What follows belongs to an exercise in optimizing a design on an open flow for small area; a production flow would make more cautious choices. RTL that was checked went through simulation tests only; none was proved equivalent to the original. The series may have gaps, and a smaller design here may also do less where the tests do not look. Only the layout flow was run in runs 7 and 8; the RTL was not checked for function there. Power is estimated from default activity; no workload was simulated.

<file path="flow/config.mk">
export PLATFORM = sky130hd
export DESIGN_NAME = mips_single_cycle
export DESIGN_NICKNAME = mips_single_cycle
export VERILOG_FILES = /design/flow/design.v
export SDC_FILE = /design/flow/constraint.sdc
export NUM_CORES = 4
export LEC_CHECK = 0
export CAP_MARGIN = 5
export CORE_MARGIN = 2
export CORE_UTILIZATION = 40
export CTS_CLUSTER_DIAMETER = 90
export CTS_CLUSTER_SIZE = 26
export SETUP_SLACK_MARGIN = 0.1
export SLEW_MARGIN = 5
export SYNTH_HIERARCHICAL = 1
</file>
<file path="flow/constraint.sdc">
create_clock -name core_clock -period 11.0 [get_ports {clk}]
set_input_delay 2.2000 -clock core_clock [delete_from_list [all_inputs] [get_ports {clk}]]
set_output_delay 2.2000 -clock core_clock [all_outputs]
set_load 0.01 [all_outputs]
</file>
<file path="flow/design.v">
module adder_32b (a, b, cin, cout, sum);
  parameter N = 32;
  input  [N-1:0] a, b;
  input  cin;
  output cout;
  output [N-1:0] sum;
  wire [31:0] aa = a, bb = b;
  wire [31:0] p, g, c;
  wire co;
  pg4 PG [7:0] (aa, bb, p, g);
  cla32 CL (p, g, cin, c, co);
  xor_n #(N) SX (p[N-1:0], c[N-1:0], sum);
  assign cout = (N == 32) ? co : c[N];
endmodule
module cla32 (p, g, ci, c, co);
  input  [31:0] p, g;
  input  ci;
  output [31:0] c;
  output co;
  wire [7:0] bg, bp;
  bgp4 B [7:0] (p, g, bg, bp);
  wire g10, p10, g32, p32, g54, p54, g76, p76, g30, p30, g74, p74;
  gp2 L10 (bg[1], bp[1], bg[0], bp[0], g10, p10);
  gp2 L32 (bg[3], bp[3], bg[2], bp[2], g32, p32);
  gp2 L54 (bg[5], bp[5], bg[4], bp[4], g54, p54);
  gp2 L76 (bg[7], bp[7], bg[6], bp[6], g76, p76);
  gp2 L30 (g32, p32, g10, p10, g30, p30);
  gp2 L74 (g76, p76, g54, p54, g74, p74);
  wire [8:0] bc;
  assign bc[0] = ci;
  ao21 C1 (bp[0], bc[0], bg[0], bc[1]);
  ao21 C2 (p10, bc[0], g10, bc[2]);
  ao21 C4 (p30, bc[0], g30, bc[4]);
  ao21 C3 (bp[2], bc[2], bg[2], bc[3]);
  ao21 C5 (bp[4], bc[4], bg[4], bc[5]);
  ao21 C6 (p54, bc[4], g54, bc[6]);
  ao21 C8 (p74, bc[4], g74, bc[8]);
  ao21 C7 (bp[6], bc[6], bg[6], bc[7]);
  assign co = bc[8];
  genvar k;
  generate
    for (k = 0; k < 8; k = k + 1) begin : blk
      assign c[4*k] = bc[k];
      rip4 R (p[4*k +: 3], g[4*k +: 3], bc[k], c[4*k+1 +: 3]);
    end
  endgenerate
endmodule
module pg4 (a, b, p, g);
  input  [3:0] a, b;
  output [3:0] p, g;
  assign p = a ^ b;
  assign g = a & b;
endmodule
module rip4 (p, g, ci, c);
  input  [2:0] p, g;
  input  ci;
  output [3:1] c;
  assign c[1] = g[0] | p[0] & ci;
  assign c[2] = g[1] | p[1] & c[1];
  assign c[3] = g[2] | p[2] & c[2];
endmodule
module bgp4 (p, g, bg, bp);
  input  [3:0] p, g;
  output bg, bp;
  assign bg = g[3] | p[3] & (g[2] | p[2] & (g[1] | p[1] & g[0]));
  assign bp = &p;
endmodule
module gp2 (gh, ph, gl, pl, g, p);
  input gh, ph, gl, pl;
  output g, p;
  assign g = gh | ph & gl;
  assign p = ph & pl;
endmodule
module ao21 (a1, a2, b1, y);
  input a1, a2, b1;
  output y;
  assign y = a1 & a2 | b1;
endmodule
module xor_n (a, b, y);
  parameter N = 32;
  input  [N-1:0] a, b;
  output [N-1:0] y;
  assign y = a ^ b;
endmodule
module alu (a, b, sub, s, g, p, co, eq);
  input  [31:0] a, b;
  input  sub;   
  output [31:0] s, g, p;
  output co, eq;
  wire [31:0] c;
  pg4 PG [7:0] (a, b, p, g);
  cla32 CL (p, g, sub, c, co);
  xor_n #(32) SX (p, c, s);
  and_n #(32) EQ (p, eq);
endmodule
module and_n (a, y);
  parameter N = 32;
  input  [N-1:0] a;
  output y;
  assign y = &a;
endmodule
module controller (rst, opcode, func, mem_read, mem_write, reg_write, wa_rd, wa_31,
                   alu_src, sub, w_pc4, w_mem, w_sum, w_g, w_p, w_slt,
                   beq, n_jr, n_j, n_seq);
  input  rst;
  input  [5:0] opcode, func;
  output mem_read, mem_write, reg_write, wa_rd, wa_31, alu_src, sub;
  output w_pc4, w_mem, w_sum, w_g, w_p, w_slt;
  output beq, n_jr, n_j, n_seq;
  wire rtype = (opcode == 6'b000000);
  wire lw    = (opcode == 6'b100011);
  wire sw    = (opcode == 6'b101011);
  wire br    = (opcode == 6'b000100);
  wire addi  = (opcode == 6'b001001);
  wire slti  = (opcode == 6'b001010);
  wire j     = (opcode == 6'b000010);
  wire jal   = (opcode == 6'b000011);
  wire jr    = (opcode == 6'b000110);
  wire f_add = (func == 6'b100000);
  wire f_sub = (func == 6'b100011);
  wire f_or  = (func == 6'b100101);
  wire f_slt = (func == 6'b101010);
  wire f_and = ~(f_add | f_sub | f_or | f_slt);
  assign mem_read  = lw;
  assign mem_write = sw;
  assign reg_write = rtype | lw | addi | slti | jal;
  assign wa_rd     = rtype;
  assign wa_31     = jal;
  assign alu_src   = lw | sw | addi | slti;
  assign sub       = br | slti | (rtype & (f_sub | f_slt));
  assign w_pc4 = ~rst & jal;
  assign w_mem = ~rst & lw;
  assign w_sum = ~rst & (addi | (rtype & (f_add | f_sub)));
  assign w_g   = ~rst & rtype & (f_and | f_or);
  assign w_p   = ~rst & rtype & f_or;
  assign w_slt = ~rst & (slti | (rtype & f_slt));
  assign beq   = br;
  assign n_jr  = ~rst & jr;
  assign n_j   = ~rst & (j | jal);
  assign n_seq = ~rst & ~(jr | j | jal);
endmodule
module mux2to1_32b (rt, imm, sel, sub, y);
  input [31:0] rt;
  input [15:0] imm;
  input sel, sub;
  output [31:0] y;
  wire [31:0] sx = {{16{imm[15]}}, imm};
  genvar k;
  generate
    for (k = 0; k < 32; k = k + 1) begin : b
      bsel B (rt[k], sx[k], sel, sub, y[k]);
    end
  endgenerate
endmodule
module bsel (r, i, s, x, y);
  input r, i, s, x;
  output y;
  assign y = (s ? i : r) ^ x;
endmodule
module mux2to1_5b (i0, i1, sel, sel31, y);
  input [4:0] i0, i1;
  input sel, sel31;
  output [4:0] y;
  assign y = sel31 ? 5'd31 : sel ? i1 : i0;
endmodule
module mux3to1_32b (i0, i1, i2, s0, s1, s2, y);
  input [31:0] i0, i1, i2;
  input s0, s1, s2;
  output [31:0] y;
  wire [31:0] n;
  genvar k;
  generate
    for (k = 0; k < 32; k = k + 1) begin : b
      aoi222 A (i0[k], s0, i1[k], s1, i2[k], s2, n[k]);
    end
  endgenerate
  inv_n #(32) I (n, y);
endmodule
module wb_mux (pc4, mem, sum, g, p, slt, s_pc4, s_mem, s_sum, s_g, s_p, s_slt, y);
  input [31:0] pc4, mem, sum, g, p;
  input slt, s_pc4, s_mem, s_sum, s_g, s_p, s_slt;
  output [31:0] y;
  wire y0;
  genvar k;
  generate
    for (k = 1; k < 32; k = k + 1) begin : b
      ao5 A (pc4[k], s_pc4, mem[k], s_mem, sum[k], s_sum, g[k], s_g, p[k], s_p, y[k]);
    end
  endgenerate
  ao5 A0 (pc4[0], s_pc4, mem[0], s_mem, sum[0], s_sum, g[0], s_g, p[0], s_p, y0);
  ao21 S0 (slt, s_slt, y0, y[0]);
endmodule
module ao5 (a0, b0, a1, b1, a2, b2, a3, b3, a4, b4, y);
  input a0, b0, a1, b1, a2, b2, a3, b3, a4, b4;
  output y;
  assign y = (a0 & b0) | (a1 & b1) | (a2 & b2) | (a3 & b3) | (a4 & b4);
endmodule
module inv_n (a, y);
  parameter N = 1;
  input  [N-1:0] a;
  output [N-1:0] y;
  assign y = ~a;
endmodule
module reg_32b (d_in, clk, d_out);
  input [31:0] d_in;
  input clk;
  output reg [31:0] d_out;
  always @(posedge clk)
    d_out <= d_in;
endmodule
module reg_file (wr_data, rd_reg1, rd_reg2, wr_reg, reg_write, rst, clk, rd_data1, rd_data2);
  input [31:0] wr_data;
  input [4:0] rd_reg1, rd_reg2, wr_reg;
  input reg_write, rst, clk;
  output [31:0] rd_data1, rd_data2;
  wire [30:0] s1, s2;
  wire [31:0] col [0:31];
  genvar i, b;
  generate
    for (i = 1; i < 32; i = i + 1) begin : g
      reg [31:0] q;
      always @(posedge clk)
        if (rst | (reg_write & (wr_reg == i)))
          q <= wr_data;
      assign s1[i-1] = (rd_reg1 == i);
      assign s2[i-1] = (rd_reg2 == i);
    end
    for (b = 0; b < 32; b = b + 1) begin : c
      wire [30:0] r;
      for (i = 1; i < 32; i = i + 1) begin : w
        assign r[i-1] = g[i].q[b];
      end
      rd_bit RB1 (r, s1, rd_data1[b]);
      rd_bit RB2 (r, s2, rd_data2[b]);
    end
  endgenerate
endmodule
module rd_bit (r, s, y);
  input [30:0] r, s;
  output y;
  wire [10:0] n;
  genvar k;
  generate
    for (k = 0; k < 10; k = k + 1) begin : a
      aoi222 A (r[3*k], s[3*k], r[3*k+1], s[3*k+1], r[3*k+2], s[3*k+2], n[k]);
    end
  endgenerate
  assign n[10] = ~(r[30] & s[30]);
  assign y = ~&n;
endmodule
module aoi222 (a0, b0, a1, b1, a2, b2, y);
  input a0, b0, a1, b1, a2, b2;
  output y;
  assign y = ~((a0 & b0) | (a1 & b1) | (a2 & b2));
endmodule
module shl2 (imm, beq, eq, t);
  input [15:0] imm;
  input beq, eq;
  output [16:0] t;
  assign t = {imm[15], imm} & {17{beq & eq}};
endmodule
module datapath (clk, rst, inst_adr, inst, data_adr, data_out, data_in, mem_read, mem_write);
  input  clk, rst;
  output [31:0] inst_adr;
  input  [31:0] inst;
  output [31:0] data_adr;
  output [31:0] data_out;
  input  [31:0] data_in;
  output mem_read, mem_write;
  wire reg_write, wa_rd, wa_31, alu_src, sub;
  wire w_pc4, w_mem, w_sum, w_g, w_p, w_slt;
  wire beq, n_jr, n_j, n_seq;
  controller CU (rst, inst[31:26], inst[5:0], mem_read, mem_write, reg_write, wa_rd, wa_31,
                 alu_src, sub, w_pc4, w_mem, w_sum, w_g, w_p, w_slt,
                 beq, n_jr, n_j, n_seq);
  wire [31:0] pc, npc, rd1, rd2, wd, b, s, g, p;
  wire [29:0] seq;
  wire [4:0]  wa;
  wire co, eq;
  reg_32b PC (npc, clk, pc);
  mux2to1_5b WA (inst[20:16], inst[15:11], wa_rd, wa_31, wa);
  reg_file RF (wd, inst[25:21], inst[20:16], wa, reg_write, rst, clk, rd1, rd2);
  mux2to1_32b BM (rd2, inst[15:0], alu_src, sub, b);
  alu ALU (rd1, b, sub, s, g, p, co, eq);
  wb_mux WB ({seq, pc[1:0]}, data_in, s, g, p, ~co, w_pc4, w_mem, w_sum, w_g, w_p, w_slt, wd);
  wire [16:0] t;
  shl2 BT (inst[15:0], beq, eq, t);
  adder_32b #(30) PCADD (pc[31:2], {{13{t[16]}}, t}, 1'b1, , seq);
  mux3to1_32b NP (rd1, {seq[29:26], inst[25:0], 2'b00}, {seq, pc[1:0]}, n_jr, n_j, n_seq, npc);
  assign inst_adr = pc;
  assign data_adr = s;
  assign data_out = rd2;
endmodule
module mips_single_cycle (rst, clk, inst_adr, inst, data_adr, data_in, data_out, mem_read, mem_write);
  input rst, clk;
  output [31:0] inst_adr;
  input  [31:0] inst;
  output [31:0] data_adr;
  input  [31:0] data_in;
  output [31:0] data_out;
  output mem_read, mem_write;
  datapath DP (clk, rst, inst_adr, inst, data_adr, data_out, data_in, mem_read, mem_write);
endmodule
</file>
<file path="flow/flow/run.sh">
#!/bin/bash
# The standard layout, except that the port buffers are the smallest
# buffer cell instead of a delay cell.
set -euo pipefail
export BUFFER_PORTS_ARGS="-buffer_cell sky130_fd_sc_hd__buf_1"
bash standard.sh > flow_make.log 2>&1
</file>
<file path="flow/standard.sh">
#!/bin/bash
# synth_recipe.tcl (not shown) runs the flow's synth.tcl, then flattens the netlist and writes it again
# the make line also repeats each setting of config.mk as NAME=value (left out here)
make -C /OpenROAD-flow-scripts/flow DESIGN_CONFIG=/design/flow/config.mk WORK_HOME=/design/flow/orfs CLKGATE_MAP_FILE= SYNTH_SCRIPT=/design/flow/synth_recipe.tcl "${@:-finish}"
</file>
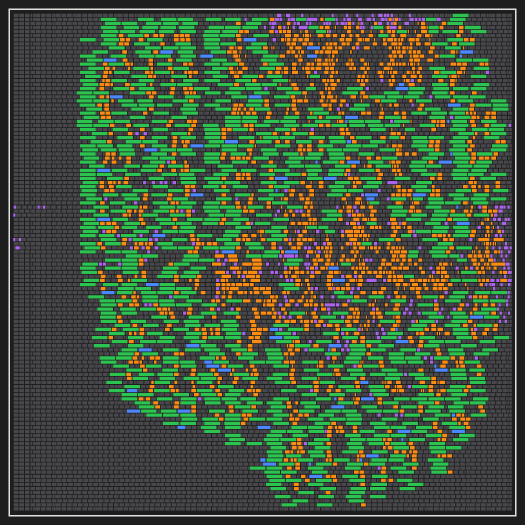
Run 1: cell classes on the final placement
(1.5 px per um) Fill, decap, tap and diode cells in gray.
Key: clock drivers and dummy loads = blue [cells 75, share of their area 3.0%]; remaining buffers and delay cells = purple [cells 364, share of their area 4.5%]; registers = green [cells 1024, share of their area 63%]; remaining logic cells = orange [cells 1645, share of their area 30%]
sequential cell area share: 0.605
Core Rows: 122
fin util: 0.457
Core Area: 110000 um^2

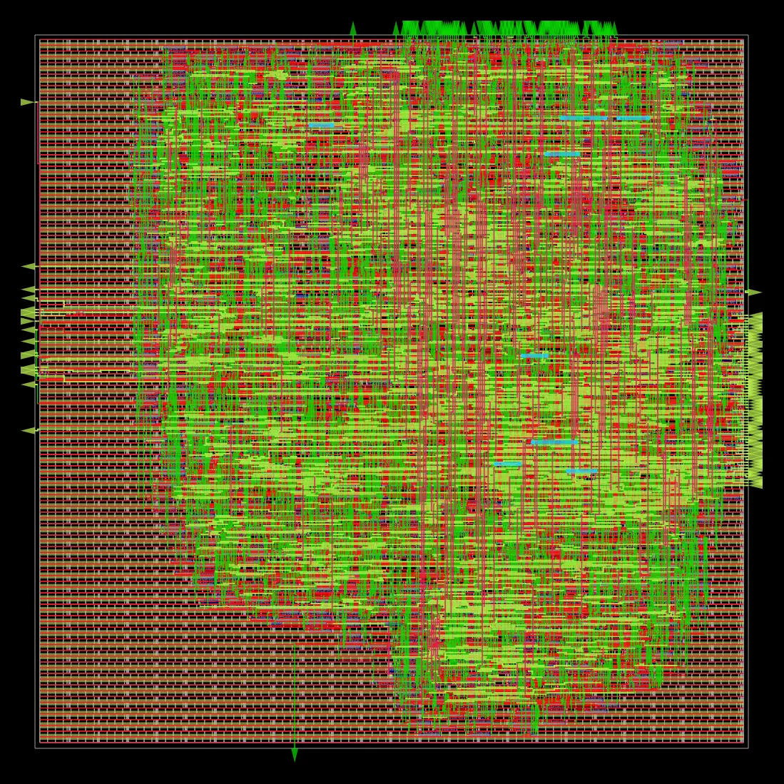
Run 1: routing view
wl on met1: 63000 um
Via Count: 35425

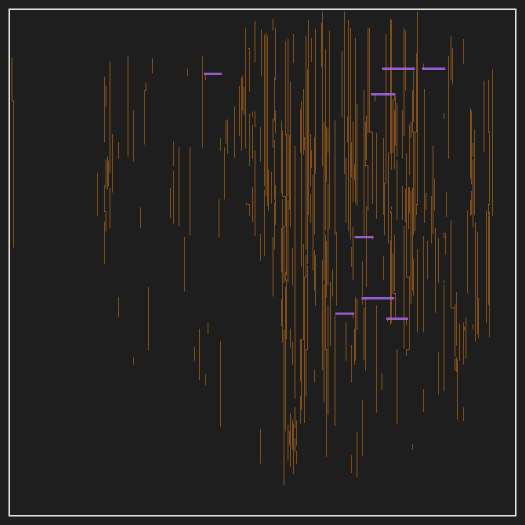
Run 1: wiring by layer
(1.5 px per um) Two of the layers only.
Key: M4 = orange [wire length 12000 um]; M5 = purple [wire length 114 um]
Overall Global Routing Usage: 0.321
post-DR wirelength/cell: 40.9 um

==> out/metrics.csv, run 1 <==
metric;value;unit
dieHeight;337;um
drv_cap;0;
port_buffers;163;
maxSlewHeadroom;0.0712;
io_pins;164;
design_area;50300;um^2
start_kind;primary input;
final_cell_mix;edfxtp_1, a222oi_1, buf_4, buf_1, nand4_1;
worst_ep_arrival_time;8.68;ns
vdd_drop_max;130;uV
final_hold_viol_count;0;
rsz0062_at_grt;false;
gp_congestion;1.03;
cp_slowest_cell;nor3_2;
period_share;0.989;
cp_top_family;compound AO/OA/AOI/OAI gates;
wl;188000;um
fillCellCount;9624;
final_nets;3212;
power_density;153;nW/um^2
worstMarginPinSlew;1.39;ns
cts_tree;yes;
synth_cells;2686;
worst_hold_path_type;reg -> reg;
die-area;113000;um^2
dp_cells;4521;
hold_slack;0.685;ns
drive_above_1_share;0.124;
gr-total-overflow;0;
dr.pass1.iters;13;
avgSynthCellArea;16.5;um^2
fin_ws;0.123;ns
drc_errors;0;
status;timing/DRC/antenna clean;
final_cell_count_no_fill;4597;
grt_max_degree;37;
clockBufferDepth;3;
worst-path-max-fanout;14;
cts_root_buf;clkbuf_16;
die-width;337;um
holdBufCountCts;0;
area_growth;13.7;%
worstPathCellList;buf_1, nand2b_1, nor3_2, buf_4, a222oi_1, nand4_1, a2111o_1, mux2i_1, xnor2_1, ha_1, a21oi_1, o21ai_1, a21o_1, a21o_1, a21o_1, a21o_1, a21o_1, a21o_1, a31o_1, xor2_2, buf_1;
crit_top_cell;a21o_1;
clock-skew-final;0.0566;ns
total_power;7.71;mW
dp_slack;0.164;ns
antenna_found_initial;13;
cp-end-kind;primary output;
required;8.80;ns
ant_nets;0;
final_max_slew_viol_count;0;
-- run 1: layout make-up --
| cell class | count | area (um^2) | area share |
|---|---|---|---|
| Sequential cell | 1024 | 30400 | 0.605 |
| Clock inverter | 12 | 180 | 0.00358 |
| Antenna cell | 1 | 2.50 | 0.0000497 |
| Multi-Input combinational cell | 1612 | 14300 | 0.284 |
| Clock buffer | 63 | 1280 | 0.0254 |
| Timing Repair Buffer | 364 | 2170 | 0.0432 |
| Tap cell | 1488 | 1860 | 0.0370 |
| Inverter | 33 | 124 | 0.00246 |
-- run 1: where the power goes --
part	total [mW]	switching, mW	internal (mW)
logic	1.04	0.766	0.275
registers	4.52	0.0891	4.43
clock network	2.14	1.29	0.858
-- run 1: flip-flops by register name, summed over array words and instances (netlist names) --
register / count
DP.PC.d_out: 32
DP.RF.g.q: 992
-- run 1: worst register-to-register path, cell delays in order (launching register included) --
cell	delay, ns
edfxtp_1	0.39
a222oi_1	0.50
nand4_1	0.52
a2111o_1	0.53
mux2i_1	0.18
xnor2_1	0.09
ha_1	0.49
nand4_1	0.16
or4_1	0.55
nor2_1	0.11
buf_4	0.22
and3_2	0.20
ha_1	0.28
a21oi_1	0.20
o21ai_1	0.11
a21o_1	0.21
a21o_1	0.18
a21o_1	0.26
a21o_1	0.23
a21o_1	0.20
a31o_1	0.24
xor2_1	0.18
a222oi_1	0.35
nand2_1	0.14
buf_4	0.27
-- run 1: repair_timing --
item / 4_1_cts / 5_1_grt
setup buffers: 0 / 0
resized for setup: 0 / 5
endpoints found under the setup margin: 0 / 2
-- run 1: final timing paths --
kind	start	end	slack, ns	depth (start not counted)
setup / recovery	inst[20]	data_adr[31]	0.12	21
hold / removal	DP.PC.d_out[0]	DP.PC.d_out[0]	0.68	2
setup reg to reg	DP.RF.g[22].q[6]	DP.RF.g[14].q[25]	3.87	24
hold reg to reg	DP.PC.d_out[0]	DP.PC.d_out[0]	0.68	2
-- run 1: metal layers --
metal  up-vias  GRT usage  routed length, um
li1      13637          -                  -
met1     17701      0.410              63000
met2      3434      0.484              81000
met3       637      0.116              31900
met4        16      0.160              12000
met5         -   0.000426                114
--- run 2 (diff from run 1) ---
--- a/flow/design.v
+++ b/flow/design.v
@@ -217,2 +217,4 @@
   wire [31:0] col [0:31];
+  dec5 D1 (rd_reg1, s1);
+  dec5 D2 (rd_reg2, s2);
   genvar i, b;
@@ -224,4 +226,2 @@
           q <= wr_data;
-      assign s1[i-1] = (rd_reg1 == i);
-      assign s2[i-1] = (rd_reg2 == i);
     end
@@ -237,2 +237,31 @@
 endmodule
+module dec5 (a, y);
+  input  [4:0] a;
+  output [30:0] y;
+  wire [3:0] lo;
+  wire [7:0] hi;
+  pre2 L (a[1:0], lo);
+  pre3 H (a[4:2], hi);
+  genvar k;
+  generate
+    for (k = 1; k < 32; k = k + 1) begin : d
+      and2 A (lo[k % 4], hi[k / 4], y[k-1]);
+    end
+  endgenerate
+endmodule
+module pre2 (a, y);
+  input  [1:0] a;
+  output [3:0] y;
+  assign y = 4'b0001 << a;
+endmodule
+module pre3 (a, y);
+  input  [2:0] a;
+  output [7:0] y;
+  assign y = 8'b00000001 << a;
+endmodule
+module and2 (a, b, y);
+  input a, b;
+  output y;
+  assign y = a & b;
+endmodule
 module rd_bit (r, s, y);
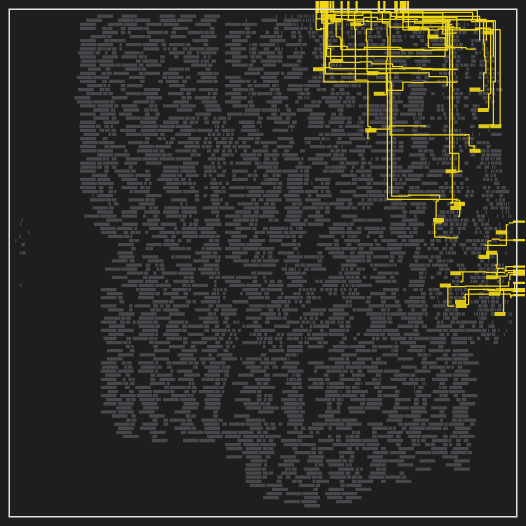
Run 2: nets reached from selected ports
(1.5 px per um)
Key: inst_adr = yellow [bits 32, direction output, edge 22 top, 10 right, end cells 32, buffers 32, wire 3550 um]

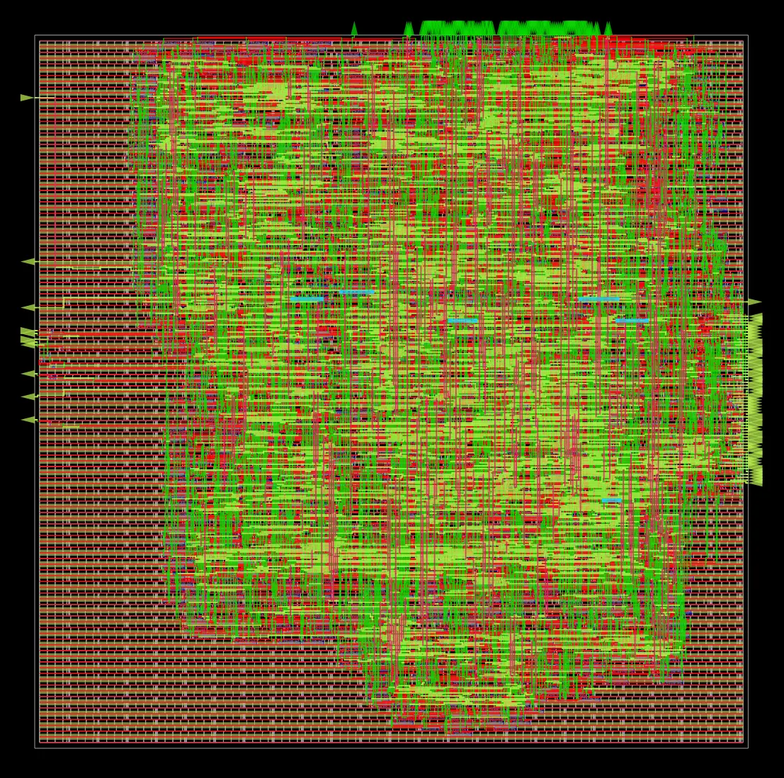
Run 2: routing view
post-DR wirelength/cell: 41.1 um
Overall Global Routing Usage: 0.318

==> out/metrics.csv, run 2 <==
metric;value;unit
regMostFlops;DP.RF.g.q;
fillCellCount;9551;
gp_congestion;0.961;
status;timing/DRC/antenna clean;
die-width;337;um
clockBufferDepth;3;
cts_root_buf;clkbuf_16;
worst_hold_path_type;reg -> reg;
antenna_found_initial;10;
drive_above_1_share;0.0976;
ant_nets;0;
rsz0062_at_grt;false;
required;8.80;ns
avgSynthCellArea;16.5;um^2
worst-path-max-fanout;18;
drv_cap;0;
final_nets;3183;
cp-end-kind;primary output;
gr-total-overflow;0;
vias;35314;
coreArea;110000;um^2
synth_cells;2687;
area_growth;12.0;%
wl;188000;um
total_power;7.67;mW
dp_slack;0.840;ns
utilization;0.451;
port_buffers;163;
power_density;154;nW/um^2
dr.pass1.iters;17;
largest_reg_flops;992;
largestRegisters;DP.RF.g.q (992), DP.PC.d_out (32);
dieHeight;337;um
drc_errors;0;
start_kind;primary input;
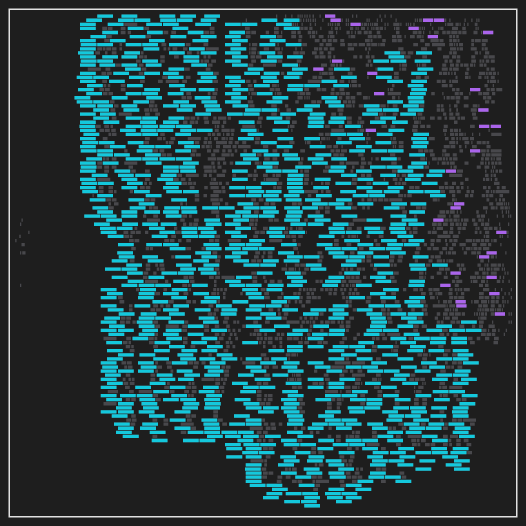
Run 2: register map, names as in the netlist
(1.5 px per um) Other cells in gray.
Key: DP.RF.g.q = cyan [flops 992]; DP.PC.d_out = purple [flops 32]
Seq. pwr: 4.52 mW
FF+latch area: 30400 um^2

==> run 2: report_power, final <==
group	leakage (nW)	internal, mW	switching [mW]
Sequential	10.5	4.43	0.0882
Combinational	7.01	0.260	0.758
Clock	0.688	0.859	1.27
Total	18.2	5.55	2.12
==> run 2: path summary, 6_finish.rpt <==
kind                     start                 to  slack [ns]
max                   inst[17]       data_adr[31]        0.65
min             DP.PC.d_out[0]     DP.PC.d_out[0]        0.57
max reg2reg  DP.RF.g[22].q[30]  DP.RF.g[17].q[29]        3.78
min reg2reg     DP.PC.d_out[0]     DP.PC.d_out[0]        0.57
==> run 2: metal layers <==
metal	part of all wire	vias up	track usage
li1	-	13585	-
met1	0.34	17472	0.405
met4	0.061	12	0.151
met3	0.17	680	0.119
met2	0.43	3565	0.479
met5	0.00042	-	0
==> run 2: worst max-delay path, stage by stage <==
cell and delay, ns:
buf_1 0.38, and2b_2 0.36, and2_1 0.63, buf_4 0.40
a222oi_1 0.51, nand4_1 0.38, a2111o_1 0.50, mux2i_1 0.18
xnor2_1 0.10, ha_1 0.41, nand2_1 0.10, o21ai_1 0.09
a21o_1 0.20, a21o_1 0.17, a21o_1 0.27, a21o_1 0.25
a21o_1 0.19, a21o_1 0.19, a31o_1 0.23, xor2_1 0.19
buf_1 0.18
==> run 2: cell type report <==
| type | count | area (um^2) | area share |
|---|---|---|---|
| Clock inverter | 12 | 153 | 0.00307 |
| Sequential cell | 1024 | 30400 | 0.612 |
| Antenna cell | 5 | 12.5 | 0.000251 |
| Clock buffer | 56 | 1250 | 0.0252 |
| Multi-Input combinational cell | 1614 | 14000 | 0.282 |
| Inverter | 36 | 135 | 0.00272 |
| Timing Repair Buffer | 331 | 1890 | 0.0379 |
| Tap cell | 1488 | 1860 | 0.0374 |
--- run 3 (diff from run 2) ---
--- a/flow/design.v
+++ b/flow/design.v
@@ -217,2 +217,4 @@
   wire [31:0] col [0:31];
+  wire [30:0] en;
+  wdec5 W (wr_reg, reg_write, rst, en);
   dec5 D1 (rd_reg1, s1);
@@ -224,3 +226,3 @@
       always @(posedge clk)
-        if (rst | (reg_write & (wr_reg == i)))
+        if (en[i-1])
           q <= wr_data;
@@ -251,2 +253,23 @@
 endmodule
+module wdec5 (a, we, rst, y);
+  input  [4:0] a;
+  input  we, rst;
+  output [30:0] y;
+  wire [3:0] lo;
+  wire [7:0] hi;
+  pre2  L (a[1:0], lo);
+  pre3e H (a[4:2], we, hi);
+  genvar k;
+  generate
+    for (k = 1; k < 32; k = k + 1) begin : d
+      ao21 A (lo[k % 4], hi[k / 4], rst, y[k-1]);
+    end
+  endgenerate
+endmodule
+module pre3e (a, en, y);
+  input  [2:0] a;
+  input  en;
+  output [7:0] y;
+  assign y = {7'd0, en} << a;
+endmodule
 module pre2 (a, y);
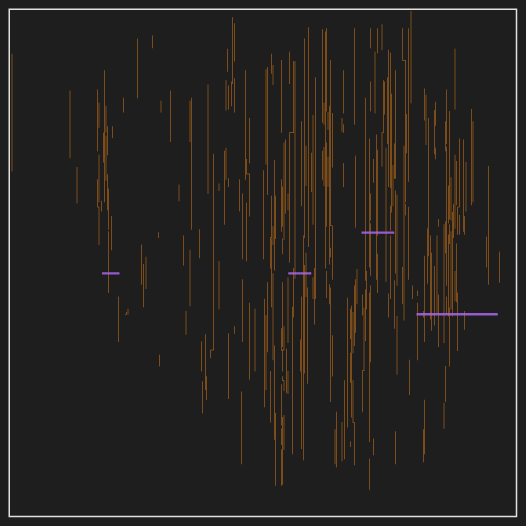
Run 3: wiring by layer
(1.5 px per um) Two of the layers only.
Key: M5 = purple [wire length 96.6 um]; M4 = orange [wire length 10800 um]
drt total wl: 186000 um
Via Count: 34911

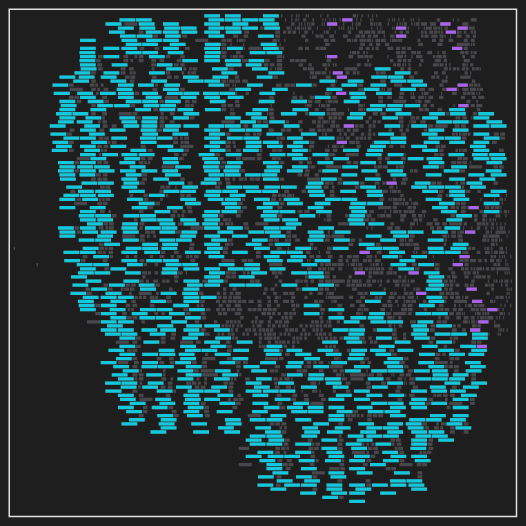
Run 3: register map, names as in the netlist
(1.5 px per um) Other cells in gray.
Key: DP.RF.g.q = cyan [flops 992, where widely spread]; DP.PC.d_out = purple [flops 32]

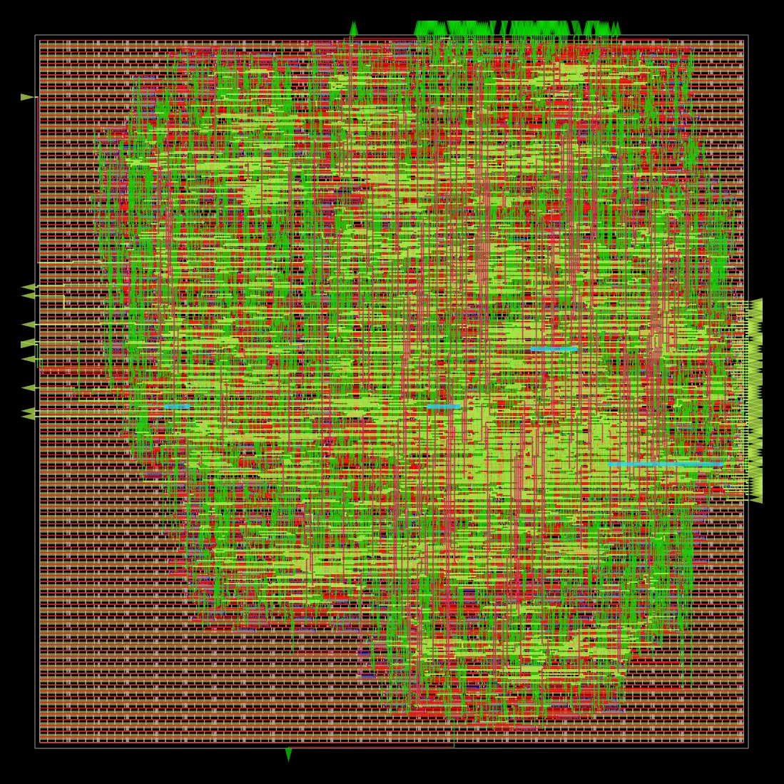
Run 3: routing view
Overall Global Routing Usage: 0.317
met3 WL post-DR: 30000 um

==> out/metrics.csv, run 3 <==
metric;value;unit
seq_area;30400;um^2
die-area;114000;um^2
total_power;7.70;mW
clock-skew-final;0.0909;ns
ctsResizeCount;0;
maxSlewHeadroom;0.0511;
clockBufferDepth;3;
worst-path-max-fanout;21;
final_hold_viol_count;0;
required;8.80;ns
port_buffers;163;
final_nets;3176;
ant_nets;0;
rr_startpoint;DP.RF.g[28].q[19];
area_growth;12.0;%
dieHeight;337;um
power_density;155;nW/um^2
worst_ep_arrival_time;8.33;ns
status;timing/DRC/antenna clean;
post-cts-setup-buffers;0;
dr.pass1.iters;15;
drc_errors;0;
gp_congestion;1.01;
cts_root_buf;clkbuf_16;
avgSynthCellArea;16.6;um^2
multi_input_area;13900;um^2
holdBufCountCts;0;
largest_reg_flops;992;
final_max_slew_viol_count;0;
wl_per_cell;40.8;um
worstMarginPinSlew;1.42;ns
regMostFlops;DP.RF.g.q;
[run 3: worst max-delay path: cells and delay by family]
family | cells | cell delay, ns
multiplexers | 1 | 0.10
XOR/XNOR | 2 | 0.50
AO/OA/AOI/OAI | 11 | 2.24
adder cells (fa/ha/maj) | 1 | 0.43
buffers and inverters | 3 | 1.33
AND/OR/NAND/NOR | 3 | 1.49
[run 3: metal layers]
layer / global-route usage / vias up / share of wire
met3: 0.109 / 611 / 0.16
li1: - / 13554 / -
met5: 0.00383 / - / 0.00052
met2: 0.475 / 3258 / 0.43
met4: 0.151 / 8 / 0.058
met1: 0.412 / 17480 / 0.35
[run 3: final cells by class]
| cell class | count | area share |
|---|---|---|
| Antenna cell | 2 | 0.000101 |
| Multi-Input combinational cell | 1608 | 0.279 |
| Sequential cell | 1024 | 0.612 |
| Clock inverter | 17 | 0.00529 |
| Inverter | 33 | 0.00249 |
| Tap cell | 1488 | 0.0375 |
| Timing Repair Buffer | 332 | 0.0384 |
| Clock buffer | 53 | 0.0250 |
[run 3: power by group]
group / internal [mW] / switching, mW
registers: 4.43 / 0.0884
clock network: 0.874 / 1.31
logic: 0.259 / 0.740
total: 5.57 / 2.14
[run 3: worst min-delay path by stage]
stage,from,to,slack [ns],cells past startpoint
after floorplan,DP.PC.d_out[0],DP.PC.d_out[0],0.55,2
after global placement,DP.PC.d_out[1],DP.PC.d_out[1],0.57,2
after detailed placement,DP.PC.d_out[1],DP.PC.d_out[1],0.57,2
after CTS,DP.PC.d_out[1],DP.PC.d_out[1],0.60,2
after global routing,DP.PC.d_out[1],DP.PC.d_out[1],0.63,2
final,DP.PC.d_out[1],DP.PC.d_out[1],0.60,2
[run 3: per-stage QoR]
| stage | std cells | cell area (um^2) | setup WS, ns | utilization | hold WS, ns |
|---|---|---|---|---|---|
| floorplan | 2676 | 44400 | 1.06 | - | 0.548 |
| global placement | 4485 | 48200 | 0.628 | 0.437 | 0.568 |
| detailed placement | 4485 | 48200 | 0.508 | 0.437 | 0.570 |
| CTS | 4555 | 49700 | 0.815 | 0.450 | 0.595 |
| global route | 4555 | 49700 | 0.437 | 0.450 | 0.630 |
| finish | 4557 | 49700 | 0.474 | 0.450 | 0.604 |
--- run 4 (diff from run 3) ---
--- a/flow/config.mk
+++ b/flow/config.mk
@@ -9,3 +9,3 @@
 export CORE_MARGIN = 2
-export CORE_UTILIZATION = 40
+export CORE_UTILIZATION = 52
 export CTS_CLUSTER_DIAMETER = 90
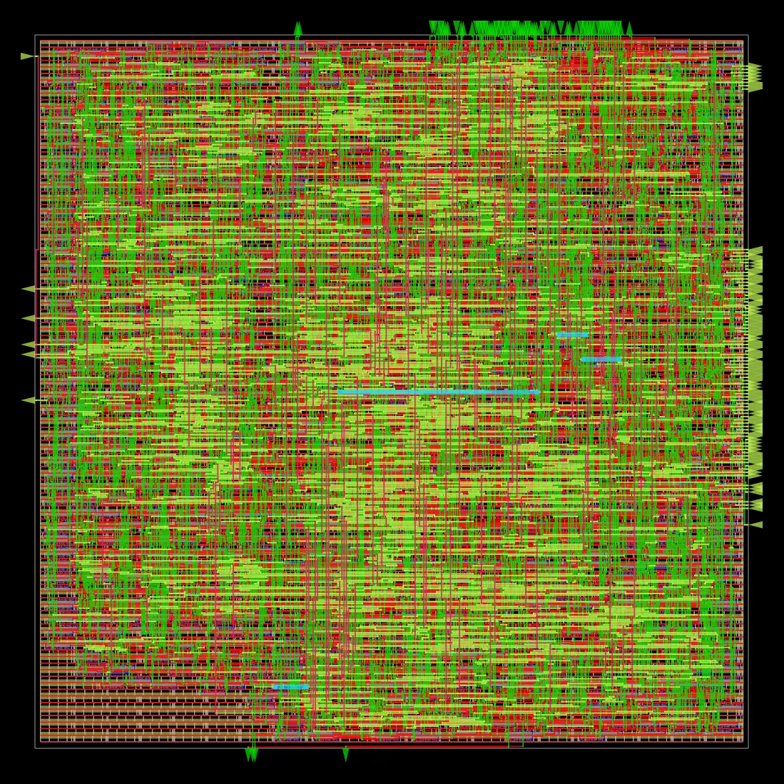
Run 4: routing view
met3 WL post-DR: 28900 um
Via Count: 34165
Overall Global Routing Usage: 0.396

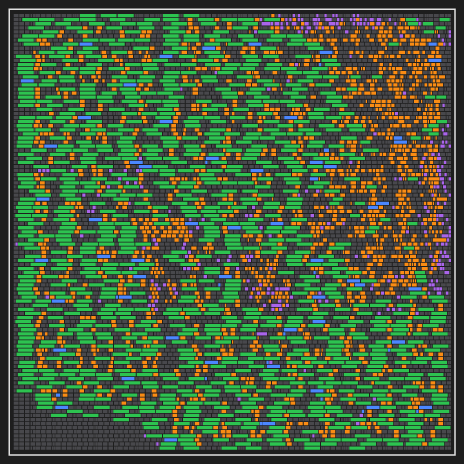
Run 4: cell classes on the final placement
(1.5 px per um) Fill, decap, tap and diode cells in gray.
Key: remaining logic cells = orange [cells 1641, share of their area 29%]; remaining buffers and delay cells = purple [cells 300, share of their area 3.5%]; clock drivers and dummy loads = blue [cells 70, share of their area 3.0%]; registers = green [cells 1024, share of their area 64%]

==> out/metrics.csv, run 4 <==
metric;value;unit
fillCellCount;6723;
worstMarginPinSlew;1.46;ns
multi_input_area;13900;um^2
crit_buf_inv;3;
cp_slowest_cell;and2_1;
place_area;47500;um^2
worst_hold_path_type;reg -> reg;
status;timing/DRC/antenna clean;
synth_cells;2671;
dp_slack;0.620;ns
worstPathCellList;buf_1, nor3b_1, and2_1, buf_4, a222oi_1, nand4_1, a2111o_1, mux2i_1, xnor2_1, ha_1, and4_1, a21o_1, a21o_1, a21o_1, a21o_1, a21o_1, a21o_1, a31o_1, xor2_1, buf_1;
final_max_slew_viol_count;0;
startpoint;inst[20];
gr-total-overflow;0;
rr_startpoint;DP.RF.g[1].q[21];
r2r_slack;3.96;ns
required;8.80;ns
worst_ep_arrival_time;8.41;ns
gp_congestion;0.986;
cp-end-kind;primary output;
design_area;48900;um^2
hold_slack;0.560;ns
post-cts-setup-buffers;0;
crit_top_cell;a21o_1;
coreArea;84900;um^2
num_antenna_cells;0;
drv_cap;0;
core.rowCount;107;
period_share;0.964;
largestRegisters;DP.RF.g.q (992), DP.PC.d_out (32);
fin_ws;0.392;ns
die-area;87700;um^2
antenna_found_initial;9;
critPathMaxStageDelay;0.99;ns
area_growth;10.3;%
worst-path-max-fanout;20;
ant_nets;0;
ctsResizeCount;0;
regMostFlops;DP.RF.g.q;
maxSlewHeadroom;0.0278;
start_kind;primary input;
cts_root_buf;clkbuf_16;
final_nets;3143;
rsz0062_at_grt;false;
vdd_drop_max;158;uV
drive_above_1_share;0.0893;
grt_max_degree;38;
final_cell_mix;edfxtp_1, a222oi_1, buf_1, nand4_1, buf_4;
die-width;296;um
holdBufCountCts;0;
largest_reg_flops;992;
cp_top_family;simple AND/OR/NAND/NOR gates;
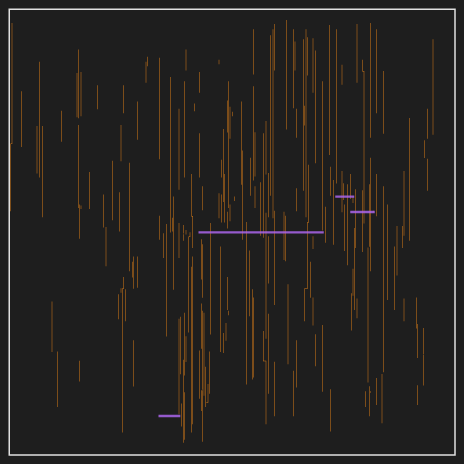
Run 4: wiring by layer
(1.5 px per um) Two of the layers only.
Key: M5 = purple [wire length 121 um]; M4 = orange [wire length 7420 um]
drt total wl: 178000 um
post-DR wirelength/cell: 42.5 um

-- run 4: worst paths after layout --
check / to / depth (start not counted)
max: data_adr[31] / 20
min: DP.PC.d_out[0] / 2
max reg2reg: DP.RF.g[22].q[29] / 24
min reg2reg: DP.PC.d_out[0] / 2
-- run 4: power by group --
part	total [mW]	switching, mW	internal [mW]
Combinational	0.967	0.719	0.247
Clock	2.12	1.27	0.855
Sequential	4.52	0.0856	4.43
-- run 4: layout make-up --
class / count / area share
Clock buffer: 61 / 0.0264
Sequential cell: 1024 / 0.622
Clock inverter: 9 / 0.00243
Tap cell: 1144 / 0.0293
Inverter: 33 / 0.00253
Multi-Input combinational cell: 1608 / 0.283
Timing Repair Buffer: 300 / 0.0343
-- run 4: per-layer routing --
layer  wire, um  vias up  GRT usage
met1      63700    17174      0.537
li1           -    13471          -
met4       7420        8      0.139
met5        120        -    0.00721
met3      28900      428      0.140
met2      77500     3084      0.592
-- run 4: worst register-to-register path: cells and delay by family, from the launching register on --
kind / cells / cell delay [ns]
XOR/XNOR: 2 / 0.30
buffers and inverters: 2 / 0.46
AO/OA/AOI/OAI: 11 / 2.99
adder cells (fa/ha/maj): 2 / 0.74
multiplexers: 1 / 0.31
flip-flops: 1 / 0.40
AND/OR/NAND/NOR: 6 / 1.54
-- run 4: metrics by stage --
step	utilization	std cells
after CTS	0.577	4179
final	0.577	4179
after global routing	0.577	4179
after global placement	0.560	4109
after floorplan	-	2676
after detailed placement	0.560	4109
--- run 5 (diff from run 4) ---
--- a/flow/config.mk
+++ b/flow/config.mk
@@ -9,3 +9,3 @@
 export CORE_MARGIN = 2
-export CORE_UTILIZATION = 52
+export CORE_UTILIZATION = 56
 export CTS_CLUSTER_DIAMETER = 90
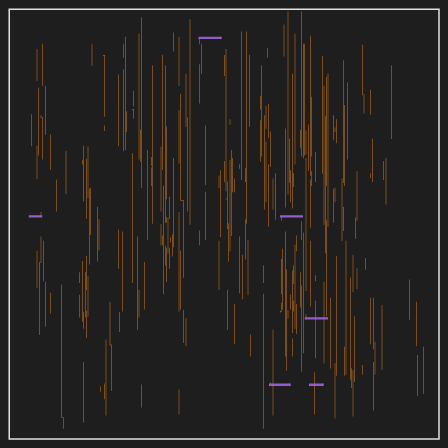
Run 5: wiring by layer
(1.5 px per um) Two of the layers only.
Key: M5 = purple [wire length 69.9 um]; M4 = orange [wire length 8330 um]
Via Count: 34733
drt total wl: 176000 um
post-DR wirelength/cell: 43.3 um
Overall Global Routing Usage: 0.421

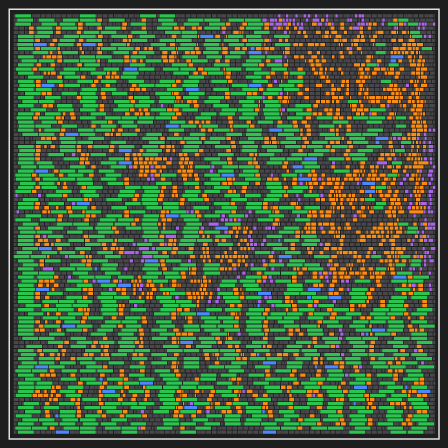
Run 5: cell classes on the final placement
(1.5 px per um) Fill, decap, tap and diode cells in gray.
Core Rows: 103
sequential cell area share: 0.625
Core Area: 78700 um^2

==> out/metrics.csv, run 5 <==
metric;value;unit
avgSynthCellArea;16.6;um^2
startpoint;inst[18];
power.internal;5.48;mW
worst-path-max-fanout;18;
ant_nets;0;
dp_slack;0.353;ns
die-width;286;um
gr-total-overflow;0;
holdBufCountCts;0;
clkPwrFrac;0.271;
period_share;0.968;
synth_cells;2671;
final_cell_count_no_fill;4074;
worstMarginPinSlew;1.41;ns
cp-end-kind;primary output;
io_pins;164;
clock-skew-final;0.0530;ns
dp_cells;4002;
worstPathCellList;buf_1, and3b_2, and2_1, buf_4, a222oi_1, nand4_1, a2111o_1, mux2i_1, xnor2_1, ha_1, a21oi_1, o21ai_1, a21o_1, a21o_1, a21o_1, a21o_1, a21o_1, xor2_1, buf_1;
p_comb_frac;0.128;
r2r_slack;3.30;ns
die-area;81500;um^2
final_max_slew_viol_count;0;
worst_hold_path_type;reg -> reg;
maxSlewHeadroom;0.0578;
gp_congestion;1.00;
p_seq_frac;0.601;
critPathMaxStageDelay;0.72;ns
hold_slack;0.550;ns
drv_cap;0;
post-cts-setup-buffers;0;
required;8.80;ns
final_nets;3130;
status;timing/DRC/antenna clean;
dr.pass1.iters;14;
p_sw_frac;0.271;
final_cell_mix;edfxtp_1, a222oi_1, buf_1, nand4_1, buf_4;
clockBufferDepth;3;
ctsResizeCount;0;
p_sw;2.04;mW
fin_ws;0.357;ns
largest_reg_flops;992;
antenna_found_initial;9;
regMostFlops;DP.RF.g.q;
crit_top_cell;a21o_1;
worst_ep_arrival_time;8.44;ns
dieHeight;286;um
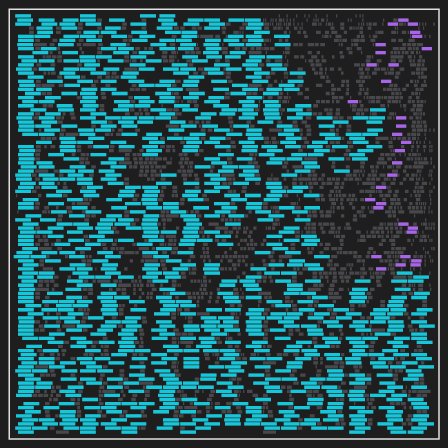
Run 5: register map, names as in the netlist
(1.5 px per um) Other cells in gray.
Key: DP.PC.d_out = purple [flops 32]; DP.RF.g.q = cyan [flops 992, where widely spread]

-- run 5: final cells by class --
cell class	count	area [um^2]	area share
diodes	4	10.0	0.000206
clock buffers	56	1210	0.0248
clock inverters	11	111	0.00229
inverters	33	124	0.00254
multi-input cells	1608	13900	0.285
flip-flops and latches	1024	30400	0.625
well taps	1050	1310	0.0270
repair buffers	288	1650	0.0338
-- run 5: per-layer routing --
layer  up-vias  track usage  wire length (um)
li1      13468            -                 -
met1     17151        0.591             61800
met2      3563        0.608             74700
met3       539        0.145             31500
met4        12        0.162              8330
met5         -            0                69
-- run 5: per-stage QoR --
stage | power [mW] | utilization | instance area (um^2)
floorplan | 5.06 | - | 44400
global placement | 5.50 | 0.601 | 47400
finish | 7.52 | 0.619 | 48700
CTS | 7.46 | 0.618 | 48700
global route | 7.69 | 0.618 | 48700
detailed placement | 5.52 | 0.601 | 47400
-- run 5: worst min path at each step --
| stage | to | cells after the start |
|---|---|---|
| floorplan | DP.PC.d_out[0] | 2 |
| global placement | DP.PC.d_out[0] | 2 |
| detailed placement | DP.PC.d_out[0] | 2 |
| CTS | DP.PC.d_out[0] | 2 |
| global route | DP.PC.d_out[0] | 2 |
| finish | DP.PC.d_out[0] | 2 |
-- run 5: power by group through the flow --
stage          clock network [mW]  registers, mW  logic [mW]
6_report                     2.04           4.52       0.962
3_5_place_dp                    0           4.61       0.915
5_1_grt                      2.16           4.54       0.985
3_3_place_gp                    0           4.59       0.912
4_1_cts                      2.02           4.52       0.919
2_1_floorplan                   0           4.58       0.479
-- run 5: critical path, delay by kind of cell --
family	cells	cell delay, ns
compound gates	9	2.95
mux	1	0.22
simple gates	3	1.01
xor+xnor	2	0.58
buf+inv	3	1.12
fa+ha+maj	1	0.33
--- run 6 (diff from run 5) ---
--- a/flow/config.mk
+++ b/flow/config.mk
@@ -9,3 +9,3 @@
 export CORE_MARGIN = 2
-export CORE_UTILIZATION = 56
+export CORE_UTILIZATION = 62
 export CTS_CLUSTER_DIAMETER = 90
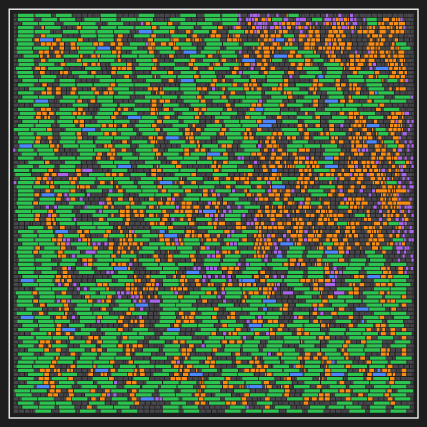
Run 6: cell classes on the final placement
(1.5 px per um) Fill, decap, tap and diode cells in gray.
Core Rows: 98
cell area after layout: 49000 um^2
Core Area: 71100 um^2

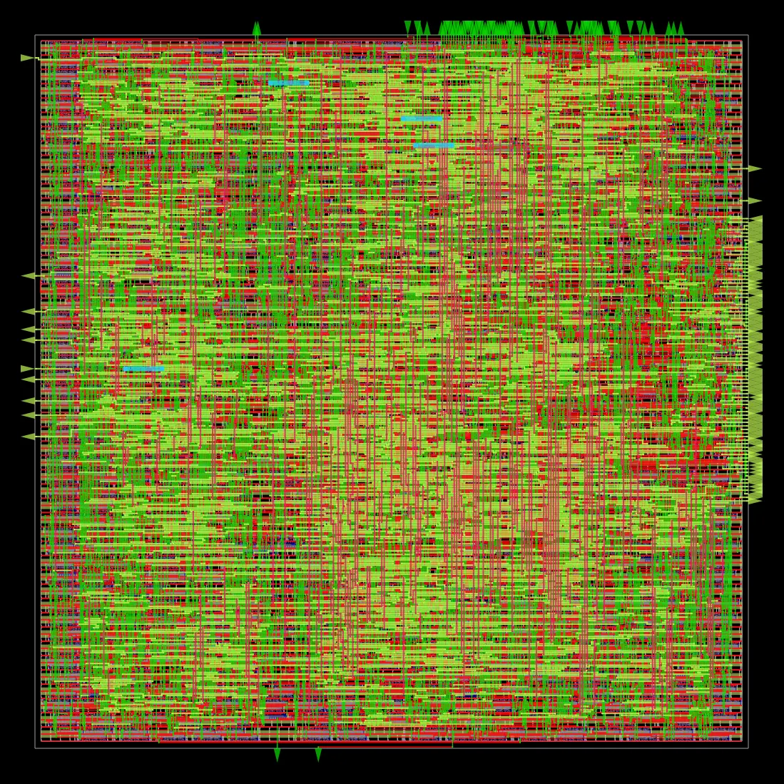
Run 6: routing view
Via Count: 35539
uppermost layer routed: met5
wl on met1: 56800 um
met3 WL post-DR: 34500 um
post-DR wirelength/cell: 43.2 um

==> out/metrics.csv, run 6 <==
metric;value;unit
power_density;154;nW/um^2
grt_max_degree;38;
p_seq_frac;0.598;
clkPwrFrac;0.274;
drv_cap;0;
drive_above_1_share;0.0990;
ant_nets;0;
worst-path-max-fanout;14;
rsz0062_at_grt;false;
vdd_drop_max;177;uV
start_kind;primary input;
holdBufCountCts;0;
regMostFlops;DP.RF.g.q;
clockBufferDepth;3;
area_growth;10.4;%
ctsResizeCount;0;
dr.pass1.iters;15;
drc_errors;0;
gp_congestion;1.04;
hold_slack;0.567;ns
die-area;73700;um^2
final_cell_mix;edfxtp_1, a222oi_1, buf_4, buf_1, nand4_1;
post-cts-setup-buffers;0;
fin_ws;0.604;ns
worstMarginPinSlew;1.43;ns
avgSynthCellArea;16.6;um^2
cp-end-kind;primary output;
synth_cells;2671;
largestRegisters;DP.RF.g.q (992), DP.PC.d_out (32);
dp_slack;0.649;ns
final_nets;3182;
power.internal;5.51;mW
p_sw;2.06;mW
clock-skew-final;0.0454;ns
p_sw_frac;0.272;
fillCellCount;4834;
cts_root_buf;clkbuf_16;
io_pins;164;
largest_reg_flops;992;
p_comb_frac;0.128;
port_buffers;163;
period_share;0.945;
die-width;272;um
antenna_found_initial;4;
multi_input_area;13900;um^2
dieHeight;272;um
worst_ep_arrival_time;8.20;ns
final_hold_viol_count;0;
cts_tree;yes;
status;timing/DRC/antenna clean;
required;8.80;ns
gr-total-overflow;0;
worst_hold_path_type;reg -> reg;
seq_area;30400;um^2
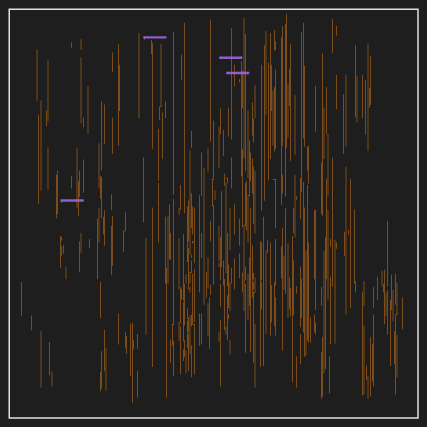
Run 6: wiring by layer
(1.5 px per um) Two of the layers only.
Overall Global Routing Usage: 0.459
drt total wl: 174000 um

run 6: changes by cell type in the layout (fill, tap and decap cells not counted), sizes merged:
cell	change
buf	+51
diode	-3
clkinvlp	-2
clkbuf	-1
clkinv	+1
inv	+1
run 6: per-stage QoR:
step                       util  instance area, um^2  total power [mW]  cells
after floorplan               -                44400              5.06   2676
after global placement    0.670                47600              5.49   3954
after detailed placement  0.670                47600              5.51   3954
after CTS                 0.689                49000              7.47   4020
after global routing      0.689                49000              7.69   4020
final                     0.689                49000              7.56   4021
run 6: layout make-up:
class / count / area share
Inverter: 33 / 0.00253
Clock buffer: 55 / 0.0251
Tap cell: 950 / 0.0243
Multi-Input combinational cell: 1608 / 0.283
Antenna cell: 1 / 0.0000511
Sequential cell: 1024 / 0.621
Clock inverter: 11 / 0.00281
Timing Repair Buffer: 339 / 0.0413
run 6: layer usage:
metal	wire length, um	global-route usage	vias to the layer above
met1	56800	0.617	17200
met2	71400	0.653	4025
met5	55	0	-
met3	34500	0.198	749
li1	-	-	13557
met4	11100	0.202	8
run 6: power groups by stage:
stage | clock network, mW | logic [mW] | registers, mW
final | 2.07 | 0.968 | 4.52
after global routing | 2.17 | 0.982 | 4.54
after CTS | 2.04 | 0.912 | 4.52
after detailed placement | 0 | 0.907 | 4.61
after global placement | 0 | 0.899 | 4.59
after floorplan | 0 | 0.479 | 4.58
run 6: final timing paths:
| check | start | to | slack (ns) | cells after the start |
|---|---|---|---|---|
| min reg2reg | DP.PC.d_out[1] | DP.PC.d_out[1] | 0.57 | 2 |
| min | DP.PC.d_out[1] | DP.PC.d_out[1] | 0.57 | 2 |
| max reg2reg | DP.RF.g[16].q[27] | DP.RF.g[13].q[28] | 3.63 | 24 |
| max | inst[19] | data_adr[31] | 0.60 | 22 |
run 6: worst max-delay path: stages:
cell and delay, ns:
buf_1 0.53, buf_4 0.27, nor3b_1 0.30, and2_1 0.93, buf_4 0.39, a222oi_1 0.17, nand4_1 0.16, a2111o_1 0.29
mux2i_1 0.14, xnor2_1 0.15, ha_1 0.41, a21oi_1 0.27, o21ai_1 0.11, a21o_1 0.20, a21o_1 0.16, a21o_1 0.23
a21o_1 0.22, a21o_1 0.18, a21o_1 0.25, a31o_1 0.26, xor2_1 0.19, buf_1 0.18
==> run 7: a larger rewrite; changed files in full <==
removed: flow/flow/run.sh
removed: flow/standard.sh
==> flow/design.v <==
module adder_32b (a, b, cin, cout, sum);
  input [31:0] a, b;
  input cin;
  output cout;
  output [31:0] sum;
  assign {cout, sum} = a + b + cin;
endmodule
module alu (a, b, sub, op_and, op_or, op_slt, y, eq);
  input  [31:0] a, b;
  input  sub, op_and, op_or, op_slt;
  output [31:0] y;
  output eq;
  wire [31:0] bx = b ^ {32{sub}};
  wire [31:0] s;
  wire        co;
  adder_32b ADD (a, bx, sub, co, s);
  assign eq = &(a ^ bx);
  assign y = op_and ? (a & b) :
             op_or  ? (a | b) :
             op_slt ? {31'd0, ~co} : s;
endmodule
module alu_controller (rtype, slti, beq, func, operation);
  input rtype, slti, beq;
  input [5:0] func;
  output reg [2:0] operation;
  always @(*) begin
    if (rtype)
      case (func)
        6'b100000: operation = 3'b010;   
        6'b100011: operation = 3'b110;   
        6'b100100: operation = 3'b000;   
        6'b100101: operation = 3'b001;   
        6'b101010: operation = 3'b111;   
        default:   operation = 3'b000;
      endcase
    else if (slti)
      operation = 3'b111;
    else if (beq)
      operation = 3'b110;
    else
      operation = 3'b010;
  end
endmodule
module controller (opcode, func, reg_dst, mem_to_reg, reg_write, alu_src,
                   mem_read, mem_write, br, jmp, jal, jr, sub, op_and, op_or, op_slt);
  input  [5:0] opcode;
  input  [5:0] func;
  output reg_dst, mem_to_reg, reg_write, alu_src, mem_read, mem_write;
  output br, jmp, jal, jr;
  output sub, op_and, op_or, op_slt;
  wire rtype = (opcode == 6'b000000);
  wire lw    = (opcode == 6'b100011);
  wire sw    = (opcode == 6'b101011);
  wire beq   = (opcode == 6'b000100);
  wire addi  = (opcode == 6'b001001);
  wire slti  = (opcode == 6'b001010);
  wire j     = (opcode == 6'b000010);
  wire jl    = (opcode == 6'b000011);
  wire jreg  = (opcode == 6'b000110);
  wire [2:0] operation;
  alu_controller ALU_CTRL (rtype, slti, beq, func, operation);
  assign reg_dst    = rtype;
  assign mem_to_reg = lw;
  assign reg_write  = rtype | lw | addi | slti | jl;
  assign alu_src    = lw | sw | addi | slti;
  assign mem_read   = lw;
  assign mem_write  = sw;
  assign br         = beq;
  assign jmp        = j | jl;
  assign jal        = jl;
  assign jr         = jreg;
  assign sub        = operation[2];
  assign op_slt     = operation[0] & operation[1];
  assign op_or      = operation[0] & ~operation[1];
  assign op_and     = ~operation[0] & ~operation[1];
endmodule
module mux2to1_32b (i0, i1, sel, y);
  input [31:0] i0, i1;
  input sel;
  output [31:0] y;
  assign y = sel ? i1 : i0;
endmodule
module mux2to1_5b (i0, i1, sel, y);
  input [4:0] i0, i1;
  input sel;
  output [4:0] y;
  assign y = sel ? i1 : i0;
endmodule
module mux3to1_32b (i0, i1, i2, sel, y);
  input [31:0] i0, i1, i2;
  input [1:0] sel;
  output [31:0] y;
  assign y = sel[1] ? i2 : sel[0] ? i1 : i0;
endmodule
module reg_32b (d_in, clk, d_out);
  input [31:0] d_in;
  input clk;
  output reg [31:0] d_out;
  always @(posedge clk)
    d_out <= d_in;
endmodule
module reg_file (wr_data, rd_reg1, rd_reg2, wr_reg, reg_write, rst, clk, rd_data1, rd_data2);
  input [31:0] wr_data;
  input [4:0] rd_reg1, rd_reg2, wr_reg;
  input reg_write, rst, clk;
  output [31:0] rd_data1, rd_data2;
  wire [32*32-1:0] r;
  wire [31:0] wdata = rst ? 32'd0 : wr_data;
  assign r[31:0] = 32'd0;
  genvar i;
  generate
    for (i = 1; i < 32; i = i + 1) begin : g
      reg [31:0] q;
      always @(posedge clk)
        if (rst | (reg_write & (wr_reg == i)))
          q <= wdata;
      assign r[i*32 +: 32] = q;
    end
  endgenerate
  reg [31:0] d1, d2;
  integer k;
  always @(*) begin
    d1 = 32'd0;
    d2 = 32'd0;
    for (k = 1; k < 32; k = k + 1) begin
      d1 = d1 | (r[k*32 +: 32] & {32{rd_reg1 == k}});
      d2 = d2 | (r[k*32 +: 32] & {32{rd_reg2 == k}});
    end
  end
  assign rd_data1 = d1;
  assign rd_data2 = d2;
endmodule
module shl2 (d_in, d_out);
  input [31:0] d_in;
  output [31:0] d_out;
  assign d_out = d_in << 2;
endmodule
module sign_ext (d_in, d_out);
  input [15:0] d_in;
  output [31:0] d_out;
  assign d_out = {{16{d_in[15]}}, d_in};
endmodule
module datapath (clk, rst, inst_adr, inst, data_adr, data_out, data_in,
                 reg_dst, mem_to_reg, alu_src, reg_write, jal, br, jmp, jr,
                 sub, op_and, op_or, op_slt);
  input  clk, rst;
  output [31:0] inst_adr;
  input  [31:0] inst;
  output [31:0] data_adr;
  output [31:0] data_out;
  input  [31:0] data_in;
  input  reg_dst, mem_to_reg, alu_src, reg_write, jal, br, jmp, jr;
  input  sub, op_and, op_or, op_slt;
  wire [31:0] pc, pc4, br_tgt, rd1, rd2, sx, b, y, wd, npc;
  wire [4:0]  wa;
  wire        eq;
  reg_32b PC (npc, clk, pc);
  adder_32b ADD4 (pc, 32'd4, 1'b0, , pc4);
  sign_ext SX (inst[15:0], sx);
  adder_32b ADDBR (pc4, {sx[29:0], 2'b00}, 1'b0, , br_tgt);
  assign wa = jal ? 5'd31 : (reg_dst ? inst[15:11] : inst[20:16]);
  reg_file RF (wd, inst[25:21], inst[20:16], wa, reg_write, rst, clk, rd1, rd2);
  mux2to1_32b BMUX (rd2, sx, alu_src, b);
  alu ALU (rd1, b, sub, op_and, op_or, op_slt, y, eq);
  mux3to1_32b WMUX (y, data_in, pc4, {jal, mem_to_reg}, wd);
  assign npc = rst ? 32'd0 :
               jr  ? rd1 :
               jmp ? {pc4[31:28], inst[25:0], 2'b00} :
               (br & eq) ? br_tgt : pc4;
  assign inst_adr = pc;
  assign data_adr = y;
  assign data_out = rd2;
endmodule
module mips_single_cycle (rst, clk, inst_adr, inst, data_adr, data_in, data_out, mem_read, mem_write);
  input rst, clk;
  output [31:0] inst_adr;
  input  [31:0] inst;
  output [31:0] data_adr;
  input  [31:0] data_in;
  output [31:0] data_out;
  output mem_read, mem_write;
  wire reg_dst, mem_to_reg, alu_src, reg_write, jal, br, jmp, jr, sub, op_and, op_or, op_slt;
  controller CU (inst[31:26], inst[5:0], reg_dst, mem_to_reg, reg_write, alu_src,
                 mem_read, mem_write, br, jmp, jal, jr, sub, op_and, op_or, op_slt);
  datapath DP (clk, rst, inst_adr, inst, data_adr, data_out, data_in,
               reg_dst, mem_to_reg, alu_src, reg_write, jal, br, jmp, jr,
               sub, op_and, op_or, op_slt);
endmodule
==> flow/run.sh <==
#!/bin/bash
# synth_recipe.tcl (not shown) runs the flow's synth.tcl, then flattens the netlist and writes it again
# the make line also repeats each setting of config.mk as NAME=value (left out here)
make -C /OpenROAD-flow-scripts/flow DESIGN_CONFIG=/design/flow/config.mk WORK_HOME=/design/flow/orfs CLKGATE_MAP_FILE= SYNTH_SCRIPT=/design/flow/synth_recipe.tcl finish
==> flow/config.mk <==
export PLATFORM = sky130hd
export DESIGN_NAME = mips_single_cycle
export DESIGN_NICKNAME = mips_single_cycle
export VERILOG_FILES = /design/flow/design.v
export SDC_FILE = /design/flow/constraint.sdc
export NUM_CORES = 4
export LEC_CHECK = 0
export CAP_MARGIN = 20
export CORE_MARGIN = 2
export CORE_UTILIZATION = 40
export SLEW_MARGIN = 20
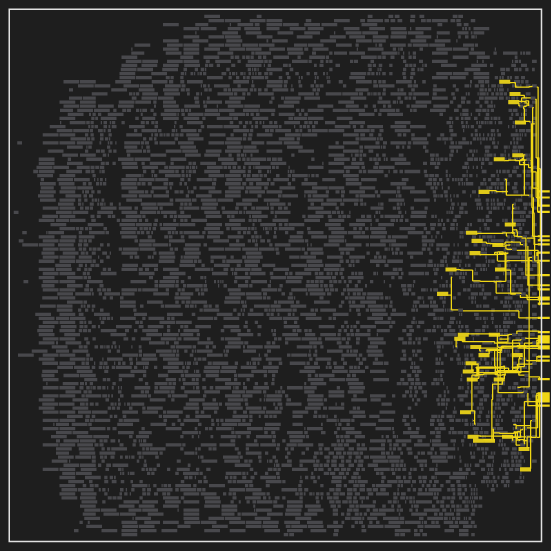
Run 7: nets reached from selected ports
(1.5 px per um)
io pins: 164
Buffers on Ports: 163

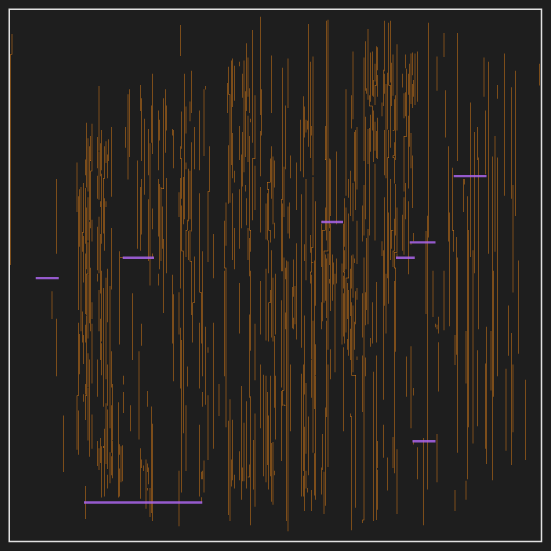
Run 7: wiring by layer
(1.5 px per um) Two of the layers only.
drt total wl: 275000 um
post-DR wirelength/cell: 46.3 um

==> out/metrics.csv, run 7 <==
metric;value;unit
antenna_found_initial;14;
r2r_slack;4.67;ns
hold_path_depth;2;
finalSetupViolations;1;
status;failed layout checks;
final_max_slew_viol_count;0;
dr.pass1.iters;10;
vias;44015;
p_sw;5.28;mW
largestRegisters;DP.RF.g.q (992), DP.PC.d_out (32);
fin_ws;-0.0396;ns
worstPathCellList;clkdlybuf4s50_1, or2_1, buf_4, nor2_4, buf_12, a22o_1, a221oi_1, nand4_1, ha_1, a21oi_1, nor2b_1, a211o_1, a21oi_1, o22ai_1, a2111oi_2, buf_4, nor4_1, a211oi_1, xor2_1, o21ai_0, buf_4, clkdlybuf4s50_1;
holdPathEnd;DP.PC.d_out[1];
p_sw_frac;0.351;
so.violations;setup timing;
ant_nets;0;
grtUsageTotal;0.426;
drc_errors;0;
grt_max_degree;63;
cp-end-kind;primary output;
clockBufferDepth;3;
cts_root_buf;clkbuf_16;
final_cell_mix;edfxtp_1, a22oi_1, buf_4, nand2_1, clkdlybuf4s50_1;
worstMarginPinSlew;1.28;ns
synth_cells;3840;
fillCellCount;10663;
coreArea;122000;um^2
die-width;354;um
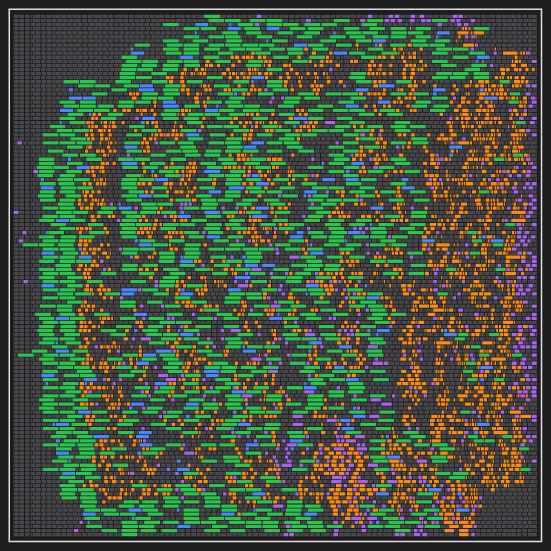
Run 7: cell classes on the final placement
(1.5 px per um) Fill, decap, tap and diode cells in gray.
Key: remaining buffers and delay cells = purple [cells 546, share of their area 8.7%]; registers = green [cells 1024, share of their area 53%]; clock drivers and dummy loads = blue [cells 200, share of their area 6.3%]; remaining logic cells = orange [cells 2548, share of their area 32%]
Core Rows: 128
cell area after layout: 59500 um^2

==> run 7: stage by stage <==
step	instances	hold slack [ns]	util
floorplan	3840	0.505	-
detailed placement	5692	0.505	0.455
global placement	5692	0.493	0.455
global route	5943	0.534	0.490
finish	5945	0.513	0.490
CTS	5913	0.515	0.487
==> run 7: power by group through the flow <==
stage                     clock, mW  combinational, mW  sequential (mW)
after detailed placement          0               3.74             7.24
after global routing           3.97               4.04             7.33
after floorplan                   0               1.68             6.85
final                          3.84               3.94             7.24
after global placement            0               3.74             7.30
after CTS                      3.81               3.75             7.19
==> run 7: cells by family (layout without fill, tap and decap cells) <==
logic type / after synthesis / in the layout / synth area share
AOI/OAI and AO/OA: 1350 / 1350 / 0.209
muxes: 48 / 48 / 0.0104
buffers and inverters: 300 / 777 / 0.0244
xor gates and xnor gates: 110 / 110 / 0.0197
adders and majority gates: 94 / 94 / 0.0227
DFF: 1024 / 1024 / 0.622
other: 0 / 2 / 0
and+or+nand+nor: 914 / 915 / 0.0925
==> run 7: layout make-up <==
type / count / area (um^2) / share of cell area
tap: 1625 / 2030 / 0.0342
sequential: 1024 / 30400 / 0.511
multi-input combinational: 2517 / 18300 / 0.308
antenna: 2 / 5.00 / 0.0000841
timing repair buffer: 546 / 4990 / 0.0839
inverter: 31 / 116 / 0.00196
clock inverter: 74 / 806 / 0.0135
clock buffer: 126 / 2820 / 0.0474
==> run 7: worst max-delay path by stage <==
stage,start,end
floorplan,inst[19],data_adr[28]
global placement,inst[19],data_adr[30]
detailed placement,inst[19],data_adr[30]
CTS,inst[19],data_adr[30]
global route,inst[18],data_adr[30]
finish,inst[21],data_adr[30]
==> run 7: per-layer routing <==
metal,part of all wire,global-route usage
met1,0.34,0.526
met4,0.081,0.268
met5,0.00067,0.00491
met3,0.16,0.165
met2,0.42,0.626
==> run 7: worst min-delay path, cell delays in order, from the launching register on <==
cell,delay (ns)
dfxtp_1,0.33
nand3_1,0.07
a21oi_1,0.06
==> run 7: what timing repair did <==
action / 4_1_cts / 5_1_grt
gates resized for setup: 4 / 16
setup endpoints to repair: 5 / 4
gates cloned: 0 / 1
endpoints found under the hold margin: 0 / 0
pin swaps: 8 / 13
setup buffers: 21 / 28
--- run 8 (changed files replaced; the others as in run 7) ---
==> flow/design.v <==
module adder_32b (a , b, cin, cout, sum);
  input [31:0] a, b;
  input cin;
  output cout;
  output [31:0] sum;
  assign {cout, sum} = a + b + cin;
endmodule
module alu (a, b, ctrl, y, zero);
  input [31:0] a, b;
  input [2:0] ctrl;
  output [31:0] y;
  output zero;
  assign y =  (ctrl == 3'b000) ? (a & b) :
              (ctrl == 3'b001) ? (a | b) : 
              (ctrl == 3'b010) ? (a + b) :
              (ctrl == 3'b110) ? (a - b) : ((a<b) ? 32'd1: 32'd0);
  assign zero = (y == 32'd0) ? 1'b1 : 1'b0;
endmodule
module alu_controller (alu_op, func, operation);
  input [1:0] alu_op;
  input [5:0] func;
  output [2:0] operation;
  reg [2:0] operation;
  always @(alu_op, func)
  begin
    operation = 3'b000;
    if (alu_op == 2'b00)         
      operation = 3'b010;
    else if (alu_op == 2'b01)    
      operation = 3'b110;
    else if (alu_op == 2'b11)    
      operation = 3'b111;
    else
      begin
        case (func)
          6'b100000: operation = 3'b010;   
          6'b100011: operation = 3'b110;   
          6'b100100: operation = 3'b000;   
          6'b100101: operation = 3'b001;   
          6'b101010: operation = 3'b111;   
          default:   operation = 3'b000;
        endcase
      end
  end
endmodule
module controller ( opcode, func, zero, reg_dst, mem_to_reg, reg_write, 
                    alu_src, mem_read, mem_write, pc_src, operation,
		    reg_dst2, data_write, pc_src2
                  );
    input [5:0] opcode;
    input [5:0] func;
    input zero;
    output  reg_dst, mem_to_reg, reg_write, alu_src, 
            mem_read, mem_write, pc_src, reg_dst2,
            data_write;
    reg     reg_dst, mem_to_reg, reg_write, 
            alu_src, mem_read, mem_write,
	    reg_dst2, data_write; 
    output [1:0] pc_src2;
    reg [1:0] pc_src2;
    output [2:0] operation;
    reg [1:0] alu_op;     
    reg branch;   
    alu_controller ALU_CTRL(alu_op, func, operation);
    always @(opcode)
    begin
      {reg_dst, alu_src, mem_to_reg, reg_write, mem_read, mem_write, branch, alu_op,
       reg_dst2, data_write, pc_src2} = 13'd0;
      case (opcode)
        6'b000000 : {reg_dst, reg_write, alu_op} = 4'b1110;   
        6'b100011 : {alu_src, mem_to_reg, reg_write, mem_read} = 4'b1111; 
        6'b101011 : {alu_src, mem_write} = 2'b11;                                 
        6'b000100 : {branch, alu_op} = 3'b101; 
        6'b001001 : {reg_write, alu_src} = 2'b11;   
	6'b001010 : {reg_write, alu_src, alu_op} = 4'b1111;
	6'b000010 : pc_src2 = 2'b01;
	6'b000011 : {reg_write, reg_dst2, data_write, pc_src2} = 5'b11101;
	6'b000110 : pc_src2 = 2'b10;       
      endcase
    end
    assign pc_src = branch & zero;
endmodule
module mux2to1_32b (i0, i1, sel, y);
  input [31:0] i0, i1;
  input sel;
  output [31:0] y;
  assign y = (sel==1'b1) ? i1 : i0;
endmodule
module mux2to1_5b (i0, i1, sel, y);
  input [4:0] i0, i1;
  input sel;
  output [4:0] y;
  assign y = (sel==1'b1) ? i1 : i0;
endmodule
module mux3to1_32b (i0, i1, i2, sel, y);
  input [31:0] i0, i1, i2;
  input [1:0] sel;
  output [31:0] y;
  assign y = (sel == 2'b00) ? i0 : 
	     (sel == 2'b01) ? i1 :
	     (sel == 2'b10) ? i2 : i0;
endmodule
module reg_32b (d_in, sclr, ld, clk, d_out);
  input [31:0] d_in;
  input sclr, ld, clk;
  output [31:0] d_out;
  reg [31:0] d_out;
  always @(posedge clk)
  begin
    if (sclr==1'b1)
      d_out <= 32'd0;
    else if (ld)
      d_out <= d_in;
  end
endmodule
module reg_file (wr_data, rd_reg1, rd_reg2, wr_reg, reg_write, rst, clk, rd_data1, rd_data2);
  input [31:0] wr_data;
  input [4:0] rd_reg1, rd_reg2, wr_reg;
  input reg_write, rst, clk;
  output [31:0] rd_data1, rd_data2;
  reg [31:0] register_file [0:31];
  integer i;
  assign rd_data1 = (rd_reg1 == 5'b0) ? 32'd0 : register_file[rd_reg1];
  assign rd_data2 = (rd_reg2 == 5'b0) ? 32'd0 : register_file[rd_reg2];
  always @(posedge clk)
    if (rst == 1'b1)
      for (i=0; i<32 ; i=i+1 )
        register_file[i] <= 32'd0;
    else if (reg_write == 1'b1)
      if(wr_reg != 5'd0)
        register_file[wr_reg] <= wr_data;
endmodule
module shl2 (d_in, d_out);
  input [31:0] d_in;
  output [31:0] d_out;
  assign d_out = d_in << 2;
endmodule
module sign_ext (d_in, d_out);
  input [15:0] d_in;
  output [31:0] d_out;
  assign d_out = {{16{d_in[15]}}, d_in};
endmodule
module datapath ( clk, rst, inst_adr, inst,
                  data_adr, data_out, data_in, 
                  reg_dst, mem_to_reg, alu_src, pc_src, alu_ctrl, reg_write,
                  zero, reg_dst2, data_write, pc_src2
                 );
  input  clk, rst;
  output [31:0] inst_adr;
  input  [31:0] inst;
  output [31:0] data_adr;
  output [31:0] data_out;
  input  [31:0] data_in;
  input  reg_dst, mem_to_reg, alu_src, pc_src, reg_write, reg_dst2, data_write;
  input  [2:0] alu_ctrl;
  input  [1:0] pc_src2;
  output zero;
  wire [31:0] pc_out;
  wire [31:0] adder1_out;
  wire [31:0] read_data1, read_data2;
  wire [31:0] sgn_ext_out;
  wire [31:0] mux2_out;
  wire [31:0] alu_out;
  wire [31:0] adder2_out;
  wire [31:0] shl2_out;
  wire [31:0] mux3_out;
  wire [31:0] mux4_out;
  wire [31:0] mux5_out;
  wire [4:0] mux6_out;
  wire [31:0] mux7_out;
  wire [4:0]  mux1_out;
  wire [31:0] shl2_2_out;
  reg_32b PC(mux5_out, rst, 1'b1, clk, pc_out);
  adder_32b ADDER_1 (pc_out , 32'd4, 1'b0, , adder1_out);
  mux2to1_5b MUX_1(inst[20:16], inst[15:11], reg_dst, mux1_out);
  reg_file  RF(mux7_out, inst[25:21], inst[20:16], mux6_out, reg_write, rst, clk, read_data1, read_data2);
  sign_ext SGN_EXT(inst[15:0], sgn_ext_out);
  mux2to1_32b MUX_2(read_data2, sgn_ext_out, alu_src, mux2_out);
  alu ALU(read_data1, mux2_out, alu_ctrl, alu_out, zero);
  shl2 SHL2(sgn_ext_out, shl2_out);
  adder_32b ADDER_2(adder1_out, shl2_out, 1'b0, , adder2_out);
  mux2to1_32b MUX_3(adder1_out, adder2_out, pc_src, mux3_out);
  mux2to1_32b MUX_4(alu_out, data_in, mem_to_reg, mux4_out);
  mux3to1_32b MUX_5(mux3_out, shl2_2_out, read_data1, pc_src2, mux5_out);
  mux2to1_5b MUX_6(mux1_out, 5'd31, reg_dst2, mux6_out);
  mux2to1_32b MUX_7(mux4_out, adder1_out, data_write, mux7_out); 
  assign inst_adr = pc_out;
  assign data_adr = alu_out;
  assign data_out = read_data2;
  assign shl2_2_out = {adder1_out[31:28], inst[25:0], 2'b00};
endmodule
module mips_single_cycle (rst, clk, inst_adr, inst, data_adr, data_in, data_out, mem_read, mem_write);
  input rst, clk;
  output [31:0] inst_adr;
  input  [31:0] inst;
  output [31:0] data_adr;
  input  [31:0] data_in;
  output [31:0] data_out;
  output mem_read, mem_write;
  wire reg_dst, mem_to_reg, alu_src, pc_src, reg_write, zero, reg_dst2, data_write;
  wire [1:0] pc_src2;
  wire [2:0] alu_ctrl;
  datapath DP(  clk, rst, inst_adr, inst, data_adr, data_out, data_in, 
                reg_dst, mem_to_reg, alu_src, pc_src, alu_ctrl, reg_write, zero,
                reg_dst2, data_write, pc_src2
            );
  controller CU(  inst[31:26], inst[5:0], zero, reg_dst, mem_to_reg, reg_write, 
                  alu_src, mem_read, mem_write, pc_src, alu_ctrl, reg_dst2,
                  data_write, pc_src2
                );
endmodule
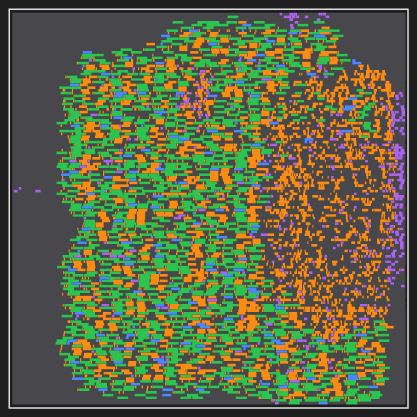
Run 8: cell classes on the final placement
(1 px per um) Fill, decap, tap and diode cells in gray.
Core Area: 154000 um^2
fin util: 0.460
sequential cell area share: 0.443

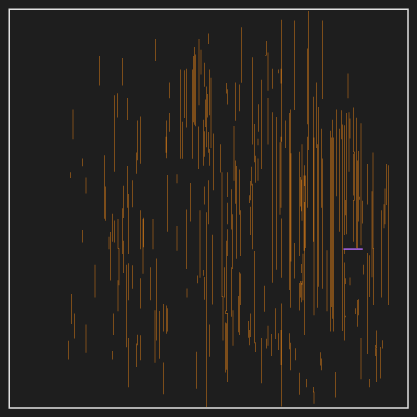
Run 8: wiring by layer
(1 px per um) Two of the layers only.
Key: M4 = orange [wire length 12700 um]; M5 = purple [wire length 17.5 um]
Via Count: 45596
drt total wl: 243000 um

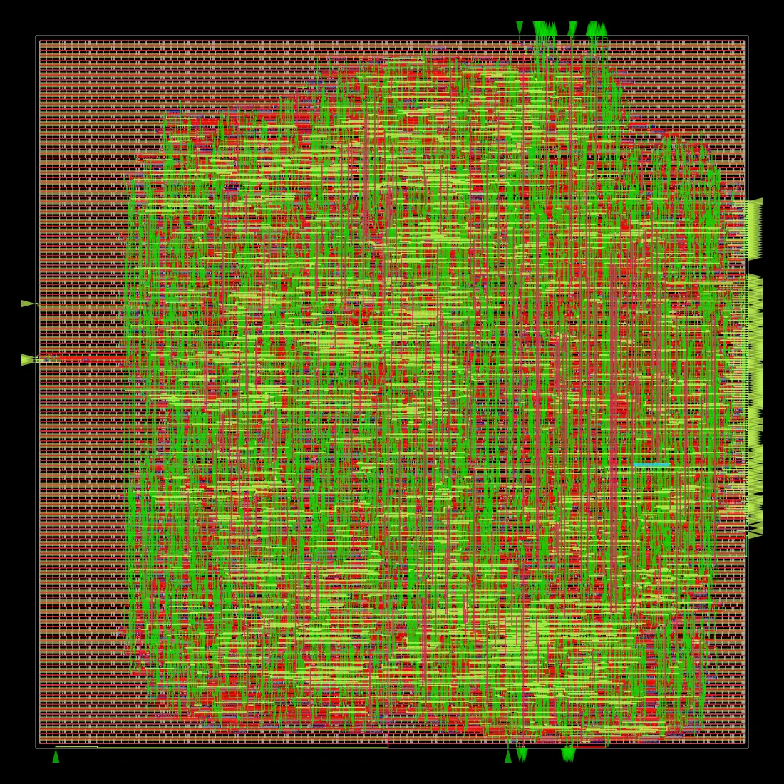
Run 8: routing view
met3 WL post-DR: 29400 um
wl on met1: 90200 um
routed wl met2: 111000 um

==> out/metrics.csv, run 8 <==
metric;value;unit
status;timing/DRC/antenna clean;
power.internal;7.85;mW
hold_path_depth;2;
drv_cap;0;
final_max_slew_viol_count;0;
clockBufferDepth;3;
p_sw_frac;0.335;
dieHeight;397;um
p_sw;3.96;mW
largestRegisters;DP.RF.register_file (1024), DP.PC.d_out (32);
dp_slack;0.230;ns
rr_endpoint;DP.PC.d_out[3];
min_from;DP.PC.d_out[0];
clkPwrFrac;0.327;
power_density;167;nW/um^2
wl_per_cell;34.7;um
antenna_found_initial;8;
vdd_drop_max;159;uV
critPathMaxStageDelay;0.53;ns
worstPathCellList;buf_12, buf_12, buf_12, mux4_2, mux4_2, mux2i_1, nor2_1, mux2i_1, buf_4, inv_1, ha_1, a2111oi_0, o21ai_0, nand4_1, a21oi_1, a41oi_1, o21ai_0, buf_4, a2bb2oi_1, a211oi_1, buf_4, inv_1, clkdlybuf4s50_1;
final_cell_count_no_fill;7000;
p_comb_frac;0.282;
clock-skew-final;0.0767;ns
io_pins;164;
cp_slowest_cell;mux4_2;
finalSetupViolations;0;
rsz0062_at_grt;false;
cp-end-kind;primary output;
port_buffers;163;
fin_ws;0.356;ns
design_area;70800;um^2
maxSlewHeadroom;0.240;
cts_root_buf;clkbuf_16;
largest_reg_flops;1024;
final_nets;5062;
gr-total-overflow;0;
cp_top_family;compound AO/OA/AOI/OAI gates;
post-cts-setup-buffers;0;
gp_congestion;1.01;
holdBufCountCts;0;
core.rowCount;144;
rr_startpoint;DP.RF.register_file[13][4];
die-area;158000;um^2
final_hold_viol_count;0;
ctsResizeCount;0;
worst_hold_path_type;reg -> reg;
[run 8: changes by cell type in the layout (fill, tap and decap cells not counted), moves of 78 or more]
cell      before   now
a221oi_1     110    18
a22o_1       115     2
a22oi_1      659     9
buf_4        344   213
inv_1         29   130
mux4_2         0   640
nand2_1      253   116
nand3_1      118    40
nor2_1       128  1188
[run 8: power groups by stage]
stage | Sequential [mW] | Combinational (mW) | Clock (mW)
final | 4.62 | 3.33 | 3.86
after global routing | 4.63 | 3.46 | 4.03
after CTS | 4.62 | 3.20 | 3.88
after detailed placement | 4.70 | 3.19 | 0
after global placement | 4.69 | 3.19 | 0
after floorplan | 4.67 | 1.78 | 0
[run 8: routing by layer]
| layer | vias to the layer above | part of all wire | wire [um] | global-route usage |
|---|---|---|---|---|
| met4 | 2 | 0.052 | 12700 | 0.136 |
| li1 | 18350 | - | - | - |
| met2 | 3268 | 0.46 | 111000 | 0.479 |
| met5 | - | 0.000070 | 17 | 0 |
| met1 | 23399 | 0.37 | 90200 | 0.412 |
| met3 | 577 | 0.12 | 29400 | 0.0638 |
[run 8: worst max path at each step]
stage	start	to	slack, ns	cells past startpoint
final	inst[16]	data_adr[31]	0.36	23
after floorplan	inst[21]	data_adr[28]	1.15	19
after detailed placement	inst[16]	data_adr[27]	0.23	19
after global routing	inst[16]	data_adr[31]	0.12	22
after CTS	inst[16]	data_adr[27]	0.22	19
after global placement	inst[16]	data_adr[27]	0.28	19
[run 8: area by class of cell]
| class | instances | area (um^2) |
|---|---|---|
| Antenna cell | 2 | 5.00 |
| Clock buffer | 125 | 2770 |
| Clock inverter | 75 | 888 |
| Fill cell | 13669 | 83000 |
| Inverter | 132 | 497 |
| Multi-Input combinational cell | 3164 | 28900 |
| Sequential cell | 1056 | 31400 |
| Tap cell | 2044 | 2560 |
| Timing Repair Buffer | 402 | 3850 |
[run 8: kinds of logic (layout without fill, tap and decap cells)]
logic type | Yosys count | in the layout | synth area share
AND/OR/NAND/NOR | 1585 | 1585 | 0.105
flip-flops | 1056 | 1056 | 0.507
multiplexers | 762 | 762 | 0.253
AO/OA/AOI/OAI | 589 | 589 | 0.0627
buffers and inverters | 577 | 734 | 0.0359
adder cells (fa/ha/maj) | 132 | 132 | 0.0268
XOR/XNOR | 64 | 64 | 0.00906
other | 1 | 34 | 0.0000606

==> what the ideal ports hide <==
In the flow no input, the clock included, has a driving cell. The finished layouts below were timed again as built, in two steps. Step 1, drivers: a clkbuf_16 drives clk and a buf_2 each remaining input, both assumed. Step 2 times the ports against the registers' clock, not the clock port: input delays grow and output delays shrink by t, the midpoint of the rising clock arrivals with the driver on. Slacks: no drivers / after step 1 / after step 2; pairs: no drivers / after step 1.
| run | t (ns) | slack for setup (ns) | worst setup path at the end | latest minus earliest clock arrival (ns) | cell pins on the clock port's net |
|---|---|---|---|---|---|
| run 1 | 0.732 | 0.123 / 0.088 / 0.088 | input to output | 0.056 / 0.057 | 1 |
| run 2 | 0.728 | 0.652 / 0.617 / 0.462 | input to register | 0.062 / 0.061 | 1 |
| run 3 | 0.762 | 0.474 / 0.443 / 0.016 | input to register | 0.091 / 0.091 | 1 |
| run 4 | 0.718 | 0.392 / 0.358 / 0.358 | input to output | 0.032 / 0.033 | 1 |
| run 5 | 0.718 | 0.357 / 0.319 / -0.070 | input to register | 0.053 / 0.053 | 1 |
| run 6 | 0.720 | 0.604 / 0.578 / 0.350 | input to register | 0.046 / 0.045 | 1 |
| run 7 | 0.791 | -0.040 / -0.100 / -0.100 | input to output | 0.056 / 0.056 | 1 |
| run 8 | 0.817 | 0.356 / 0.263 / 0.263 | input to output | 0.077 / 0.077 | 1 |
With both steps, setup timing fails in run 5, where it was met with ideal ports. For run 3, which loses most, drivers alone change the setup slack by -0.031 ns; drivers and shift together by -0.458 ns.
